This design comes from an exercise in tuning for small area and a short achievable clock period on the open sky130 flow, not from production work.
RTL that was checked went through simulation tests only; none was proved equivalent to the original.
The series may have gaps, and a smaller design here may also do less where the tests do not look.
For run 5, only the layout was checked, not whether the RTL still works.

==> flow/design.v, too long to show whole: its modules and the start of the top module <==
// module floating_multiplier: 21 lines
// module mant_mul: 1799 lines
// module floating_add_sub: 63 lines
// module vector_dot_dma: 83 lines
module vector_dot_dma(
				clk,
				reset,
				address,
				writedata,
				write,
				read,
				readdata,
                b_data);
  // ...
==> flow/run.sh <==
#!/bin/bash
# synth_recipe.tcl (not shown) runs the flow's synth.tcl, then flattens the netlist and writes it again
# the make line also repeats each setting of config.mk as NAME=value (left out here)
make -C /OpenROAD-flow-scripts/flow DESIGN_CONFIG=/design/flow/config.mk WORK_HOME=/design/flow/orfs CLKGATE_MAP_FILE= SYNTH_SCRIPT=/design/flow/synth_recipe.tcl finish
==> flow/config.mk <==
export PLATFORM = sky130hd
export DESIGN_NAME = vector_dot_dma
export DESIGN_NICKNAME = vector_dot_dma
export VERILOG_FILES = /design/flow/design.v
export SDC_FILE = /design/flow/constraint.sdc
export NUM_CORES = 4
export LEC_CHECK = 0
export ABC_AREA = 1
export CAP_MARGIN = 20
export CORE_MARGIN = 2
export CORE_UTILIZATION = 60
export PLACE_DENSITY = 0.75
export SETUP_SLACK_MARGIN = 5
export SLEW_MARGIN = 20
==> flow/constraint.sdc <==
create_clock -name core_clock -period 11.0 [get_ports {clk}]
set_input_delay 2.2000 -clock core_clock [delete_from_list [all_inputs] [get_ports {clk}]]
set_output_delay 2.2000 -clock core_clock [all_outputs]
set_load 0.01 [all_outputs]
Fig. 1: run 1, supply network
Pins as bars on the die edge.
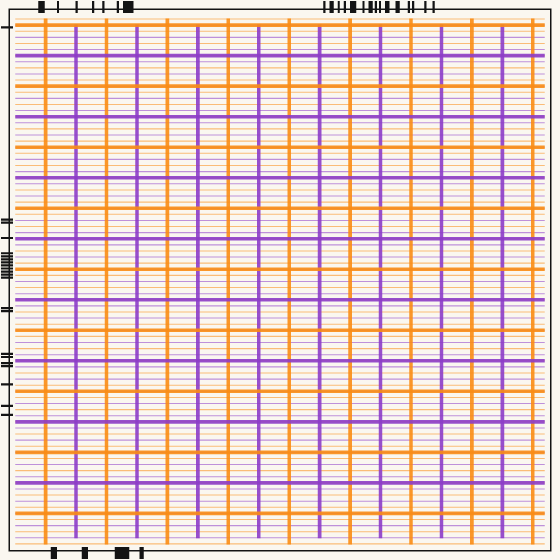
net	colour
VSS	orange
VDD	purple
met5 straps	17
met4 straps	17
rows	86
met1 rails	87

Fig. 2: run 1, placed cells, one colour a class
Bar = 50 um. Fill, decap, tap and diode cells in grey.
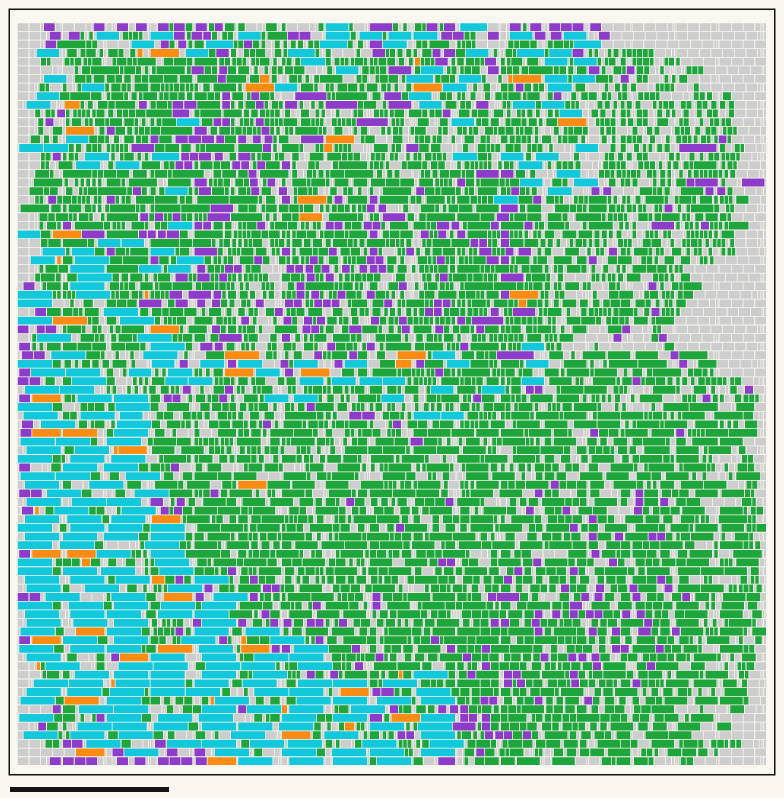
class	colour	cells
flip-flops	cyan	297
all other logic	green	3,759
clock drivers and dummy loads	orange	58
other buffers and delay cells	purple	466
core area: 0.05520 mm^2
Cell Rows: 86
fin util: 76.52%

Fig. 3: run 1, gate-type map
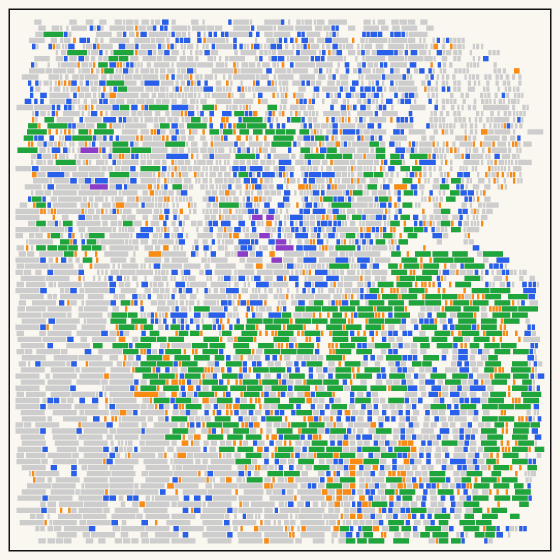
family	colour	cells	where
inverting AOI/OAI gates	blue	919	widely spread
adder and majority cells	green	445	widely spread
multiplexers	purple	9	centre
inverters	orange	642	widely spread

Fig. 4: run 1, the routed nets
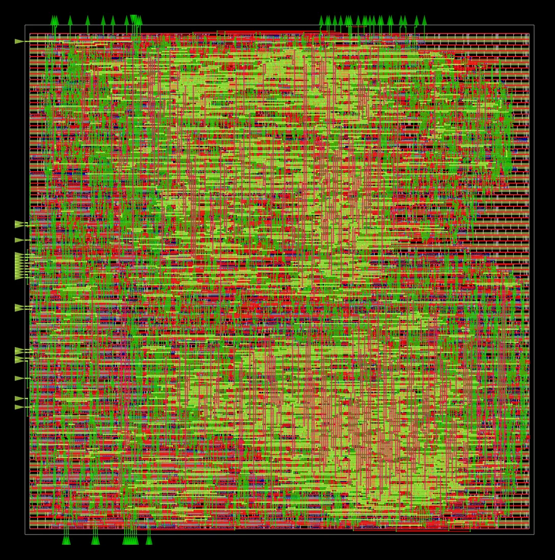
met1 wire length: 46.66 mm
wire per inst: 23.54 um

==> impl_metrics.json, run 1 <==
{
  "whs_path_depth": 2,
  "area_growth_pct": 25.68,
  "finalCritPeriodShare_pct": 69.26,
  "fin_nets": 5039,
  "postCtsSetupRepairBufs": 282,
  "ant_nets": 0,
  "fin_cells": 5329,
  "place_congestion": 1.020,
  "numPortBuffers": 70,
  "hold_buffers": 0,
  "muxShareOfSynthArea_pct": 0.2792,
  "syn_inst": 4237,
  "post-place-ws_ns": 1.945,
  "dpl_cell_area_mm2": 0.03494,
  "required_ns": 11.48,
  "avgSynthCellArea_um2": 7.932,
  "hp-class": "register to register",
  "reg2reg_depth": 53,
  "drc": 0,
  "nMultiInputCombCells": 3117,
  "multi_input_area_share_pct": 59.70,
  "clock-sinks": 297,
  "hold_viol": 0,
  "synth_top_area_share_pct": 17.51,
  "grt_pass1_wl_mm": 184.6,
  "crit_path_max_fanout": 7,
  "htree_levels": 1,
  "route.met3.wl_mm": 19.09,
  "sh_seq_area_pct": 18.90,
  "mostFrequentLayoutCells": "nand2_1 (627), inv_1 (496), xor2_1 (341)",
  "slew_violations": 0,
  "die-area_mm2": 0.05792,
  "rsz0062_at_grt": "yes",
  "synthFlopType": "edfxtp_1",
  "layout_commonest_cell": "nand2_1",
  "grt_overflow": 0,
  "clk_latency_ns": 0.63,
  "design.seq.count": 297,
  "synth_top_family_by_area": "adder cells",
  "dp_hpwl_mm": 77.31,
  "synth_area_mm2": 0.03361,
  "status": "timing/DRC/antenna clean",
  "nonClkBufAreaFrac_pct": 10.04,
  "antennaDiodeCount": 1,
  "skew_ns": 0.04255,
  "io_pins": 71,
  "antenna_found_initial": 0
}
==> run 2, diff against run 1 <==
--- a/flow/config.mk
+++ b/flow/config.mk
@@ -12,3 +12,3 @@
 export PLACE_DENSITY = 0.75
-export SETUP_SLACK_MARGIN = 5
+export SETUP_SLACK_MARGIN = 4
 export SLEW_MARGIN = 20
==> impl_metrics.json, run 2 <==
{
  "fp-row-count": 86,
  "avgSynthCellArea_um2": 7.932,
  "numPortBuffers": 70,
  "required_ns": 11.52,
  "post_drt_wl_per_cell_um": 23.33,
  "grt_pass1_wl_mm": 178.3,
  "clkCellAreaFrac_pct": 2.555,
  "dp_hpwl_mm": 77.99,
  "clock-sinks": 297,
  "htree_levels": 1,
  "nMultiInputCombCells": 3108,
  "fin_crit_ns": 7.404,
  "hold_buffers": 0,
  "multi_input_area_share_pct": 59.24,
  "design.seq.count": 297,
  "reg2reg_depth": 39,
  "dpl_cell_area_mm2": 0.03473,
  "slew_violations": 13,
  "multiInputGateArea_mm2": 0.02451,
  "hp-class": "register to register",
  "drc": 0,
  "nonClkBufAreaFrac_pct": 10.35,
  "fin_hold_ws_ns": 0.4540,
  "finalCritPeriodShare_pct": 67.31,
  "skew_ns": 0.02183,
  "area_growth_pct": 23.12,
  "place_congestion": 1.030,
  "synth_top_family_by_area": "adder cells",
  "synth_edf_count": 196,
  "antenna_found_initial": 1,
  "layout_commonest_cell": "nand2_1",
  "io_pins": 71,
  "synth_area_mm2": 0.03361,
  "synth-simple-area-share_pct": 16.66,
  "path_clk_slew_ns": 0.06,
  "end_kind": "register",
  "grt_overflow": 0,
  "muxShareOfSynthArea_pct": 0.2792,
  "rsz0062_at_grt": "yes",
  "fin_util_pct": 74.96,
  "postCtsSetupRepairBufs": 182,
  "synthFlopType": "edfxtp_1",
  "mostFrequentLayoutCells": "nand2_1 (656), inv_1 (509), xor2_1 (347)",
  "crit_path_max_fanout": 13,
  "whs_path_depth": 2,
  "status": "finished with violations",
  "ant_nets": 0,
  "violatedChecks": "capacitance limit, slew limit",
  "n_all_buffers": 425,
  "antennaDiodeCount": 1,
  "largest_reg_flops": 128,
  "die-area_mm2": 0.05792,
  "clk_latency_ns": 0.62,
  "inverters_excl_clock": 626,
  "fin_nets": 4973,
  "drv_cap": 1,
  "met1_usage_pct": 55.96,
  "hold_viol": 0,
  "post-place-ws_ns": 1.638,
  "fin_cells": 5262,
  "wl_met1_mm": 46.26,
  "synth_top_area_share_pct": 17.51,
  "core_mm2": 0.05520,
  "syn_inst": 4237,
  "clock_buffers": 32,
  "critPathSlowestCell": "fa_1"
}
Fig. 5: run 2, supply network
Pins as bars on the die edge.
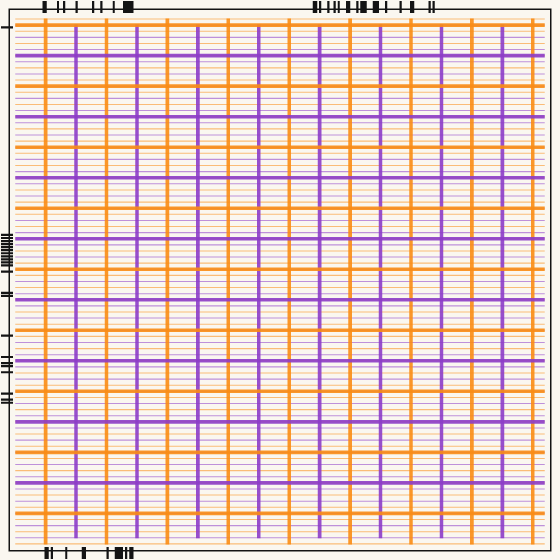
net	colour
VSS	orange
VDD	purple
rows	86
met4 straps	17
met5 straps	17
signal pins	71
DIE WIDTH: 240.7 um
Die H: 240.7 um

Fig. 6: run 2, placed cells, one colour a class
Bar = 50 um. Fill, decap, tap and diode cells in grey.
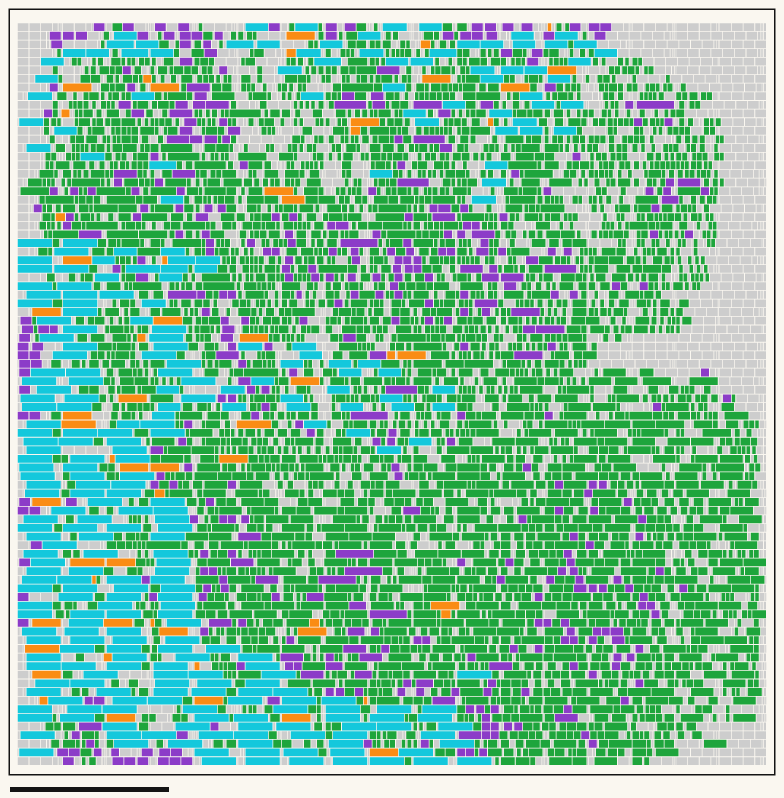
class	colour	cells
flip-flops	cyan	297
all other logic	green	3,734
other buffers and delay cells	purple	425
clock drivers and dummy loads	orange	57
sequential cell area share: 19.26%
Finished Cell Area: 0.04138 mm^2

Fig. 7: run 2, the routed nets
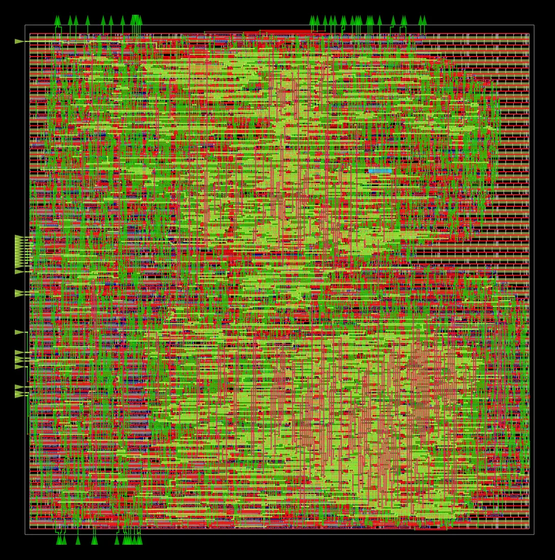
met3 WL: 19.15 mm
global router's overall resource usage: 40.01%

Fig. 8: run 2, wires at chosen ports, followed through buffers
Bar = 50 um.
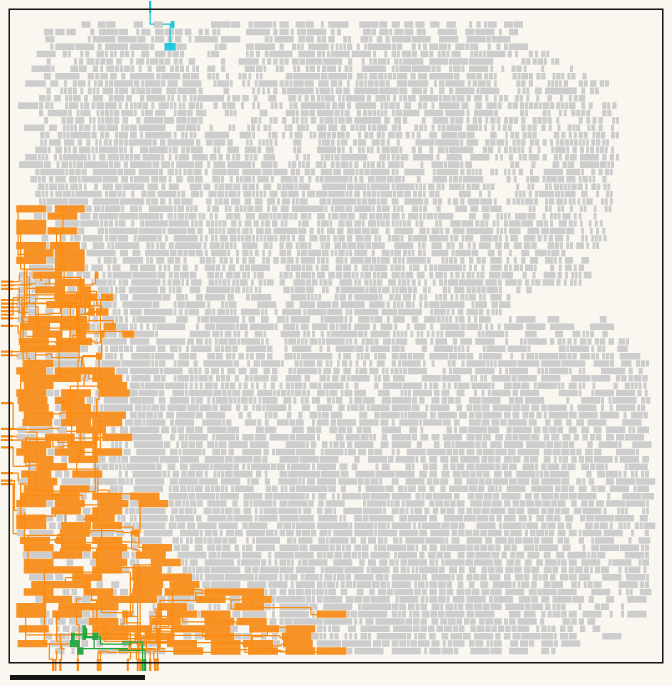

==> run 3, diff against run 2 <==
--- a/flow/design.v
+++ b/flow/design.v
@@ -12,10 +12,12 @@
 wire        p47 = product[47];
-wire [22:0] trimmed = p47 ? product[46:24] : product[45:23];
 wire [8:0]  fe1 = fe0 + 9'd1;
-wire [8:0]  fe = p47 ? fe1 : fe0;
-wire        zero1 = (product[47:23] == 25'h0800000) | (product[47:24] == 24'h800000);
-wire        special = fe[8] & ~zero1;
-wire [7:0]  r_exp = special ? {7'b0, ~fe[7]} : fe[7:0];
-wire [22:0] r_man = fe[8] ? 23'b0 : trimmed;
-assign result = z ? 32'b0 : {s, r_exp, r_man};
+wire        zero_0 = (product[45:23] == 23'd0);
+wire        zero_1 = (product[46:24] == 23'd0);
+wire [7:0]  exp_0 = (fe0[8] & ~zero_0) ? {7'b0, ~fe0[7]} : fe0[7:0];
+wire [7:0]  exp_1 = (fe1[8] & ~zero_1) ? {7'b0, ~fe1[7]} : fe1[7:0];
+wire [22:0] man_0 = product[45:23] & {23{~fe0[8]}};
+wire [22:0] man_1 = product[46:24] & {23{~fe1[8]}};
+assign result = z   ? 32'b0 :
+                p47 ? {s, exp_1, man_1} :
+                      {s, exp_0, man_0};
 endmodule
@@ -1845,3 +1847,5 @@
 wire [23:0] fs = (dabs >= 8'd24) ? 24'd0 : (S0 >> dabs[4:0]);
-wire [24:0] fr = op ? ({1'b0, L} - {1'b0, fs}) : ({1'b0, L} + {1'b0, fs});
+wire [23:0] fsx = fs ^ {24{op}};
+wire [25:0] fsum2 = {1'b0, L, 1'b1} + {op, fsx, op};
+wire [24:0] fr = fsum2[25:1];
 reg  [7:0]  f_exp;
--- a/flow/config.mk
+++ b/flow/config.mk
@@ -8,7 +8,8 @@
 export ABC_AREA = 1
-export CAP_MARGIN = 20
+export CAP_MARGIN = 30
 export CORE_MARGIN = 2
-export CORE_UTILIZATION = 60
-export PLACE_DENSITY = 0.75
-export SETUP_SLACK_MARGIN = 4
-export SLEW_MARGIN = 20
+export CORE_UTILIZATION = 50
+export PLACE_DENSITY = 0.65
+export SETUP_SLACK_MARGIN = 5
+export SLEW_MARGIN = 30
+export TNS_END_PERCENT = 0
Fig. 9: run 3, wires at chosen ports, followed through buffers
Bar = 100 um.
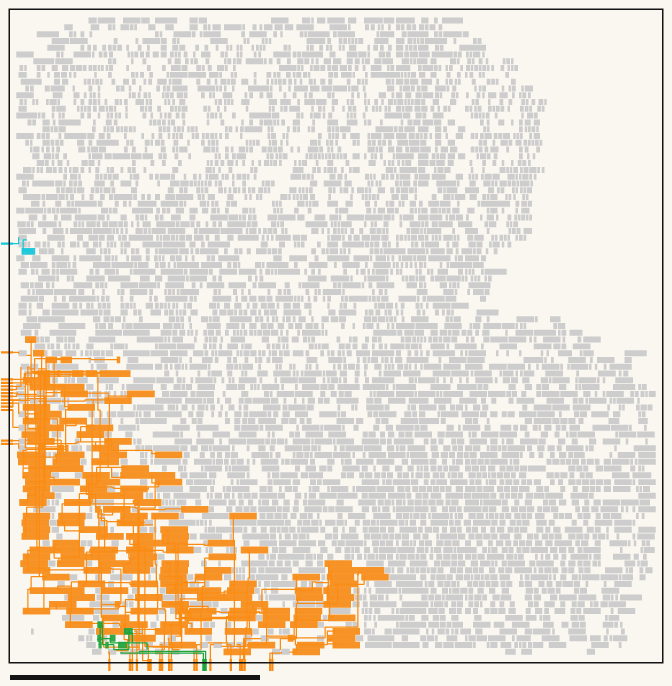
port	colour	bits	direction	edge	end cells	buffers	wire
reset	cyan	1	input	left	2	1	15.4 um
address	green	2	input	bottom	7	2	139 um
writedata	orange	32	input	19 bottom, 13 left	172	32	3,300 um

Fig. 10: run 3, gate-type map
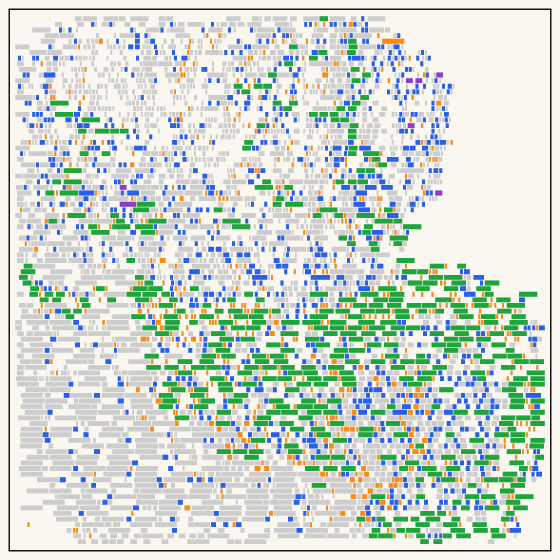
family	colour	cells
multiplexers	purple	7
adder and majority cells	green	443
inverting AOI/OAI gates	blue	920
inverters	orange	623

Fig. 11: run 3, the routed nets
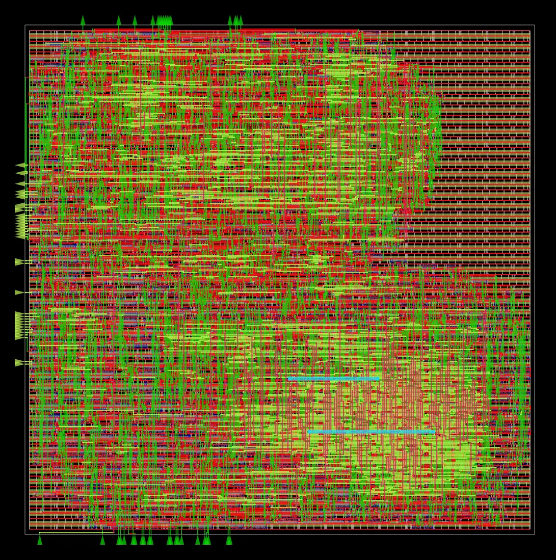
global router's overall resource usage: 34.29%
final wirelength: 119.1 mm
Top Metal Used: met5
met2 WL: 48.13 mm

==> impl_metrics.json, run 3 <==
{
  "dpl_cell_area_mm2": 0.03444,
  "synth-simple-area-share_pct": 16.02,
  "muxShareOfSynthArea_pct": 0.2117,
  "nonClkBufAreaFrac_pct": 8.180,
  "skew_ns": 0.03574,
  "numPortBuffers": 70,
  "hold_buffers": 0,
  "path_clk_slew_ns": 0.06,
  "fin_nets": 4824,
  "design.seq.count": 297,
  "clock_buffers": 40,
  "wl_met1_mm": 49.43,
  "mostFrequentLayoutCells": "nand2_1 (647), inv_1 (506), xor2_1 (351)",
  "nMultiInputCombCells": 3017,
  "synth_area_mm2": 0.03310,
  "sh_seq_area_pct": 20.18,
  "required_ns": 11.46,
  "drc": 0,
  "whs_path_depth": 2,
  "hp-class": "register to register",
  "syn_inst": 4127,
  "place_congestion": 1.002,
  "met1_usage_pct": 48.55,
  "inverters_excl_clock": 623,
  "ant_nets": 0,
  "htree_levels": 1,
  "fp-row-count": 94,
  "hold_viol": 0,
  "slew_violations": 0,
  "fin_cells": 5230,
  "io_pins": 71,
  "rsz0062_at_grt": "yes",
  "fin_hold_ws_ns": 0.4573,
  "critPathSlowestCell": "ha_1",
  "status": "timing/DRC/antenna clean",
  "synth_edf_count": 196,
  "multiInputGateArea_mm2": 0.02365,
  "postCtsSetupRepairBufs": 203
}
==> run 4, diff against run 3 <==
--- a/flow/config.mk
+++ b/flow/config.mk
@@ -10,4 +10,4 @@
 export CORE_MARGIN = 2
-export CORE_UTILIZATION = 50
-export PLACE_DENSITY = 0.65
+export CORE_UTILIZATION = 45
+export PLACE_DENSITY = 0.6
 export SETUP_SLACK_MARGIN = 5
Fig. 12: run 4, the routed nets
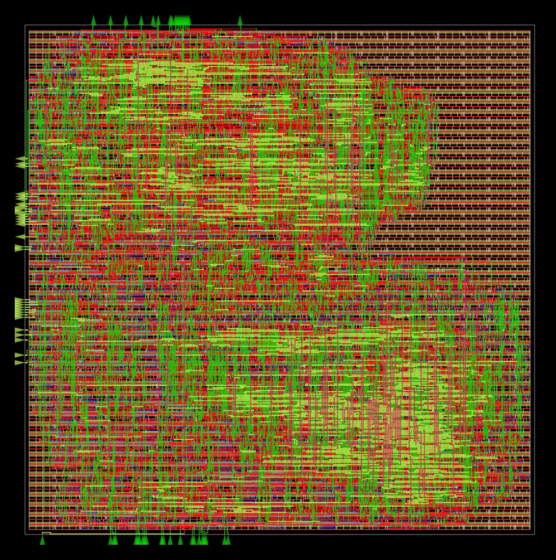
final wirelength: 116.6 mm
Top Metal Used: met4
met3 WL: 13.37 mm

Fig. 13: run 4, supply network
Pins as bars on the die edge.
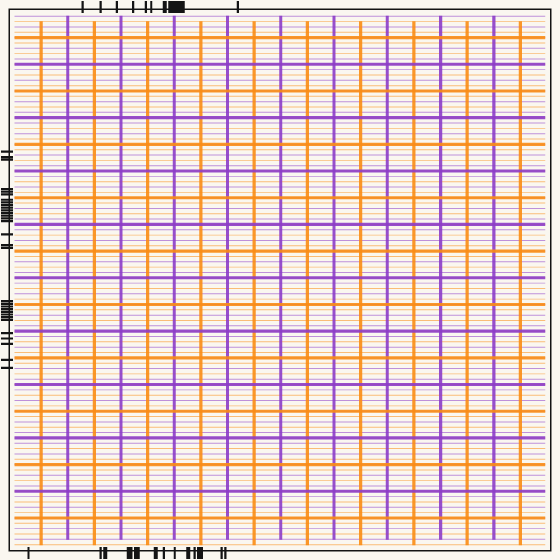
net	colour
VDD	purple
VSS	orange
rows	99
met1 rails	100
signal pins	71
met4 straps	19
Die H: 275.2 um
DIE WIDTH: 275.2 um

==> impl_metrics.json, run 4 <==
{
  "status": "timing/DRC/antenna clean",
  "fin_nets": 4744,
  "htree_levels": 1,
  "inverters_excl_clock": 619,
  "die-area_mm2": 0.07573,
  "met1_usage_pct": 44.81,
  "tightest_slew_ns": 0.9306,
  "nMultiInputCombCells": 3009,
  "post_drt_wl_per_cell_um": 22.24,
  "core_mm2": 0.07283,
  "postCtsSetupRepairBufs": 140,
  "n_all_buffers": 305,
  "post-place-ws_ns": 2.221,
  "fmax_mhz": 141.6,
  "ant_nets": 0,
  "rsz0062_at_grt": "yes",
  "synth_top_area_share_pct": 17.78,
  "slew_violations": 0,
  "hp-class": "register to register",
  "clk_latency_ns": 0.59,
  "antennaDiodeCount": 1,
  "area_growth_pct": 18.04,
  "grt_pass1_vias": 29190,
  "syn_nets": 4609,
  "whs_path_depth": 2,
  "final_area_mm2": 0.03907,
  "dpl_cell_area_mm2": 0.03458,
  "layout_commonest_cell": "nand2_1",
  "synth-simple-area-share_pct": 16.02,
  "fin_util_pct": 53.64,
  "drv_cap": 0,
  "crit_family": "adder cells",
  "slew_headroom_pct": 37.96,
  "path_clk_slew_ns": 0.06,
  "cts_made_buffers": 30,
  "async_reset_ff_share_pct": 0,
  "largestClassByArea": "multi-input combinational cells",
  "dp_hpwl_mm": 81.04,
  "hold_buffers": 0,
  "skew_ns": 0.01165,
  "met2_length_mm": 47.80,
  "vias": 31060,
  "worstSetupStartpointType": "register",
  "multi_input_area_share_pct": 60.14,
  "avgSynthCellArea_um2": 8.020,
  "synth_area_leader_cell": "edfxtp_1",
  "fin_cells": 5244,
  "synth.area.top_cells": "edfxtp_1 (18%), fa_1 (16%), xor2_1 (9.5%)",
  "top_usage_layer": "met1",
  "multiInputGateArea_mm2": 0.02350,
  "fin_crit_ns": 7.061,
  "largest_reg_flops": 128,
  "clock-sinks": 297,
  "critPathSlowestCell": "fa_1",
  "start_util_pct": 45.44,
  "finalCritPeriodShare_pct": 64.19,
  "muxShareOfSynthArea_pct": 0.2117,
  "drc": 0,
  "required_ns": 11.50,
  "clock_path_buffers": 3,
  "worst_path_largest_cell_delay_ns": 0.59,
  "synth_edf_count": 196,
  "grt_overflow": 0,
  "crit_path_max_fanout": 6,
  "place_congestion": 0.9983,
  "fin_hold_ws_ns": 0.4556,
  "clkCellAreaFrac_pct": 2.476,
  "synthFlopType": "edfxtp_1",
  "wl_met1_mm": 51.07,
  "grt_util_all_layers_pct": 30.33,
  "yosysWarnings": 2,
  "cp.arrival_ns": 7.56,
  "nonClkBufAreaFrac_pct": 7.225,
  "design.seq.count": 297,
  "synth_top_family_by_area": "adder cells",
  "synth_compound_area_share_pct": 16.91,
  "grt_util_met2_pct": 43.42,
  "setup_viol": 0,
  "hold_viol": 0,
  "antenna_found_initial": 1,
  "end_kind": "register",
  "sh_seq_area_pct": 20.42,
  "fp-row-count": 99,
  "reg2reg_depth": 31,
  "nFillCells": 6869,
  "grt_pass1_wl_mm": 176.7,
  "synth.most_common_cell": "nand2_1",
  "synth_area_mm2": 0.03310,
  "syn_inst": 4127,
  "mostFrequentLayoutCells": "nand2_1 (654), inv_1 (507), xor2_1 (348)",
  "firstDrtPassIters": 8,
  "clock_buffers": 35
}
Fig. 14: run 4, wires at chosen ports, followed through buffers
Bar = 100 um.
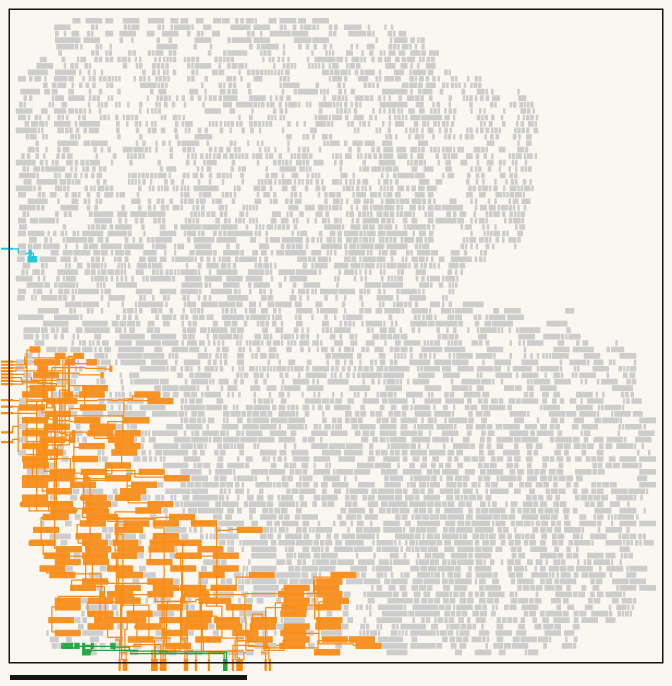
port	colour	bits	direction	edge	end cells	buffers	wire
writedata	orange	32	input	19 bottom, 13 left	172	32	3,190 um
reset	cyan	1	input	left	2	1	10.8 um
address	green	2	input	bottom	7	2	159 um
Ports: 71
PortBufs: 70

==> run 5, diff against run 4 <==
--- a/flow/design.v
+++ b/flow/design.v
@@ -12,12 +12,10 @@
 wire        p47 = product[47];
+wire [22:0] trimmed = p47 ? product[46:24] : product[45:23];
 wire [8:0]  fe1 = fe0 + 9'd1;
-wire        zero_0 = (product[45:23] == 23'd0);
-wire        zero_1 = (product[46:24] == 23'd0);
-wire [7:0]  exp_0 = (fe0[8] & ~zero_0) ? {7'b0, ~fe0[7]} : fe0[7:0];
-wire [7:0]  exp_1 = (fe1[8] & ~zero_1) ? {7'b0, ~fe1[7]} : fe1[7:0];
-wire [22:0] man_0 = product[45:23] & {23{~fe0[8]}};
-wire [22:0] man_1 = product[46:24] & {23{~fe1[8]}};
-assign result = z   ? 32'b0 :
-                p47 ? {s, exp_1, man_1} :
-                      {s, exp_0, man_0};
+wire [8:0]  fe = p47 ? fe1 : fe0;
+wire        zero1 = (product[47:23] == 25'h0800000) | (product[47:24] == 24'h800000);
+wire        special = fe[8] & ~zero1;
+wire [7:0]  r_exp = special ? {7'b0, ~fe[7]} : fe[7:0];
+wire [22:0] r_man = fe[8] ? 23'b0 : trimmed;
+assign result = z ? 32'b0 : {s, r_exp, r_man};
 endmodule
@@ -1841,47 +1839,36 @@
 wire [7:0]  E = a_ge ? ea : eb;
-wire        d1 = a_ge ? (dab[7:0] == 8'd1) : (dba[7:0] == 8'd1);
-wire        near = op & (e_eq | d1);
-wire        sign_big = a_big ? sa : sb;
 wire [23:0] L = a_big ? ma : mb;
 wire [23:0] S0 = a_big ? mb : ma;
-wire [23:0] fs = (dabs >= 8'd24) ? 24'd0 : (S0 >> dabs[4:0]);
-wire [23:0] fsx = fs ^ {24{op}};
-wire [25:0] fsum2 = {1'b0, L, 1'b1} + {op, fsx, op};
-wire [24:0] fr = fsum2[25:1];
-reg  [7:0]  f_exp;
-reg  [22:0] f_man;
+wire [23:0] S = (dabs >= 8'd24) ? 24'd0 : (S0 >> dabs[4:0]);
+wire [24:0] r = op ? ({1'b0, L} - {1'b0, S}) : ({1'b0, L} + {1'b0, S});
+reg  [4:0]  lz;
+integer     i;
+always @(*) begin
+    lz = 5'd0;
+    for (i = 0; i < 24; i = i + 1)
+        if (r[i]) lz = 5'd23 - i[4:0];
+end
+wire [23:0] r_sh = r[23:0] << lz;
+wire        r_zero = (r == 25'd0);
+reg  [7:0]  n_exp;
+reg  [22:0] n_man;
 always @(*) begin
-    if (fr[24]) begin
+    if (r[24]) begin
         if (E == 8'd0) begin
-            f_exp = 8'd0;
-            f_man = fr[22:0];
+            n_exp = 8'd0;
+            n_man = r[22:0];
         end else begin
-            f_exp = E + 8'd1;
-            f_man = fr[23:1];
+            n_exp = E + 8'd1;
+            n_man = r[23:1];
         end
-    end else if (fr[23]) begin
-        f_exp = E;
-        f_man = fr[22:0];
+    end else if (r_zero) begin
+        n_exp = 8'd0;
+        n_man = 23'd0;
     end else begin
-        f_exp = E - 8'd1;
-        f_man = {fr[21:0], 1'b0};
+        n_exp = E - {3'b0, lz};
+        n_man = r_sh[22:0];
     end
 end
-wire        f_sign = op ? sign_big : sa;
-wire [23:0] ns = e_eq ? S0 : {1'b0, S0[23:1]};
-wire [23:0] nr = L - ns;
-reg  [4:0]  lz;
-integer     i;
-always @(*) begin
-    lz = 5'd0;
-    for (i = 0; i < 24; i = i + 1)
-        if (nr[i]) lz = 5'd23 - i[4:0];
-end
-wire [23:0] n_sh = nr << lz;
-wire        n_zero = (nr == 24'd0);
-wire [7:0]  n_exp = n_zero ? 8'd0 : E - {3'b0, lz};
-wire        n_sign = ~n_zero & sign_big;
-assign result = (E == 8'hff) ? 32'b0 :
-                near ? {n_sign, n_exp, n_sh[22:0]} :
-                       {f_sign, f_exp, f_man};
+wire        sign = op ? (~r_zero & (a_big ? sa : sb)) : sa;
+assign result = (E == 8'hff) ? 32'b0 : {sign, n_exp, n_man};
 endmodule
--- a/flow/config.mk
+++ b/flow/config.mk
@@ -8,8 +8,7 @@
 export ABC_AREA = 1
-export CAP_MARGIN = 30
+export CAP_MARGIN = 20
 export CORE_MARGIN = 2
-export CORE_UTILIZATION = 45
-export PLACE_DENSITY = 0.6
+export CORE_UTILIZATION = 60
+export PLACE_DENSITY = 0.75
 export SETUP_SLACK_MARGIN = 5
-export SLEW_MARGIN = 30
-export TNS_END_PERCENT = 0
+export SLEW_MARGIN = 20
Fig. 15: run 5, the routed nets
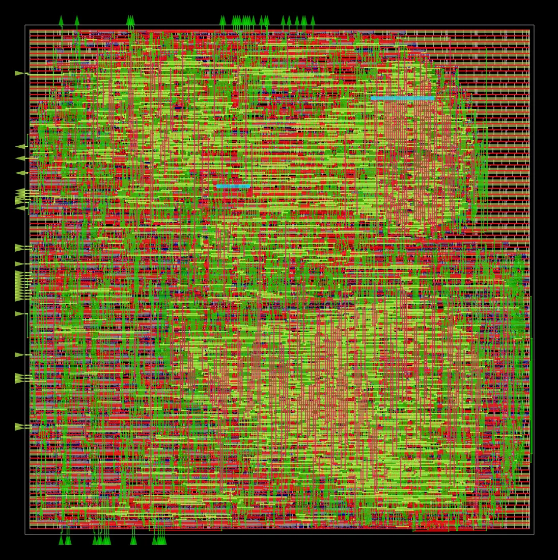
final wirelength: 121.9 mm
Top Metal Used: met5

Fig. 16: run 5, placed cells, one colour a class
Bar = 50 um. Fill, decap, tap and diode cells in grey.
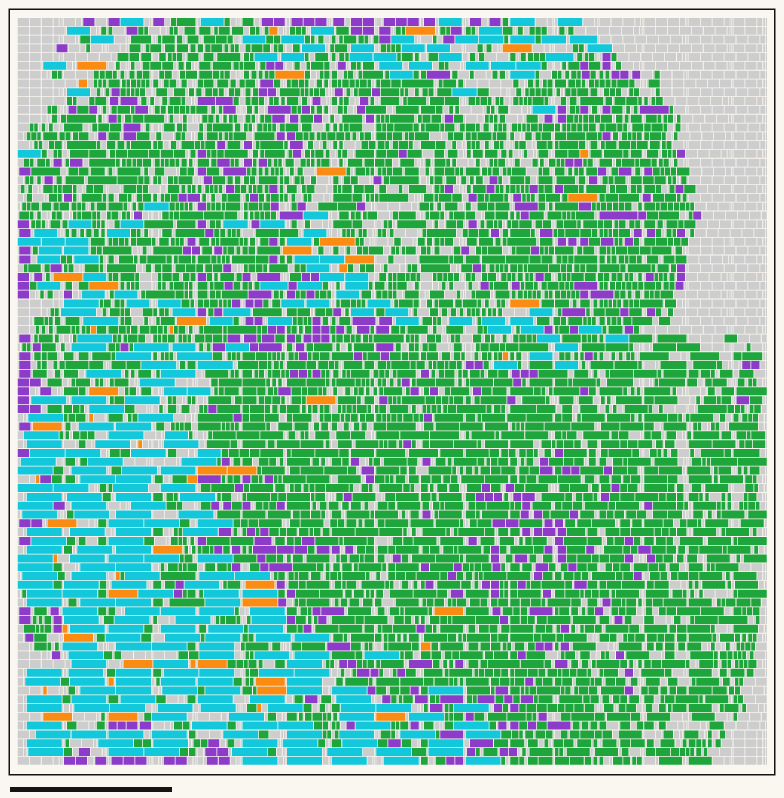
class	colour	cells
clock drivers and dummy loads	orange	51
all other logic	green	3,557
other buffers and delay cells	purple	443
flip-flops	cyan	297

==> impl_metrics.json, run 5 <==
{
  "synth_top_family_by_area": "adder cells",
  "clk_latency_ns": 0.63,
  "fin_crit_ns": 7.820,
  "async_reset_ff_share_pct": 0,
  "io_pins": 71,
  "inverters_excl_clock": 610,
  "synth-simple-area-share_pct": 17.80,
  "multi_input_area_share_pct": 59.88,
  "drc": 0,
  "drv_cap": 0,
  "firstDrtPassIters": 13,
  "sh_seq_area_pct": 19.35,
  "required_ns": 11.52,
  "route.met3.wl_mm": 18.64,
  "synth_top_area_share_pct": 18.19,
  "grt_overflow": 0,
  "met1_usage_pct": 55.84,
  "die-area_mm2": 0.05581,
  "hold_buffers": 0,
  "die_w_um": 236.2,
  "layout_commonest_cell": "nand2_1",
  "post_drt_wl_per_cell_um": 24.17,
  "fin_cells": 5044,
  "wl_met1_mm": 45.20,
  "vias": 33500,
  "grt_util_met2_pct": 57.61,
  "syn_nets": 4505,
  "finalCritPeriodShare_pct": 71.09,
  "clock_buffers": 36,
  "worstSetupStartpointType": "register",
  "design.seq.count": 297,
  "slew_violations": 0,
  "fin_util_pct": 76.63,
  "synth.area.top_cells": "edfxtp_1 (18%), fa_1 (17%), xor2_1 (9.1%)",
  "slew_headroom_pct": 22.97,
  "path_clk_slew_ns": 0.06,
  "hp-class": "register to register",
  "synthFlopType": "edfxtp_1",
  "tightest_slew_ns": 1.126,
  "area_growth_pct": 26.94,
  "hold_viol": 0,
  "setup_viol": 0,
  "critPathSlowestCell": "dfxtp_1",
  "clock_path_buffers": 3,
  "reg2reg_depth": 51,
  "core_mm2": 0.05360,
  "clock-sinks": 297,
  "fp-row-count": 85,
  "top_usage_layer": "met2",
  "grt_pass1_wl_mm": 174.8,
  "cp.arrival_ns": 8.34,
  "clkCellAreaFrac_pct": 2.224,
  "via_per_inst": 6.641,
  "antennaDiodeCount": 0,
  "grt_pass1_vias": 30710,
  "crit_path_max_fanout": 8,
  "avgSynthCellArea_um2": 8.002,
  "skew_ns": 0.04382,
  "cts-resized-gates": 435,
  "ant_nets": 0,
  "cts_made_buffers": 30,
  "place_congestion": 1.054,
  "synth_area_leader_cell": "edfxtp_1",
  "grt_util_all_layers_pct": 40.06,
  "worst_path_largest_cell_delay_ns": 0.56,
  "multiInputGateArea_mm2": 0.02460,
  "nFillCells": 3514,
  "regToRegSetupSlack_ns": 3.18,
  "fin_nets": 4790,
  "final_area_mm2": 0.04108,
  "cp.depth": 51,
  "syn_inst": 4044,
  "largest_reg_flops": 128,
  "whs_path_depth": 2,
  "rsz0062_at_grt": "yes",
  "fmax_mhz": 127.9,
  "synth_area_mm2": 0.03236,
  "post-place-ws_ns": 1.878,
  "postCtsSetupRepairBufs": 222,
  "nMultiInputCombCells": 2947,
  "fin_hold_ws_ns": 0.4598,
  "end_kind": "register",
  "nonClkBufAreaFrac_pct": 9.884,
  "largestClassByArea": "multi-input combinational cells",
  "antenna_found_initial": 1,
  "synth_edf_count": 196,
  "status": "timing/DRC/antenna clean",
  "yosysWarnings": 2,
  "crit_family": "simple AND/OR/NAND/NOR gates",
  "start_util_pct": 60.37,
  "muxShareOfSynthArea_pct": 0,
  "met2_length_mm": 50.08,
  "n_all_buffers": 443,
  "dp_hpwl_mm": 72.39
}
Fig. 17: run 5, wires at chosen ports, followed through buffers
Bar = 50 um.
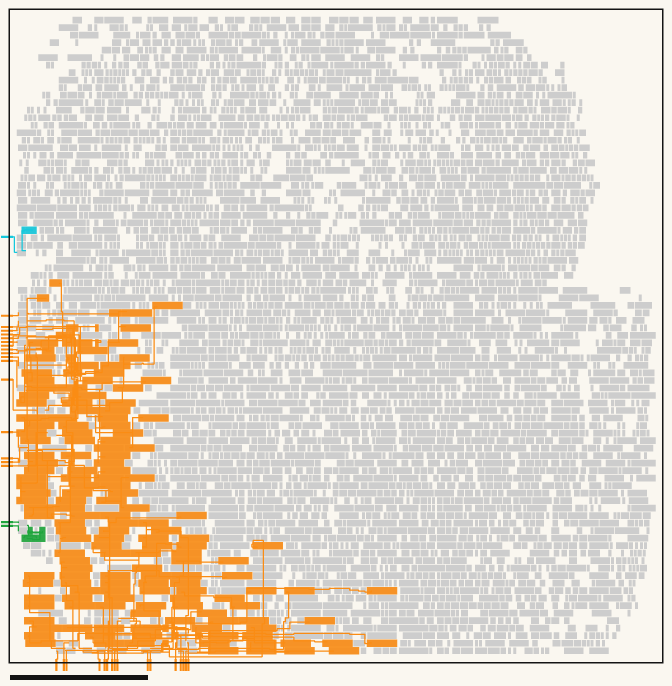
port	colour	bits	direction	edge	end cells	buffers	wire
address	green	2	input	left	6	2	37.4 um
reset	cyan	1	input	left	2	1	20.6 um
writedata	orange	32	input	16 bottom, 16 left	170	32	3,080 um

==> run 6, diff against run 5 <==
--- a/flow/design.v
+++ b/flow/design.v
@@ -12,10 +12,12 @@
 wire        p47 = product[47];
-wire [22:0] trimmed = p47 ? product[46:24] : product[45:23];
 wire [8:0]  fe1 = fe0 + 9'd1;
-wire [8:0]  fe = p47 ? fe1 : fe0;
-wire        zero1 = (product[47:23] == 25'h0800000) | (product[47:24] == 24'h800000);
-wire        special = fe[8] & ~zero1;
-wire [7:0]  r_exp = special ? {7'b0, ~fe[7]} : fe[7:0];
-wire [22:0] r_man = fe[8] ? 23'b0 : trimmed;
-assign result = z ? 32'b0 : {s, r_exp, r_man};
+wire        zero_0 = (product[45:23] == 23'd0);
+wire        zero_1 = (product[46:24] == 23'd0);
+wire [7:0]  exp_0 = (fe0[8] & ~zero_0) ? {7'b0, ~fe0[7]} : fe0[7:0];
+wire [7:0]  exp_1 = (fe1[8] & ~zero_1) ? {7'b0, ~fe1[7]} : fe1[7:0];
+wire [22:0] man_0 = product[45:23] & {23{~fe0[8]}};
+wire [22:0] man_1 = product[46:24] & {23{~fe1[8]}};
+assign result = z   ? 32'b0 :
+                p47 ? {s, exp_1, man_1} :
+                      {s, exp_0, man_0};
 endmodule
@@ -1839,36 +1841,47 @@
 wire [7:0]  E = a_ge ? ea : eb;
+wire        d1 = a_ge ? (dab[7:0] == 8'd1) : (dba[7:0] == 8'd1);
+wire        near = op & (e_eq | d1);
+wire        sign_big = a_big ? sa : sb;
 wire [23:0] L = a_big ? ma : mb;
 wire [23:0] S0 = a_big ? mb : ma;
-wire [23:0] S = (dabs >= 8'd24) ? 24'd0 : (S0 >> dabs[4:0]);
-wire [24:0] r = op ? ({1'b0, L} - {1'b0, S}) : ({1'b0, L} + {1'b0, S});
-reg  [4:0]  lz;
-integer     i;
-always @(*) begin
-    lz = 5'd0;
-    for (i = 0; i < 24; i = i + 1)
-        if (r[i]) lz = 5'd23 - i[4:0];
-end
-wire [23:0] r_sh = r[23:0] << lz;
-wire        r_zero = (r == 25'd0);
-reg  [7:0]  n_exp;
-reg  [22:0] n_man;
+wire [23:0] fs = (dabs >= 8'd24) ? 24'd0 : (S0 >> dabs[4:0]);
+wire [23:0] fsx = fs ^ {24{op}};
+wire [25:0] fsum2 = {1'b0, L, 1'b1} + {op, fsx, op};
+wire [24:0] fr = fsum2[25:1];
+reg  [7:0]  f_exp;
+reg  [22:0] f_man;
 always @(*) begin
-    if (r[24]) begin
+    if (fr[24]) begin
         if (E == 8'd0) begin
-            n_exp = 8'd0;
-            n_man = r[22:0];
+            f_exp = 8'd0;
+            f_man = fr[22:0];
         end else begin
-            n_exp = E + 8'd1;
-            n_man = r[23:1];
+            f_exp = E + 8'd1;
+            f_man = fr[23:1];
         end
-    end else if (r_zero) begin
-        n_exp = 8'd0;
-        n_man = 23'd0;
+    end else if (fr[23]) begin
+        f_exp = E;
+        f_man = fr[22:0];
     end else begin
-        n_exp = E - {3'b0, lz};
-        n_man = r_sh[22:0];
+        f_exp = E - 8'd1;
+        f_man = {fr[21:0], 1'b0};
     end
 end
-wire        sign = op ? (~r_zero & (a_big ? sa : sb)) : sa;
-assign result = (E == 8'hff) ? 32'b0 : {sign, n_exp, n_man};
+wire        f_sign = op ? sign_big : sa;
+wire [23:0] ns = e_eq ? S0 : {1'b0, S0[23:1]};
+wire [23:0] nr = L - ns;
+reg  [4:0]  lz;
+integer     i;
+always @(*) begin
+    lz = 5'd0;
+    for (i = 0; i < 24; i = i + 1)
+        if (nr[i]) lz = 5'd23 - i[4:0];
+end
+wire [23:0] n_sh = nr << lz;
+wire        n_zero = (nr == 24'd0);
+wire [7:0]  n_exp = n_zero ? 8'd0 : E - {3'b0, lz};
+wire        n_sign = ~n_zero & sign_big;
+assign result = (E == 8'hff) ? 32'b0 :
+                near ? {n_sign, n_exp, n_sh[22:0]} :
+                       {f_sign, f_exp, f_man};
 endmodule
==> flow/flow/run.sh (new file) <==
#!/bin/bash
# Own layout flow:
#  1. the standard synthesis, unchanged (standard.sh synth);
#  2. its combinational logic re-mapped by ABC (ORFS's area script) as whole
#     register-to-register paths: the standard netlist's full/half adder
#     cells are turned back into logic first, so that ABC sees each path
#     whole (flow/remap.ys.in, flow/remap.abc); the registers keep their
#     instances, names and cell types;
#  3. the standard layout steps on that netlist (standard.sh finish).
# Each tool's output goes to a log file of its own in this folder.
set -euo pipefail
W=$(pwd)
R=$W/orfs/results/$FLOW_PLATFORM/vector_dot_dma/base
LIB=$FLOW_HOME/platforms/$FLOW_PLATFORM/lib/sky130_fd_sc_hd__tt_025C_1v80.lib
YOSYS=$FLOW_HOME/../tools/install/yosys/bin/yosys
[[ -x $YOSYS ]] || YOSYS=$(command -v yosys)

bash standard.sh synth > $W/log_1_standard_synth.log 2>&1

cp $R/1_2_yosys.v $W/standard_synth.v
sed -e "s|@LIB@|$LIB|g" -e "s|@IN@|$W/standard_synth.v|" -e "s|@TOP@|$FLOW_TOP|g" \
    -e "s|@ABC@|$W/flow/remap.abc|" -e "s|@CONSTR@|$W/flow/abc.constr|" \
    -e "s|@OUT@|$W/remapped.v|" $W/flow/remap.ys.in > $W/remap.ys
$YOSYS -s $W/remap.ys > $W/log_2_remap_yosys.log 2>&1
cp $W/remapped.v $R/1_2_yosys.v
rm -f $R/1_synth.odb $R/1_synth.sdc

bash standard.sh finish > $W/log_3_standard_layout.log 2>&1
==> flow/flow/abc.constr (new file) <==
set_driving_cell sky130_fd_sc_hd__buf_1
set_load 5
==> flow/flow/remap.abc (new file) <==
strash
dch
map -B 0.9
topo
stime -c
buffer -c
upsize -c
dnsize -c
stime -p
==> flow/flow/remap.ys.in (new file) <==
# Re-map the combinational logic of the standard synthesis netlist with ABC,
# seeing whole register-to-register paths (the standard netlist's full/half
# adder cells are turned back into logic). Registers are kept as they are:
# same instances, names and cell types.
read_liberty -ignore_miss_func @LIB@
read_verilog @IN@
hierarchy -top @TOP@
setattr -mod -set keep_hierarchy 1 sky130_fd_sc_hd__df* sky130_fd_sc_hd__edf* sky130_fd_sc_hd__sdf* sky130_fd_sc_hd__dl* sky130_fd_sc_hd__conb_1
flatten
blackbox sky130_fd_sc_hd__df* sky130_fd_sc_hd__edf* sky130_fd_sc_hd__sdf* sky130_fd_sc_hd__dl* sky130_fd_sc_hd__conb_1
select -module @TOP@
techmap
opt -fast
abc -script @ABC@ -liberty @LIB@ -dont_use sky130_fd_sc_hd__lpflow_bleeder_1 -dont_use sky130_fd_sc_hd__lpflow_clkbufkapwr_1 -dont_use sky130_fd_sc_hd__lpflow_clkbufkapwr_16 -dont_use sky130_fd_sc_hd__lpflow_clkbufkapwr_2 -dont_use sky130_fd_sc_hd__lpflow_clkbufkapwr_4 -dont_use sky130_fd_sc_hd__lpflow_clkbufkapwr_8 -dont_use sky130_fd_sc_hd__lpflow_clkinvkapwr_1 -dont_use sky130_fd_sc_hd__lpflow_clkinvkapwr_16 -dont_use sky130_fd_sc_hd__lpflow_clkinvkapwr_2 -dont_use sky130_fd_sc_hd__lpflow_clkinvkapwr_4 -dont_use sky130_fd_sc_hd__lpflow_clkinvkapwr_8 -dont_use sky130_fd_sc_hd__lpflow_decapkapwr_12 -dont_use sky130_fd_sc_hd__lpflow_decapkapwr_3 -dont_use sky130_fd_sc_hd__lpflow_decapkapwr_4 -dont_use sky130_fd_sc_hd__lpflow_decapkapwr_6 -dont_use sky130_fd_sc_hd__lpflow_decapkapwr_8 -dont_use sky130_fd_sc_hd__lpflow_inputiso0n_1 -dont_use sky130_fd_sc_hd__lpflow_inputiso0p_1 -dont_use sky130_fd_sc_hd__lpflow_inputiso1n_1 -dont_use sky130_fd_sc_hd__lpflow_inputiso1p_1 -dont_use sky130_fd_sc_hd__lpflow_inputisolatch_1 -dont_use sky130_fd_sc_hd__lpflow_isobufsrc_1 -dont_use sky130_fd_sc_hd__lpflow_isobufsrc_16 -dont_use sky130_fd_sc_hd__lpflow_isobufsrc_2 -dont_use sky130_fd_sc_hd__lpflow_isobufsrc_4 -dont_use sky130_fd_sc_hd__lpflow_isobufsrc_8 -dont_use sky130_fd_sc_hd__lpflow_isobufsrckapwr_16 -dont_use sky130_fd_sc_hd__lpflow_lsbuf_lh_hl_isowell_tap_1 -dont_use sky130_fd_sc_hd__lpflow_lsbuf_lh_hl_isowell_tap_2 -dont_use sky130_fd_sc_hd__lpflow_lsbuf_lh_hl_isowell_tap_4 -dont_use sky130_fd_sc_hd__lpflow_lsbuf_lh_isowell_4 -dont_use sky130_fd_sc_hd__lpflow_lsbuf_lh_isowell_tap_1 -dont_use sky130_fd_sc_hd__lpflow_lsbuf_lh_isowell_tap_2 -dont_use sky130_fd_sc_hd__lpflow_lsbuf_lh_isowell_tap_4 -dont_use sky130_fd_sc_hd__probe_p_8 -dont_use sky130_fd_sc_hd__probec_p_8 -constr @CONSTR@
select -clear
opt_clean -purge
rename -hide w:*.*
opt_clean -purge
hilomap -singleton -hicell sky130_fd_sc_hd__conb_1 HI -locell sky130_fd_sc_hd__conb_1 LO
splitnets
opt_clean -purge
insbuf -buf sky130_fd_sc_hd__buf_4 A X
stat -liberty @LIB@
check
write_verilog -noattr -noexpr -nohex -nodec @OUT@
==> flow/standard.sh (new file) <==
#!/bin/bash
# synth_recipe.tcl (not shown) runs the flow's synth.tcl, then flattens the netlist and writes it again
# the make line also repeats each setting of config.mk as NAME=value (left out here)
make -C /OpenROAD-flow-scripts/flow DESIGN_CONFIG=/design/flow/config.mk WORK_HOME=/design/flow/orfs CLKGATE_MAP_FILE= SYNTH_SCRIPT=/design/flow/synth_recipe.tcl "${@:-finish}"
--- a/flow/config.mk
+++ b/flow/config.mk
@@ -8,7 +8,8 @@
 export ABC_AREA = 1
-export CAP_MARGIN = 20
+export CAP_MARGIN = 30
 export CORE_MARGIN = 2
-export CORE_UTILIZATION = 60
-export PLACE_DENSITY = 0.75
+export CORE_UTILIZATION = 50
+export PLACE_DENSITY = 0.65
 export SETUP_SLACK_MARGIN = 5
-export SLEW_MARGIN = 20
+export SLEW_MARGIN = 30
+export TNS_END_PERCENT = 0
removed: flow/run.sh
Fig. 18: run 6, wires at chosen ports, followed through buffers
Bar = 100 um.
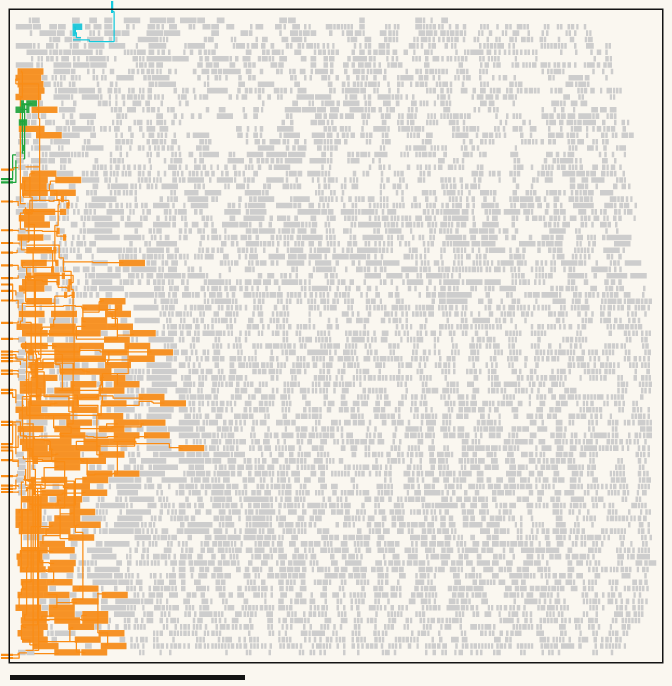
port	colour	bits	direction	edge	end cells	buffers	wire
address	green	2	input	left	7	2	80.4 um
reset	cyan	1	input	top	2	1	40.2 um
writedata	orange	32	input	left	175	32	3,060 um

Fig. 19: run 6, placed cells, one colour a class
Bar = 100 um. Fill, decap, tap and diode cells in grey.
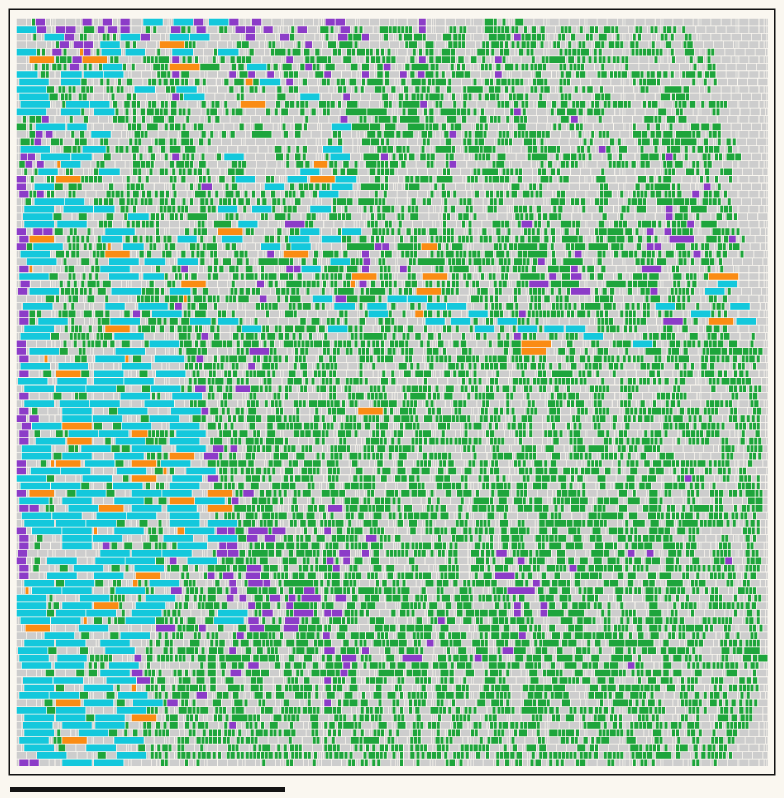
class	colour	cells
other buffers and delay cells	purple	257
flip-flops	cyan	297
all other logic	green	5,832
clock drivers and dummy loads	orange	60
Finished Cell Area: 0.04298 mm^2
sequential cell area share: 18.49%
core area: 0.07432 mm^2

==> impl_metrics.json, run 6 <==
{
  "met1_usage_pct": 48.34,
  "fp-row-count": 100,
  "cp.arrival_ns": 6.23,
  "nonClkBufAreaFrac_pct": 5.816,
  "worstSetupStartpointType": "register",
  "path_clk_slew_ns": 0.06,
  "drc": 0,
  "die-area_mm2": 0.07716,
  "postCtsSetupRepairBufs": 28,
  "cts_made_buffers": 34,
  "critPathSlowestCell": "dfxtp_2",
  "avgSynthCellArea_um2": 5.914,
  "fin_hold_ws_ns": 0.4523,
  "dpl_cell_area_mm2": 0.03885,
  "nMultiInputCombCells": 5037,
  "skew_ns": 0.03925,
  "fin_nets": 6461,
  "design.seq.count": 297,
  "largest_reg_flops": 128,
  "die_w_um": 277.8,
  "hold_buffers": 0,
  "start_util_pct": 50.43,
  "grt_pass1_wl_mm": 207.4,
  "hold_viol": 0,
  "htree_levels": 2,
  "reg2reg_depth": 36,
  "firstDrtPassIters": 7,
  "mostFrequentLayoutCells": "nand2_1 (2,254), inv_1 (723), xor2_1 (465)",
  "fmax_mhz": 172.6,
  "post_drt_wl_per_cell_um": 18.61,
  "finalCritPeriodShare_pct": 52.68,
  "nFillCells": 7416,
  "gr-usage-met3_pct": 8.161,
  "dp_hpwl_mm": 101.5,
  "wl_met1_mm": 60.42,
  "top_usage_layer": "met2",
  "syn_inst": 6337,
  "inverters_excl_clock": 795,
  "syn_nets": 6376,
  "worst_path_largest_cell_delay_ns": 0.36,
  "status": "timing/DRC/antenna clean",
  "io_pins": 71,
  "multi_input_area_share_pct": 62.86,
  "clock_path_buffers": 3,
  "grt_util_met2_pct": 50.96,
  "n_all_buffers": 257,
  "layout_commonest_cell": "nand2_1",
  "crit_family": "simple AND/OR/NAND/NOR gates",
  "area_growth_pct": 14.69,
  "antennaDiodeCount": 0,
  "route.met3.wl_mm": 16.32,
  "tapcell.inserted": 969,
  "ant_nets": 0,
  "grt_overflow": 0,
  "hp-class": "register to register",
  "multiInputGateArea_mm2": 0.02702,
  "fin_crit_ns": 5.795,
  "whs_path_depth": 2,
  "rsz0062_at_grt": "yes",
  "via_per_inst": 5.682,
  "grt_pass1_vias": 36980,
  "synth_area_mm2": 0.03748,
  "clk_latency_ns": 0.55,
  "clkCellAreaFrac_pct": 2.620,
  "maxUsedRoutingLayer": "met5",
  "setup_viol": 0,
  "required_ns": 11.44,
  "fin_util_pct": 57.83,
  "fin_cells": 7415,
  "largestClassByArea": "multi-input combinational cells",
  "slew_violations": 0,
  "regToRegSetupSlack_ns": 5.20,
  "critPathBufInv": 6,
  "drv_cap": 0,
  "cts-resized-gates": 71,
  "place_congestion": 1.033,
  "antenna_found_initial": 3,
  "yosysWarnings": 2,
  "tightest_slew_ns": 1.022,
  "clock_buffers": 43,
  "crit_path_max_fanout": 6,
  "numPortBuffers": 70,
  "die_h_um": 277.8,
  "end_kind": "register"
}
Fig. 20: run 6, the routed nets
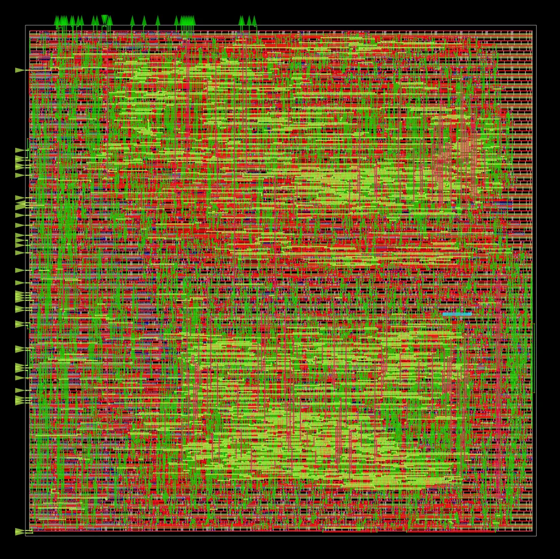
vias: 42,130
met2 WL: 57.07 mm
final wirelength: 138.0 mm
global router's overall resource usage: 33.99%

==> run 7, diff against run 6 <==
--- a/flow/flow/run.sh
+++ b/flow/flow/run.sh
@@ -8,4 +8,2 @@
 #     instances, names and cell types;
-#  3. the standard layout steps on that netlist (standard.sh finish).
-# Each tool's output goes to a log file of its own in this folder.
 set -euo pipefail
@@ -27,2 +25,2 @@
 
-bash standard.sh finish > $W/log_3_standard_layout.log 2>&1
+bash standard.sh finish SETUP_SLACK_MARGIN=6 > $W/log_3_standard_layout.log 2>&1
--- a/flow/config.mk
+++ b/flow/config.mk
@@ -12,3 +12,2 @@
 export PLACE_DENSITY = 0.65
-export SETUP_SLACK_MARGIN = 5
 export SLEW_MARGIN = 30
Fig. 21: run 7, gate-type map
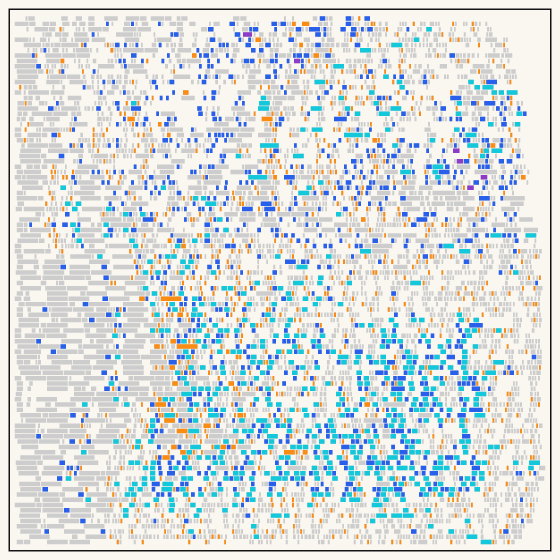
family	colour	cells
inverting AOI/OAI gates	blue	884
inverters	orange	799
XOR/XNOR gates	cyan	577
multiplexers	purple	6
fraction of area in multi-input gates: 62.29%
Non-Filler Instances: 7,473
commonest non-fill, non-tap cell in the layout: nand2_1

Fig. 22: run 7, the routed nets
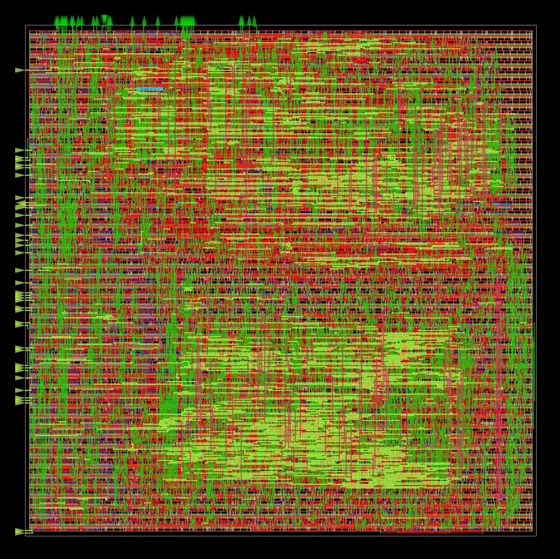
met3 WL: 16.87 mm
vias: 42,610
final wirelength: 141.0 mm

==> impl_metrics.json, run 7 <==
{
  "status": "timing/DRC/antenna clean",
  "drv_cap": 0,
  "drc": 0,
  "end_kind": "register",
  "cts_made_buffers": 34,
  "fin_nets": 6518,
  "start_util_pct": 50.43,
  "die_w_um": 277.8,
  "syn_nets": 6376,
  "top_usage_layer": "met2",
  "setup_viol": 0,
  "clock_buffers": 43,
  "avgSynthCellArea_um2": 5.914,
  "dp_hpwl_mm": 101.5,
  "antennaDiodeCount": 1,
  "cts-resized-gates": 512,
  "tightest_slew_ns": 0.9672,
  "grt_util_all_layers_pct": 35.07,
  "fin_util_pct": 59.76,
  "ant_nets": 0,
  "inverters_excl_clock": 799,
  "worstSetupStartpointType": "register",
  "fmax_mhz": 176.4,
  "path_clk_slew_ns": 0.06,
  "post_drt_wl_per_cell_um": 18.86,
  "fp-row-count": 100,
  "wl_met1_mm": 60.95,
  "core_mm2": 0.07432,
  "numPortBuffers": 70,
  "syn_inst": 6337,
  "die-area_mm2": 0.07716,
  "critPathBufInv": 4,
  "critPathSlowestCell": "dfxtp_1",
  "n_all_buffers": 306,
  "crit_family": "simple AND/OR/NAND/NOR gates",
  "tapcell.inserted": 969,
  "antenna_found_initial": 3,
  "yosysWarnings": 2,
  "hold_buffers": 0,
  "whs_path_depth": 2,
  "design.seq.count": 297,
  "met1_usage_pct": 49.23,
  "clk_latency_ns": 0.55,
  "multiInputGateArea_mm2": 0.02767,
  "slew_violations": 0,
  "met2_length_mm": 58.50,
  "required_ns": 11.44,
  "regToRegSetupSlack_ns": 5.33,
  "clkCellAreaFrac_pct": 2.535,
  "finalCritPeriodShare_pct": 51.53,
  "clock-sinks": 297,
  "nFillCells": 7284,
  "nMultiInputCombCells": 5041,
  "cp.depth": 35,
  "fin_crit_ns": 5.669,
  "hp-class": "register to register",
  "hold_viol": 0
}
Fig. 23: run 7, placed cells, one colour a class
Bar = 100 um. Fill, decap, tap and diode cells in grey.
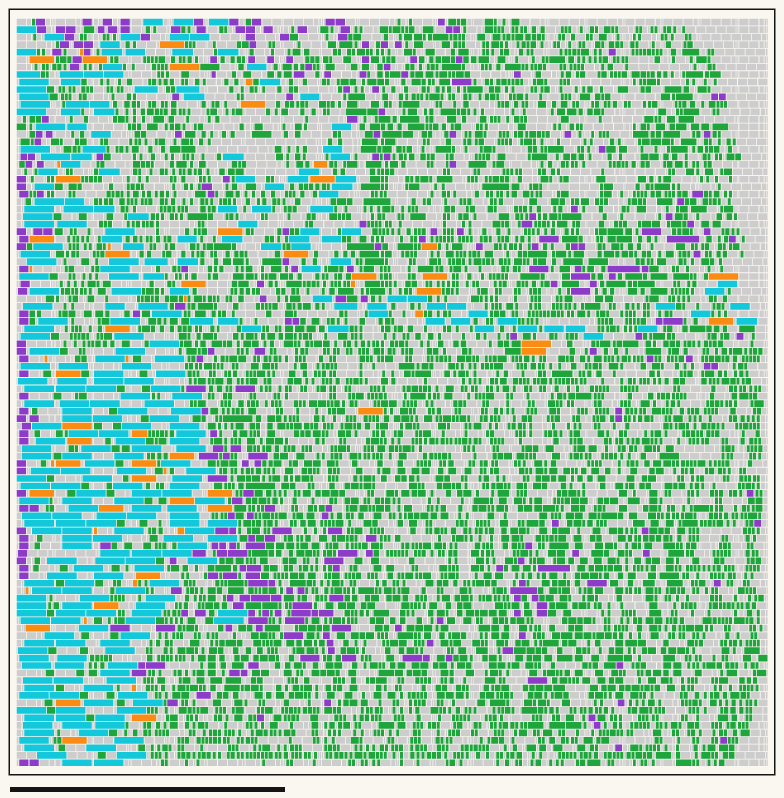
class	colour	cells
flip-flops	cyan	297
all other logic	green	5,840
other buffers and delay cells	purple	306
clock drivers and dummy loads	orange	60

==> run 8, diff against run 7 <==
--- a/flow/flow/run.sh
+++ b/flow/flow/run.sh
@@ -25,2 +25,2 @@
 
-bash standard.sh finish SETUP_SLACK_MARGIN=6 > $W/log_3_standard_layout.log 2>&1
+bash standard.sh finish SETUP_SLACK_MARGIN=7 > $W/log_3_standard_layout.log 2>&1
Fig. 24: run 8, gate-type map
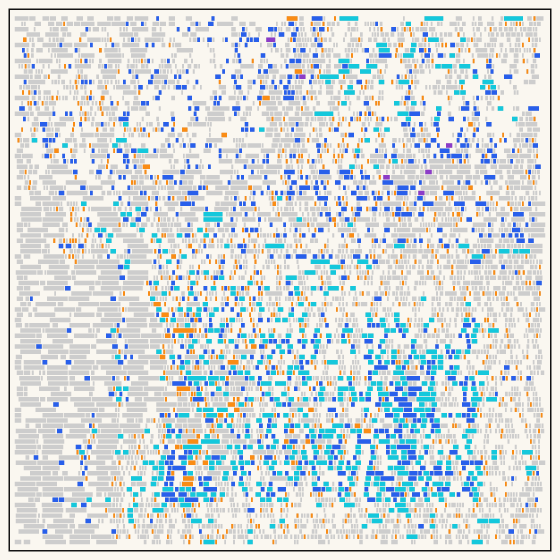
family	colour	cells
inverters	orange	799
multiplexers	purple	6
XOR/XNOR gates	cyan	577
inverting AOI/OAI gates	blue	884

Fig. 25: run 8, the routed nets
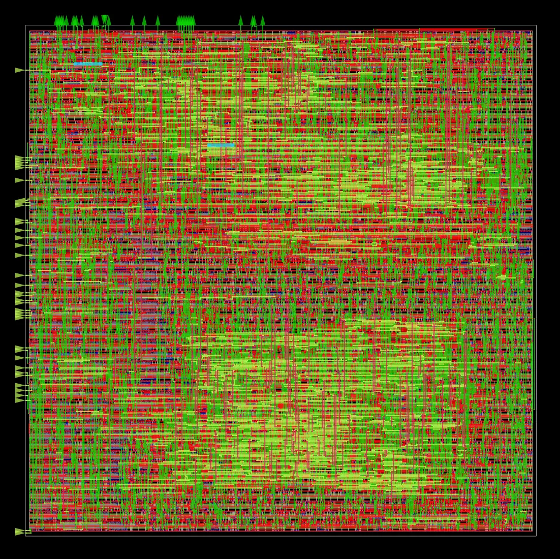
met3 WL: 19.33 mm
wire per inst: 19.60 um
met2 WL: 61.56 mm
met1 wire length: 62.69 mm

Fig. 26: run 8, wires at chosen ports, followed through buffers
Bar = 100 um.
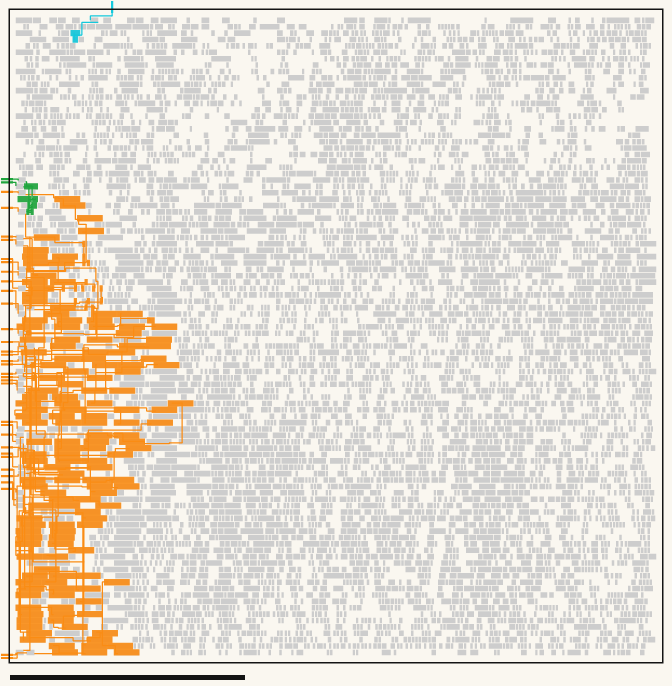
port	colour	bits	direction	edge	end cells	buffers	wire
writedata	orange	32	input	left	175	32	3,200 um
address	green	2	input	left	7	2	48.7 um
reset	cyan	1	input	top	2	1	31.8 um

==> impl_metrics.json, run 8 <==
{
  "status": "timing/DRC/antenna clean",
  "drc": 0,
  "hold_viol": 0,
  "n_all_buffers": 417,
  "grt_pass1_vias": 38400,
  "fin_util_pct": 64.76,
  "post-place-ws_ns": 3.609,
  "dp_hpwl_mm": 101.8,
  "antenna_found_initial": 4,
  "ant_nets": 0,
  "avgSynthCellArea_um2": 5.914,
  "clk_latency_ns": 0.58,
  "nMultiInputCombCells": 5040,
  "drt-total-wl_mm": 148.7,
  "grt_overflow": 0,
  "regToRegSetupSlack_ns": 5.50,
  "numPortBuffers": 70,
  "synth_area_mm2": 0.03748,
  "cp.depth": 39,
  "fin_crit_ns": 5.495,
  "syn_nets": 6376,
  "rsz0062_at_grt": "yes",
  "cp.arrival_ns": 5.97,
  "crit_family": "simple AND/OR/NAND/NOR gates",
  "tapcell.inserted": 969,
  "gr-usage-met3_pct": 9.753,
  "grt_max_degree": 77,
  "slew_violations": 0,
  "maxUsedRoutingLayer": "met5",
  "worst_path_largest_cell_delay_ns": 0.53,
  "die_h_um": 277.8,
  "hold_buffers": 0,
  "design.seq.count": 297,
  "fin_nets": 6629,
  "nonClkBufAreaFrac_pct": 8.766,
  "clkCellAreaFrac_pct": 2.561,
  "critPathBufInv": 6,
  "area_growth_pct": 28.42,
  "slew_headroom_pct": 33.71,
  "grt_util_all_layers_pct": 36.11,
  "final_area_mm2": 0.04813,
  "fin_cells": 7590,
  "syn_inst": 6337,
  "firstDrtPassIters": 7,
  "met1_usage_pct": 51.00,
  "via_per_inst": 5.735,
  "crit_path_max_fanout": 8,
  "mostFrequentLayoutCells": "nand2_1 (2,015), inv_1 (682), xor2_1 (427)",
  "clock_buffers": 43,
  "fp-row-count": 100,
  "hp-class": "register to register",
  "critPathSlowestCell": "edfxtp_1",
  "postCtsSetupRepairBufs": 143,
  "clock-sinks": 297,
  "setup_viol": 0,
  "layout_commonest_cell": "nand2_1",
  "cts_made_buffers": 35,
  "finalCritPeriodShare_pct": 49.96,
  "cts-resized-gates": 626,
  "die-area_mm2": 0.07716,
  "multi_input_area_share_pct": 62.63,
  "core_mm2": 0.07432,
  "antennaDiodeCount": 4,
  "required_ns": 11.48,
  "dpl_cell_area_mm2": 0.03893,
  "clock_path_buffers": 3,
  "yosysWarnings": 2,
  "largest_reg_flops": 128,
  "place_congestion": 1.028,
  "tightest_slew_ns": 0.9909,
  "multiInputGateArea_mm2": 0.03014,
  "end_kind": "register",
  "die_w_um": 277.8,
  "io_pins": 71,
  "skew_ns": 0.05554,
  "nFillCells": 6885,
  "grt_util_met2_pct": 53.28,
  "vias": 43530
}
==> run 9, diff against run 8 <==
--- a/flow/flow/run.sh
+++ b/flow/flow/run.sh
@@ -25,2 +25,3 @@
 
-bash standard.sh finish SETUP_SLACK_MARGIN=7 > $W/log_3_standard_layout.log 2>&1
+bash standard.sh cts SETUP_SLACK_MARGIN=5.5 > $W/log_3_standard_layout_to_cts.log 2>&1
+bash standard.sh finish SETUP_SLACK_MARGIN=5 > $W/log_4_standard_layout_finish.log 2>&1
Fig. 27: run 9, gate-type map
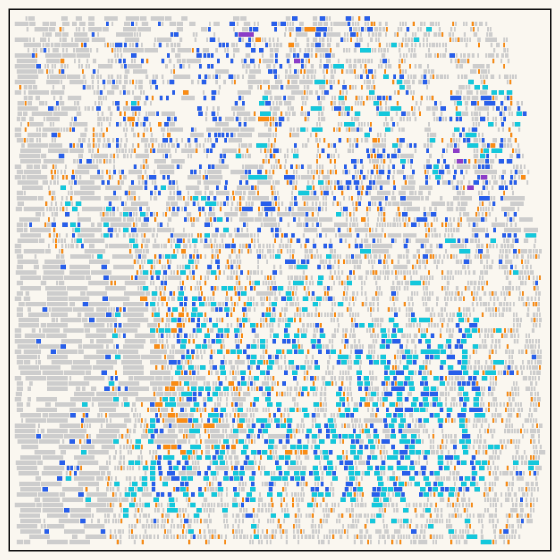
family	colour	cells
inverters	orange	796
multiplexers	purple	6
XOR/XNOR gates	cyan	577
inverting AOI/OAI gates	blue	884
fraction of area in multi-input gates: 62.85%
Non-Filler Instances: 7,413

Fig. 28: run 9, supply network
Pins as bars on the die edge.
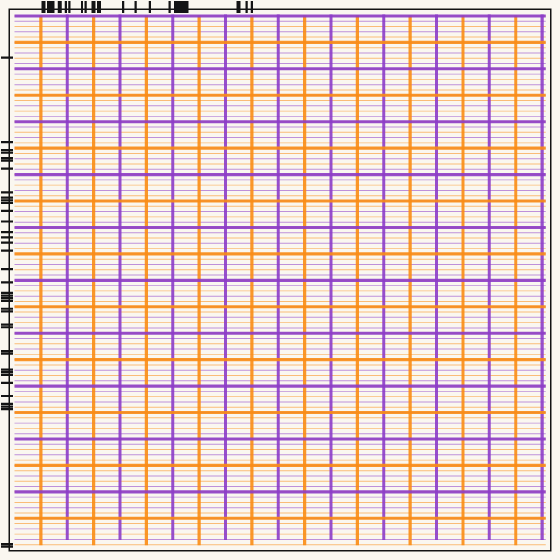
net	colour
VSS	orange
VDD	purple
met1 rails	101
met4 straps	20
rows	100
signal pins	71
met5 straps	20

Fig. 29: run 9, wires at chosen ports, followed through buffers
Bar = 100 um.
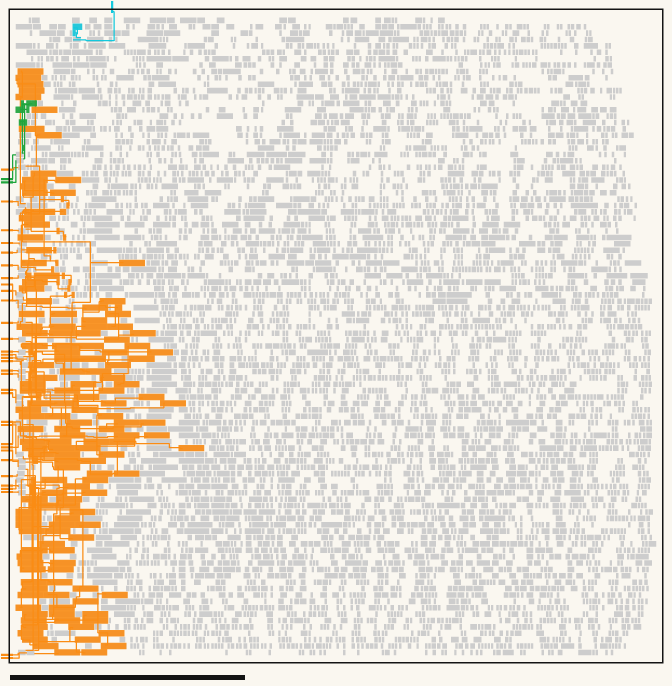
port	colour	bits	direction	edge	end cells	buffers	wire
reset	cyan	1	input	top	2	1	40.6 um
writedata	orange	32	input	left	175	32	3,070 um
address	green	2	input	left	7	2	80.4 um

==> impl_metrics.json, run 9 <==
{
  "die_h_um": 277.8,
  "wl_met1_mm": 61.45,
  "core_mm2": 0.07432,
  "firstDrtPassIters": 9,
  "status": "timing/DRC/antenna clean",
  "grt_overflow": 0,
  "crit_path_max_fanout": 18,
  "tapcell.inserted": 969,
  "multiInputGateArea_mm2": 0.02727,
  "met1_usage_pct": 48.89,
  "grt_util_all_layers_pct": 34.52,
  "hold_buffers": 0,
  "crit_family": "simple AND/OR/NAND/NOR gates",
  "drc": 0,
  "grt_pass1_vias": 37750,
  "nFillCells": 7391,
  "cp.arrival_ns": 6.21,
  "numPortBuffers": 70,
  "critPathBufInv": 6,
  "clock_buffers": 43,
  "slew_headroom_pct": 29.47,
  "required_ns": 11.49,
  "synth_area_mm2": 0.03748,
  "fin_util_pct": 58.38,
  "start_util_pct": 50.43,
  "tightest_slew_ns": 1.048,
  "n_all_buffers": 254,
  "hold_viol": 0,
  "fmax_mhz": 174.8,
  "avgSynthCellArea_um2": 5.914,
  "end_kind": "register",
  "inverters_excl_clock": 796,
  "die_w_um": 277.8,
  "critPathSlowestCell": "clkinv_1",
  "tns_ns": 0,
  "met2_length_mm": 57.21,
  "maxUsedRoutingLayer": "met5",
  "reg2reg_depth": 26,
  "post-place-ws_ns": 3.683,
  "yosysWarnings": 2,
  "place_congestion": 1.033,
  "setup_viol": 0,
  "design.seq.count": 297,
  "gr-usage-met3_pct": 8.119,
  "clock_path_buffers": 3,
  "drt-total-wl_mm": 139.0,
  "grt_util_met2_pct": 51.88,
  "fin_hold_ws_ns": 0.4524,
  "largest_reg_flops": 128,
  "postCtsSetupRepairBufs": 68,
  "die-area_mm2": 0.07716,
  "fin_nets": 6459,
  "htree_levels": 2,
  "whs_path_depth": 2,
  "hp-class": "register to register",
  "worst_path_largest_cell_delay_ns": 0.65,
  "clk_latency_ns": 0.55,
  "cts_made_buffers": 34,
  "rsz0062_at_grt": "yes",
  "route.met3.wl_mm": 15.61,
  "clock-sinks": 297,
  "ant_nets": 0,
  "drv_cap": 0,
  "path_clk_slew_ns": 0.06,
  "worstSetupStartpointType": "register",
  "syn_nets": 6376,
  "final_area_mm2": 0.04339,
  "layout_commonest_cell": "nand2_1",
  "post_drt_wl_per_cell_um": 18.75,
  "nMultiInputCombCells": 5037,
  "io_pins": 71,
  "grt_max_degree": 72,
  "dp_hpwl_mm": 101.5,
  "nonClkBufAreaFrac_pct": 6.033,
  "fin_crit_ns": 5.722,
  "clkCellAreaFrac_pct": 2.595,
  "syn_inst": 6337,
  "cp.depth": 26,
  "dpl_cell_area_mm2": 0.03885,
  "regToRegSetupSlack_ns": 5.28,
  "sh_seq_area_pct": 18.35,
  "vias": 42100,
  "antenna_found_initial": 3,
  "via_per_inst": 5.679,
  "finalCritPeriodShare_pct": 52.02,
  "skew_ns": 0.03714,
  "mostFrequentLayoutCells": "nand2_1 (2,232), inv_1 (718), xor2_1 (466)"
}
Fig. 30: run 9, the routed nets
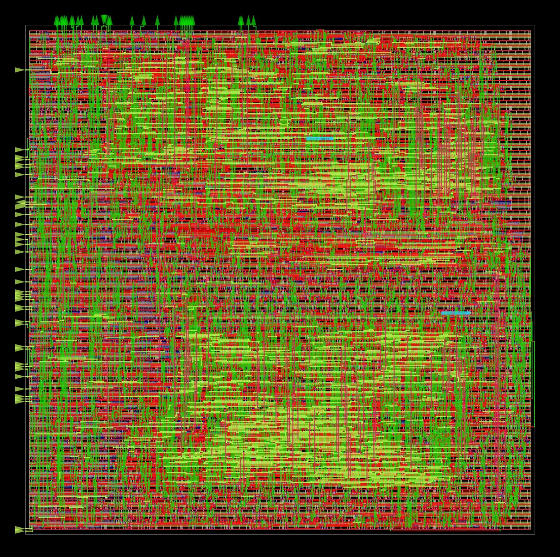

==> run 10, diff against run 9 <==
--- a/flow/config.mk
+++ b/flow/config.mk
@@ -10,4 +10,4 @@
 export CORE_MARGIN = 2
-export CORE_UTILIZATION = 50
-export PLACE_DENSITY = 0.65
+export CORE_UTILIZATION = 45
+export PLACE_DENSITY = 0.6
 export SLEW_MARGIN = 30
Fig. 31: run 10, the routed nets
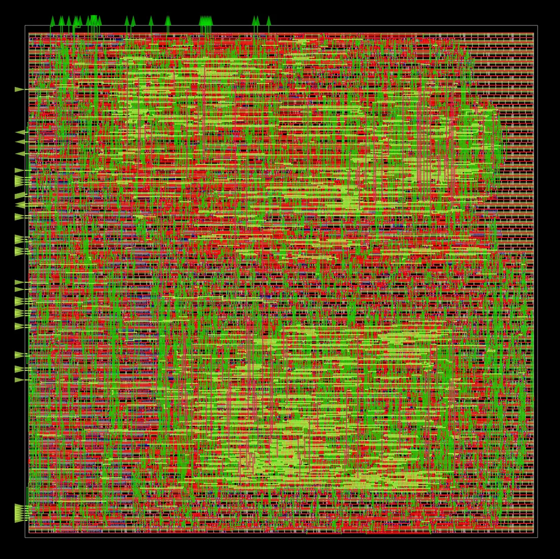
met1 wire length: 66.06 mm
met3 WL: 15.51 mm

Fig. 32: run 10, wires at chosen ports, followed through buffers
Bar = 100 um.
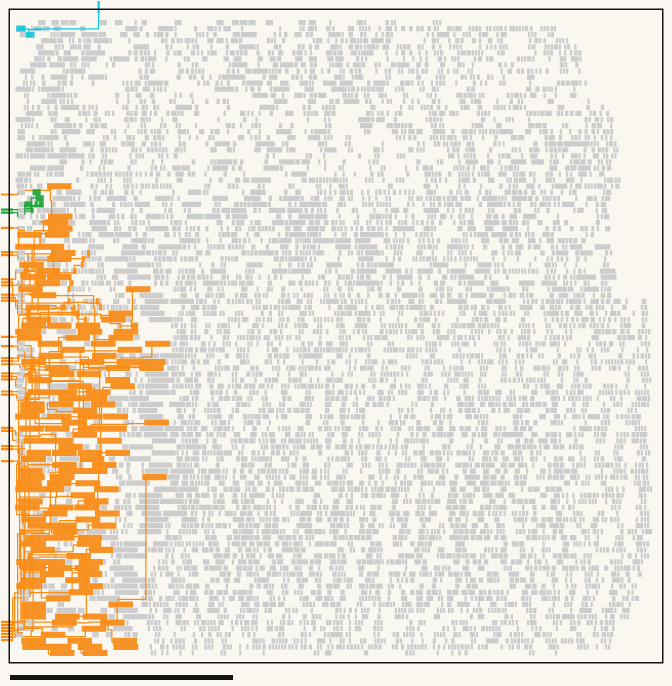
port	colour	bits	direction	edge	end cells	buffers	wire
address	green	2	input	left	7	2	45.2 um
reset	cyan	1	input	top	2	1	50.3 um
writedata	orange	32	input	left	175	32	3,060 um

==> impl_metrics.json, run 10 <==
{
  "fin_hold_ws_ns": 0.4517,
  "end_kind": "register",
  "final_area_mm2": 0.04338,
  "hp-class": "register to register",
  "via_per_inst": 5.567,
  "numPortBuffers": 70,
  "fp-row-count": 105,
  "clk_latency_ns": 0.57,
  "largest_reg_flops": 128,
  "postCtsSetupRepairBufs": 93,
  "syn_nets": 6376,
  "fin_util_pct": 52.74,
  "grt_overflow": 0,
  "sh_seq_area_pct": 18.34,
  "clock_path_buffers": 3,
  "htree_levels": 2,
  "status": "timing/DRC/antenna clean",
  "clock_buffers": 42,
  "design.seq.count": 297,
  "required_ns": 11.45,
  "tapcell.inserted": 1070,
  "nonClkBufAreaFrac_pct": 5.884,
  "whs_path_depth": 2,
  "critPathBufInv": 6,
  "vias": 41910,
  "worst_path_largest_cell_delay_ns": 0.38,
  "tns_ns": 0,
  "start_util_pct": 45.57,
  "nFillCells": 8440,
  "die_h_um": 292.6,
  "dp_hpwl_mm": 104.9,
  "syn_inst": 6337,
  "antennaDiodeCount": 2,
  "crit_path_max_fanout": 15,
  "cp.depth": 43,
  "drv_cap": 0,
  "antenna_found_initial": 3,
  "fin_cells": 7528,
  "layout_commonest_cell": "nand2_1",
  "die_w_um": 292.6,
  "multiInputGateArea_mm2": 0.02715,
  "met1_usage_pct": 48.22,
  "yosysWarnings": 2,
  "drc": 0,
  "grt_max_degree": 72,
  "gr-usage-met3_pct": 6.996,
  "fmax_mhz": 175.5,
  "n_all_buffers": 262,
  "path_clk_slew_ns": 0.06,
  "setup_viol": 0,
  "cts_made_buffers": 36,
  "synth_area_mm2": 0.03748,
  "critPathSlowestCell": "dfxtp_2",
  "post-place-ws_ns": 3.466,
  "multi_input_area_share_pct": 62.60,
  "nMultiInputCombCells": 5037,
  "grt_util_met2_pct": 48.04,
  "skew_ns": 0.04101,
  "worstSetupStartpointType": "register",
  "met2_length_mm": 58.66,
  "top_usage_layer": "met1",
  "core_mm2": 0.08224,
  "post_drt_wl_per_cell_um": 19.12,
  "dpl_cell_area_mm2": 0.03899,
  "grt_pass1_vias": 37560,
  "clock-sinks": 297
}
Fig. 33: run 10, supply network
Pins as bars on the die edge.
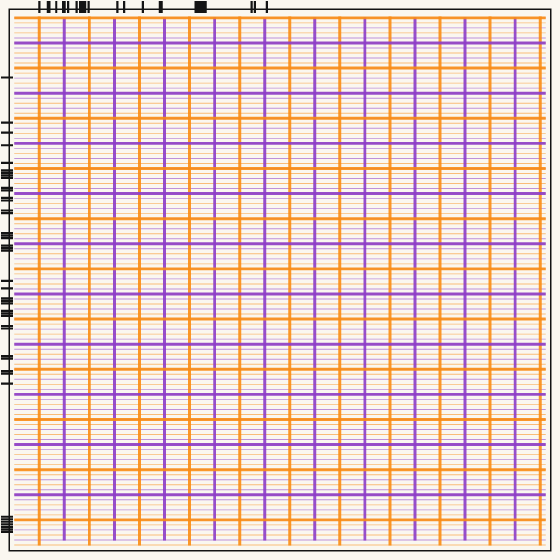
net	colour
VSS	orange
VDD	purple
signal pins	71
met4 straps	21
met1 rails	106
met5 straps	21

==> run 11, diff against run 10 <==
--- a/flow/config.mk
+++ b/flow/config.mk
@@ -10,4 +10,4 @@
 export CORE_MARGIN = 2
-export CORE_UTILIZATION = 45
-export PLACE_DENSITY = 0.6
+export CORE_UTILIZATION = 40
+export PLACE_DENSITY = 0.55
 export SLEW_MARGIN = 30
==> impl_metrics.json, run 11 <==
{
  "ant_nets": 0,
  "dp_hpwl_mm": 106.9,
  "syn_nets": 6376,
  "antenna_found_initial": 2,
  "required_ns": 11.47,
  "slew_violations": 0,
  "place_congestion": 0.9899,
  "skew_ns": 0.04099,
  "core_mm2": 0.09305,
  "fin_util_pct": 46.84,
  "crit_path_max_fanout": 9,
  "regToRegSetupSlack_ns": 5.26,
  "hold_buffers": 0,
  "clock_buffers": 45,
  "drc": 0,
  "post_drt_wl_per_cell_um": 18.93,
  "syn_inst": 6337,
  "fp-row-count": 112,
  "met2_length_mm": 59.55,
  "die_w_um": 310.1,
  "fmax_mhz": 174.3,
  "largestClassByArea": "multi-input combinational cells",
  "met1_usage_pct": 43.75,
  "via_per_inst": 5.426,
  "mostFrequentLayoutCells": "nand2_1 (2,251), inv_1 (713), xor2_1 (463)",
  "tns_ns": 0,
  "setup_viol": 0,
  "status": "timing/DRC/antenna clean",
  "rsz0062_at_grt": "yes",
  "grt_util_all_layers_pct": 29.68,
  "maxUsedRoutingLayer": "met4",
  "clock-sinks": 297,
  "grt_pass1_wl_mm": 220.8,
  "sh_seq_area_pct": 18.23,
  "numPortBuffers": 70,
  "nFillCells": 9866,
  "final_area_mm2": 0.04359,
  "end_kind": "register",
  "reg2reg_depth": 33,
  "worst_path_largest_cell_delay_ns": 0.38,
  "clock_path_buffers": 3,
  "drt-total-wl_mm": 145.9,
  "grt_max_degree": 71,
  "drv_cap": 0,
  "n_all_buffers": 255,
  "nMultiInputCombCells": 5035,
  "largest_reg_flops": 128,
  "die-area_mm2": 0.09616,
  "hold_viol": 0,
  "grt_overflow": 0,
  "cts-resized-gates": 316,
  "top_usage_layer": "met1",
  "worstSetupStartpointType": "register",
  "synth_area_mm2": 0.03748,
  "tapcell.inserted": 1254,
  "route.met3.wl_mm": 13.84,
  "crit_type": "register to register",
  "grt_pass1_vias": 37740,
  "critPathSlowestCell": "dfxtp_1",
  "fin_crit_ns": 5.738,
  "die_h_um": 310.1,
  "gr-usage-met3_pct": 5.571,
  "fin_cells": 7703,
  "htree_levels": 2,
  "critPathBufInv": 7,
  "start_util_pct": 40.28,
  "vias": 41800,
  "crit_family": "simple AND/OR/NAND/NOR gates",
  "hp-class": "register to register",
  "clkCellAreaFrac_pct": 2.727,
  "post-place-ws_ns": 3.685,
  "fin_hold_ws_ns": 0.4540,
  "cp.arrival_ns": 6.21,
  "tightest_slew_ns": 0.8732,
  "multiInputGateArea_mm2": 0.02717,
  "io_pins": 71,
  "path_clk_slew_ns": 0.06,
  "postCtsSetupRepairBufs": 83,
  "dpl_cell_area_mm2": 0.03920,
  "layout_commonest_cell": "nand2_1",
  "design.seq.count": 297,
  "cp.depth": 33,
  "wl_met1_mm": 68.25,
  "cts_made_buffers": 35,
  "multi_input_area_share_pct": 62.34
}
Fig. 34: run 11, wires at chosen ports, followed through buffers
Bar = 100 um.
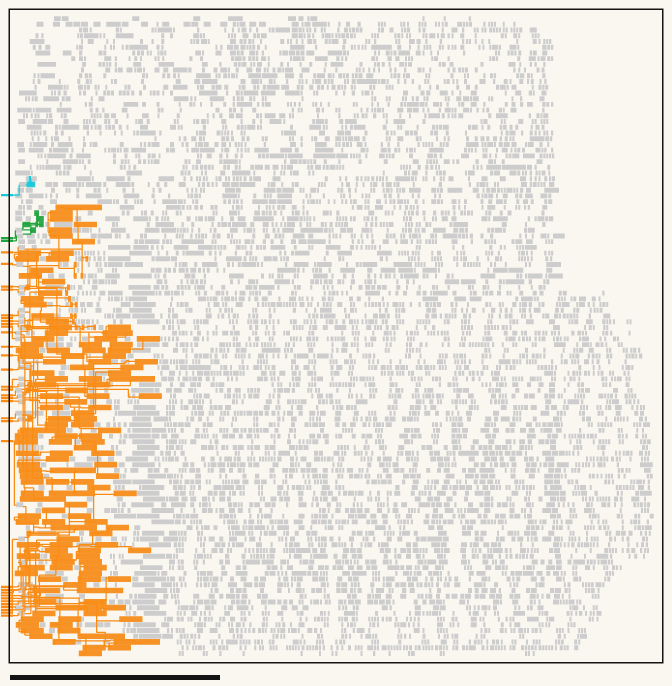
port	colour	bits	direction	edge	end cells	buffers	wire
address	green	2	input	left	7	2	52.5 um
reset	cyan	1	input	left	2	1	12.8 um
writedata	orange	32	input	left	175	32	3,000 um

Fig. 35: run 11, placed cells, one colour a class
Bar = 100 um. Fill, decap, tap and diode cells in grey.
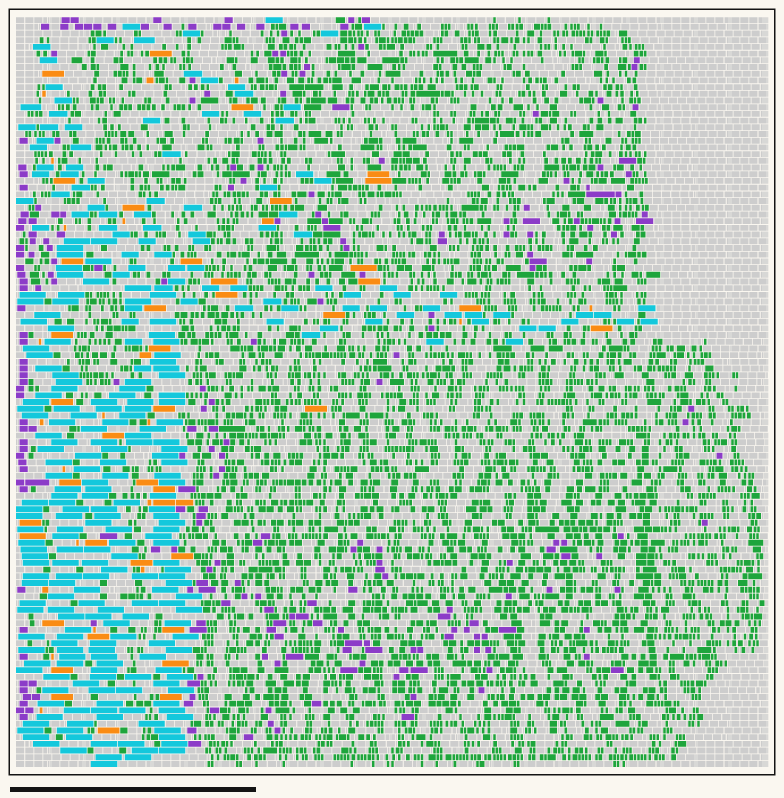
class	colour	cells
all other logic	green	5,833
other buffers and delay cells	purple	255
flip-flops	cyan	297
clock drivers and dummy loads	orange	64

Fig. 36: run 11, gate-type map
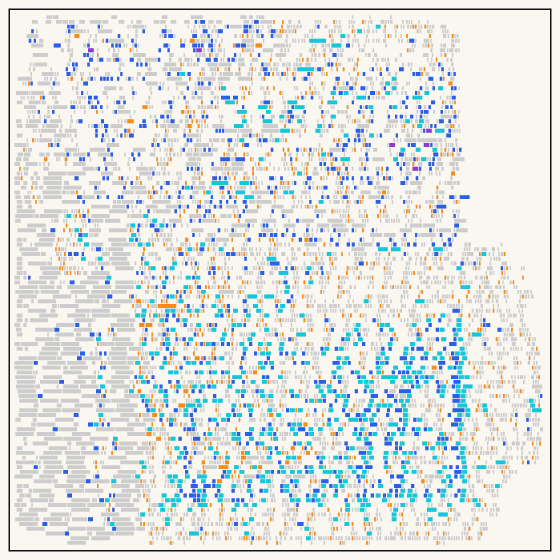
family	colour	cells
multiplexers	purple	6
inverters	orange	798
inverting AOI/OAI gates	blue	884
XOR/XNOR gates	cyan	577

==> run 12, diff against run 11 <==
--- a/flow/flow/run.sh
+++ b/flow/flow/run.sh
@@ -3,3 +3,3 @@
 #  1. the standard synthesis, unchanged (standard.sh synth);
-#  2. its combinational logic re-mapped by ABC (ORFS's area script) as whole
+#  2. its combinational logic re-mapped by ABC (delay target 4.5 ns) as whole
 #     register-to-register paths: the standard netlist's full/half adder
==> flow/flow/remap.abc (replaced) <==
strash
dch
map -D 4500
topo
buffer -c
upsize -c
dnsize -c
stime -p
--- a/flow/config.mk
+++ b/flow/config.mk
@@ -10,4 +10,4 @@
 export CORE_MARGIN = 2
-export CORE_UTILIZATION = 40
-export PLACE_DENSITY = 0.55
+export CORE_UTILIZATION = 45
+export PLACE_DENSITY = 0.6
 export SLEW_MARGIN = 30
==> impl_metrics.json, run 12 <==
{
  "status": "timing/DRC/antenna clean",
  "avgSynthCellArea_um2": 6.228,
  "fin_hold_ws_ns": 0.4618,
  "regArea_mm2": 0.007936,
  "drive_gt1_share_pct": 16.59,
  "sh_seq_area_pct": 18.62,
  "cts_made_buffers": 35,
  "firstDrtPassIters": 6,
  "crit_type": "register to register",
  "fmax_mhz": 143.2,
  "drc": 0,
  "nonClkBufAreaFrac_pct": 7.363,
  "cts-resized-gates": 259,
  "grt_overflow": 0,
  "place_congestion": 1.066,
  "largest_reg_flops": 128,
  "mostFrequentLayoutCells": "nand2_1 (1,263), nor2_1 (690), inv_1 (682)",
  "core_mm2": 0.07874,
  "final_area_mm2": 0.04262,
  "die-area_mm2": 0.08152,
  "inverters_excl_clock": 786,
  "required_ns": 11.43,
  "fp-row-count": 103,
  "post_drt_wl_per_cell_um": 19.65,
  "tapcell.inserted": 1050,
  "clock-sinks": 297,
  "clkCellAreaFrac_pct": 2.807,
  "route.met3.wl_mm": 15.72,
  "finalCritPeriodShare_pct": 63.48,
  "path_clk_slew_ns": 0.06,
  "die_w_um": 285.5,
  "fin_crit_ns": 6.982,
  "n_all_buffers": 357,
  "critPathSlowestCell": "o311ai_2",
  "via_per_inst": 5.666,
  "syn_nets": 5765,
  "crit_path_max_fanout": 20,
  "design.seq.count": 297,
  "ant_nets": 0,
  "start_util_pct": 45.29,
  "grt_max_degree": 69,
  "post-place-ws_ns": 2.034,
  "gr-usage-met3_pct": 8.676,
  "layout_commonest_cell": "nand2_1",
  "cp.arrival_ns": 7.41,
  "htree_levels": 2,
  "die_h_um": 285.5,
  "regToRegSetupSlack_ns": 4.02,
  "critPathBufInv": 8,
  "clk_latency_ns": 0.58,
  "largestClassByArea": "multi-input combinational cells",
  "worstSetupStartpointType": "register",
  "nMultiInputCombCells": 4436,
  "fin_util_pct": 54.13,
  "io_pins": 71,
  "slew_headroom_pct": 38.92,
  "skew_ns": 0.03625,
  "postCtsSetupRepairBufs": 109,
  "clock_buffers": 43,
  "hp-class": "register to register",
  "dpl_cell_area_mm2": 0.03729,
  "fin_nets": 5952,
  "multiInputGateArea_mm2": 0.02587,
  "drv_cap": 0,
  "grt_util_met2_pct": 47.86,
  "nFillCells": 7828,
  "syn_inst": 5726,
  "grt_pass1_vias": 35900,
  "grt_pass1_wl_mm": 206.1,
  "slew_violations": 0,
  "met1_usage_pct": 45.24,
  "tns_ns": 0,
  "yosysWarnings": 2,
  "antenna_found_initial": 1,
  "whs_path_depth": 2,
  "clock_path_buffers": 3,
  "area_growth_pct": 19.50,
  "end_kind": "register",
  "setup_ws_ns": 4.018,
  "hold_viol": 0,
  "top_usage_layer": "met2",
  "setup_viol": 0,
  "vias": 39600,
  "crit_family": "compound AO/OA/AOI/OAI gates",
  "worst_path_largest_cell_delay_ns": 0.39,
  "rsz0062_at_grt": "yes",
  "maxUsedRoutingLayer": "met5",
  "dp_hpwl_mm": 99.30,
  "reg2reg_depth": 41,
  "cp.depth": 41,
  "antennaDiodeCount": 0,
  "tightest_slew_ns": 0.9140,
  "hold_buffers": 0,
  "numPortBuffers": 70,
  "synth_area_mm2": 0.03566,
  "drt-total-wl_mm": 137.3
}
Fig. 37: run 12, gate-type map
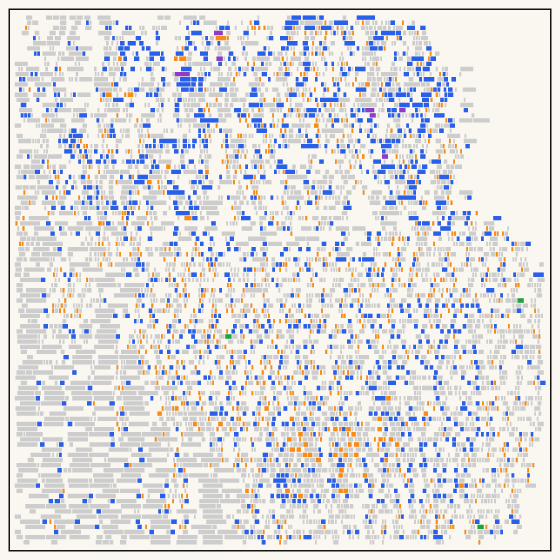
family	colour	cells
inverters	orange	786
multiplexers	purple	7
adder and majority cells	green	3
inverting AOI/OAI gates	blue	1,187
fraction of area in multi-input gates: 60.71%
Non-Filler Instances: 6,989

Fig. 38: run 12, the routed nets
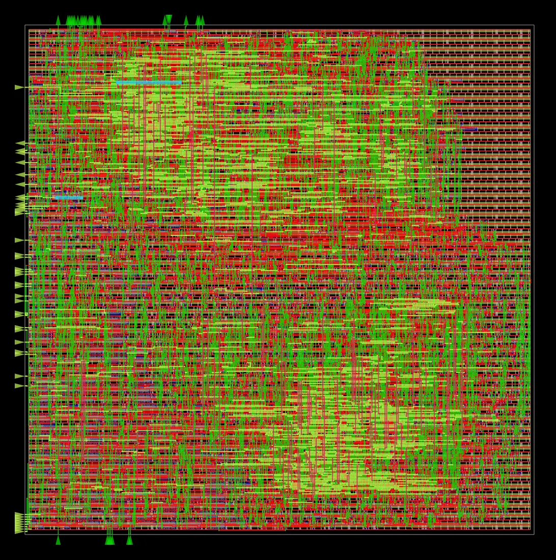
met2 WL: 56.60 mm
met1 wire length: 60.76 mm
global router's overall resource usage: 32.15%

Fig. 39: run 12, wires at chosen ports, followed through buffers
Bar = 100 um.
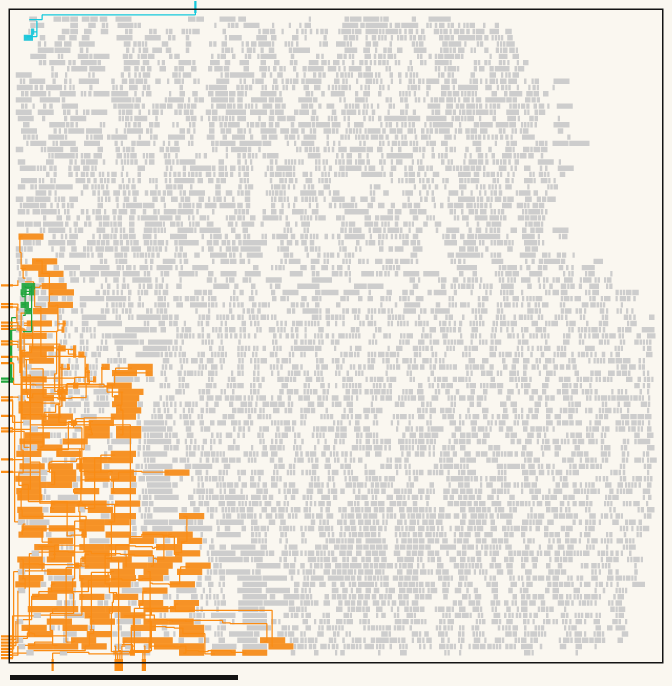
port	colour	bits	direction	edge	end cells	buffers	wire
reset	cyan	1	input	top	2	1	89.2 um
address	green	2	input	left	7	2	108 um
writedata	orange	32	input	25 left, 7 bottom	178	32	3,250 um


## Gallery

Gate-type map.
picture 1
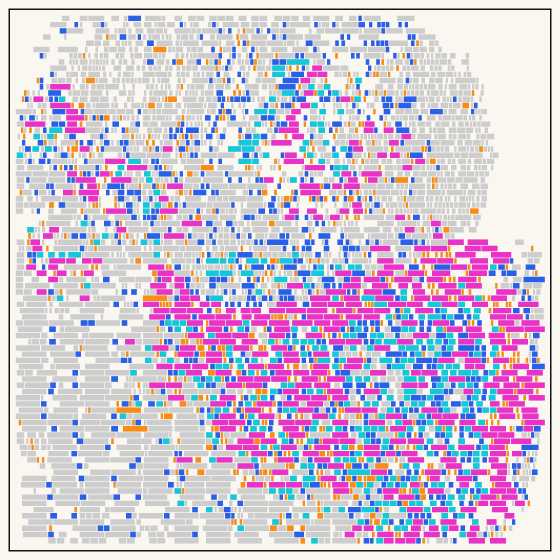
picture 2
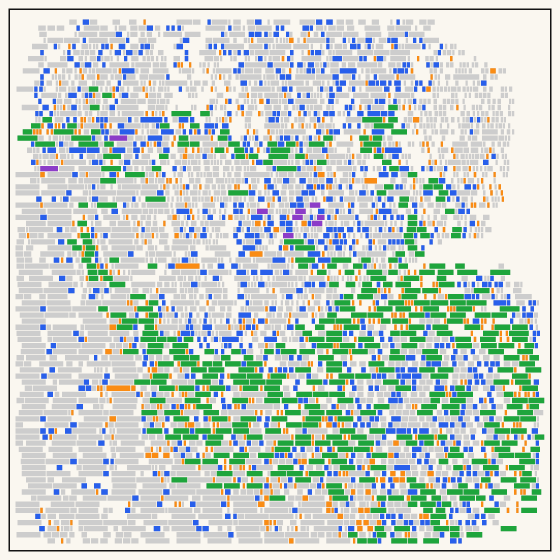
picture 3
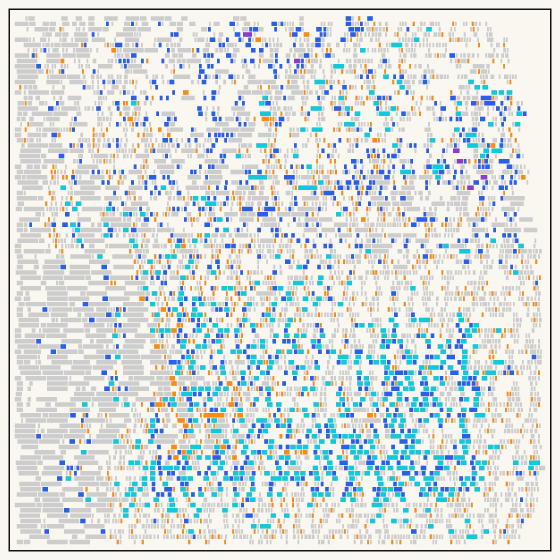
- run 6 = picture 3
- run 2 = picture 2
- run 5 = picture 1
- most cells: picture 3

Key to picture 1:
family	colour	cells
inverters	orange	610
inverting AOI/OAI gates	blue	810
adder and majority cells	magenta	422
XOR/XNOR gates	cyan	373


==> gallery <==
Placed cells, one colour a class.
Bar = 100 um. Fill, decap, tap and diode cells in grey.
image #1
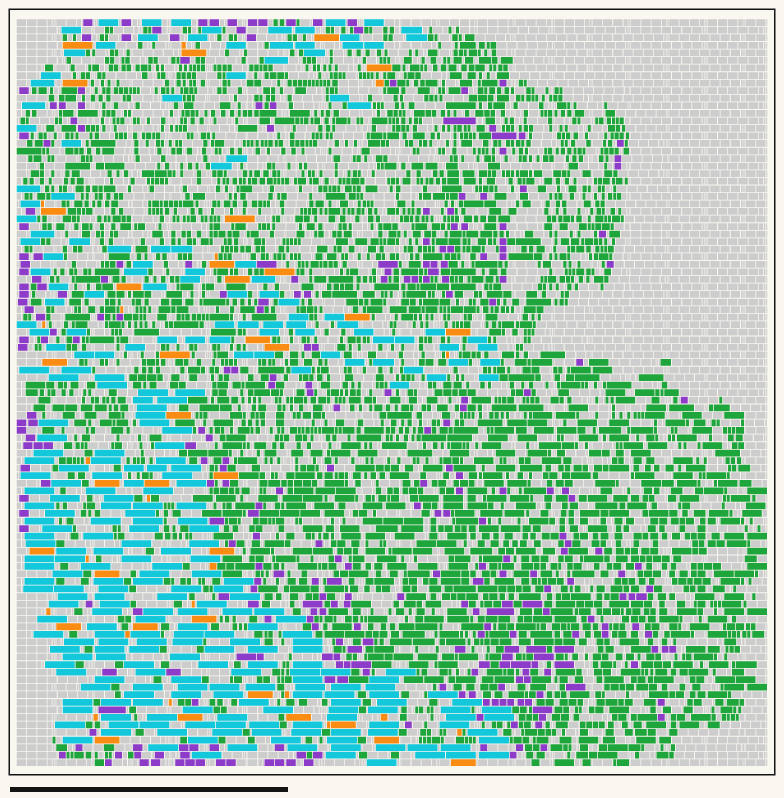
image #2
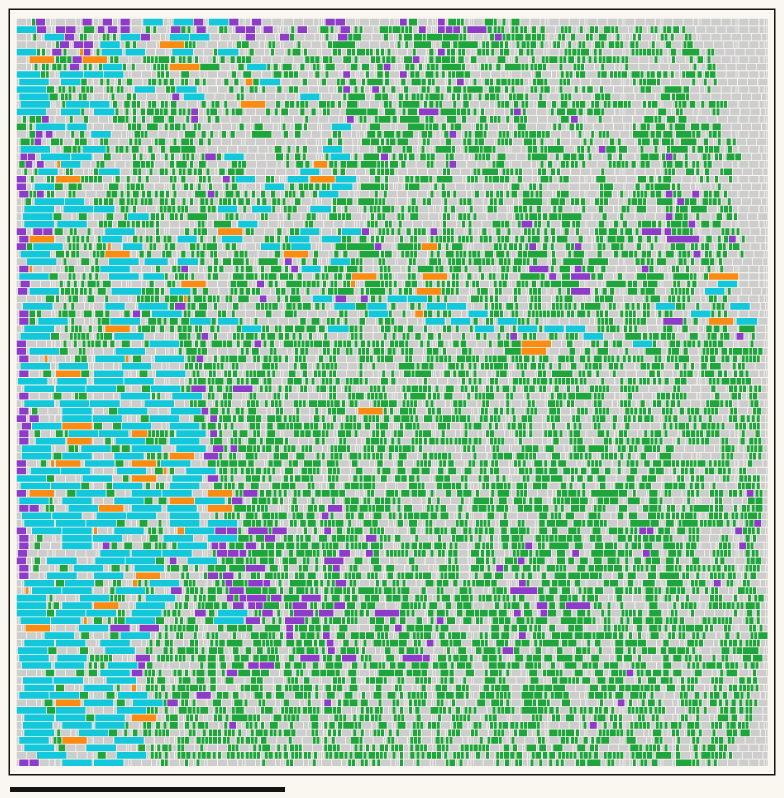
Of these, most cells: image #2
| from | picture |
|---|---|
| run 9 | image #2 |
| run 4 | image #1 |

Key to image #1:
class	colour	cells
flip-flops	cyan	297
all other logic	green	3,628
other buffers and delay cells	purple	305
clock drivers and dummy loads	orange	54

port drivers added, routing unchanged:
The results above use ideal ports. As a check the final layouts listed here were re-extracted and re-timed, cells and wires unchanged. Step 1, drivers: a clkbuf_16 drives clk and a buf_2 each remaining input, both assumed. Step 2, shift: input delay + t, output delay - t, t = (earliest + latest rising clock arrival at the registers) / 2. This alone moves slack from input paths to output paths. Three values: ideal, step 1, step 2; two values: the first two.
run | t (ns) | setup WS [ns] | hold WS [ns]
run 1 | 0.664 | 3.382 / 3.382 / 3.382 | 0.457 / 0.457 / 0.457
run 2 | 0.665 | 3.596 / 3.596 / 3.596 | 0.454 / 0.454 / 0.454
run 3 | 0.651 | 4.199 / 4.199 / 4.199 | 0.457 / 0.457 / 0.457
run 4 | 0.641 | 3.939 / 3.939 / 3.939 | 0.456 / 0.456 / 0.456
run 5 | 0.668 | 3.180 / 3.180 / 3.180 | 0.460 / 0.460 / 0.460
run 6 | 0.605 | 5.205 / 5.205 / 5.205 | 0.452 / 0.452 / 0.452
run 7 | 0.601 | 5.331 / 5.331 / 5.253 | 0.452 / 0.452 / 0.452
run 8 | 0.627 | 5.505 / 5.505 / 5.280 | 0.450 / 0.450 / 0.450
run 9 | 0.598 | 5.278 / 5.278 / 5.228 | 0.452 / 0.452 / 0.452
run 10 | 0.617 | 5.303 / 5.303 / 5.256 | 0.452 / 0.452 / 0.452
run 11 | 0.615 | 5.262 / 5.262 / 5.262 | 0.454 / 0.454 / 0.454
run 12 | 0.631 | 4.018 / 4.018 / 4.018 | 0.462 / 0.462 / 0.462
The setup slack of run 8, which loses most, moves by 0.000 ns with the drivers and by -0.225 ns with both steps.
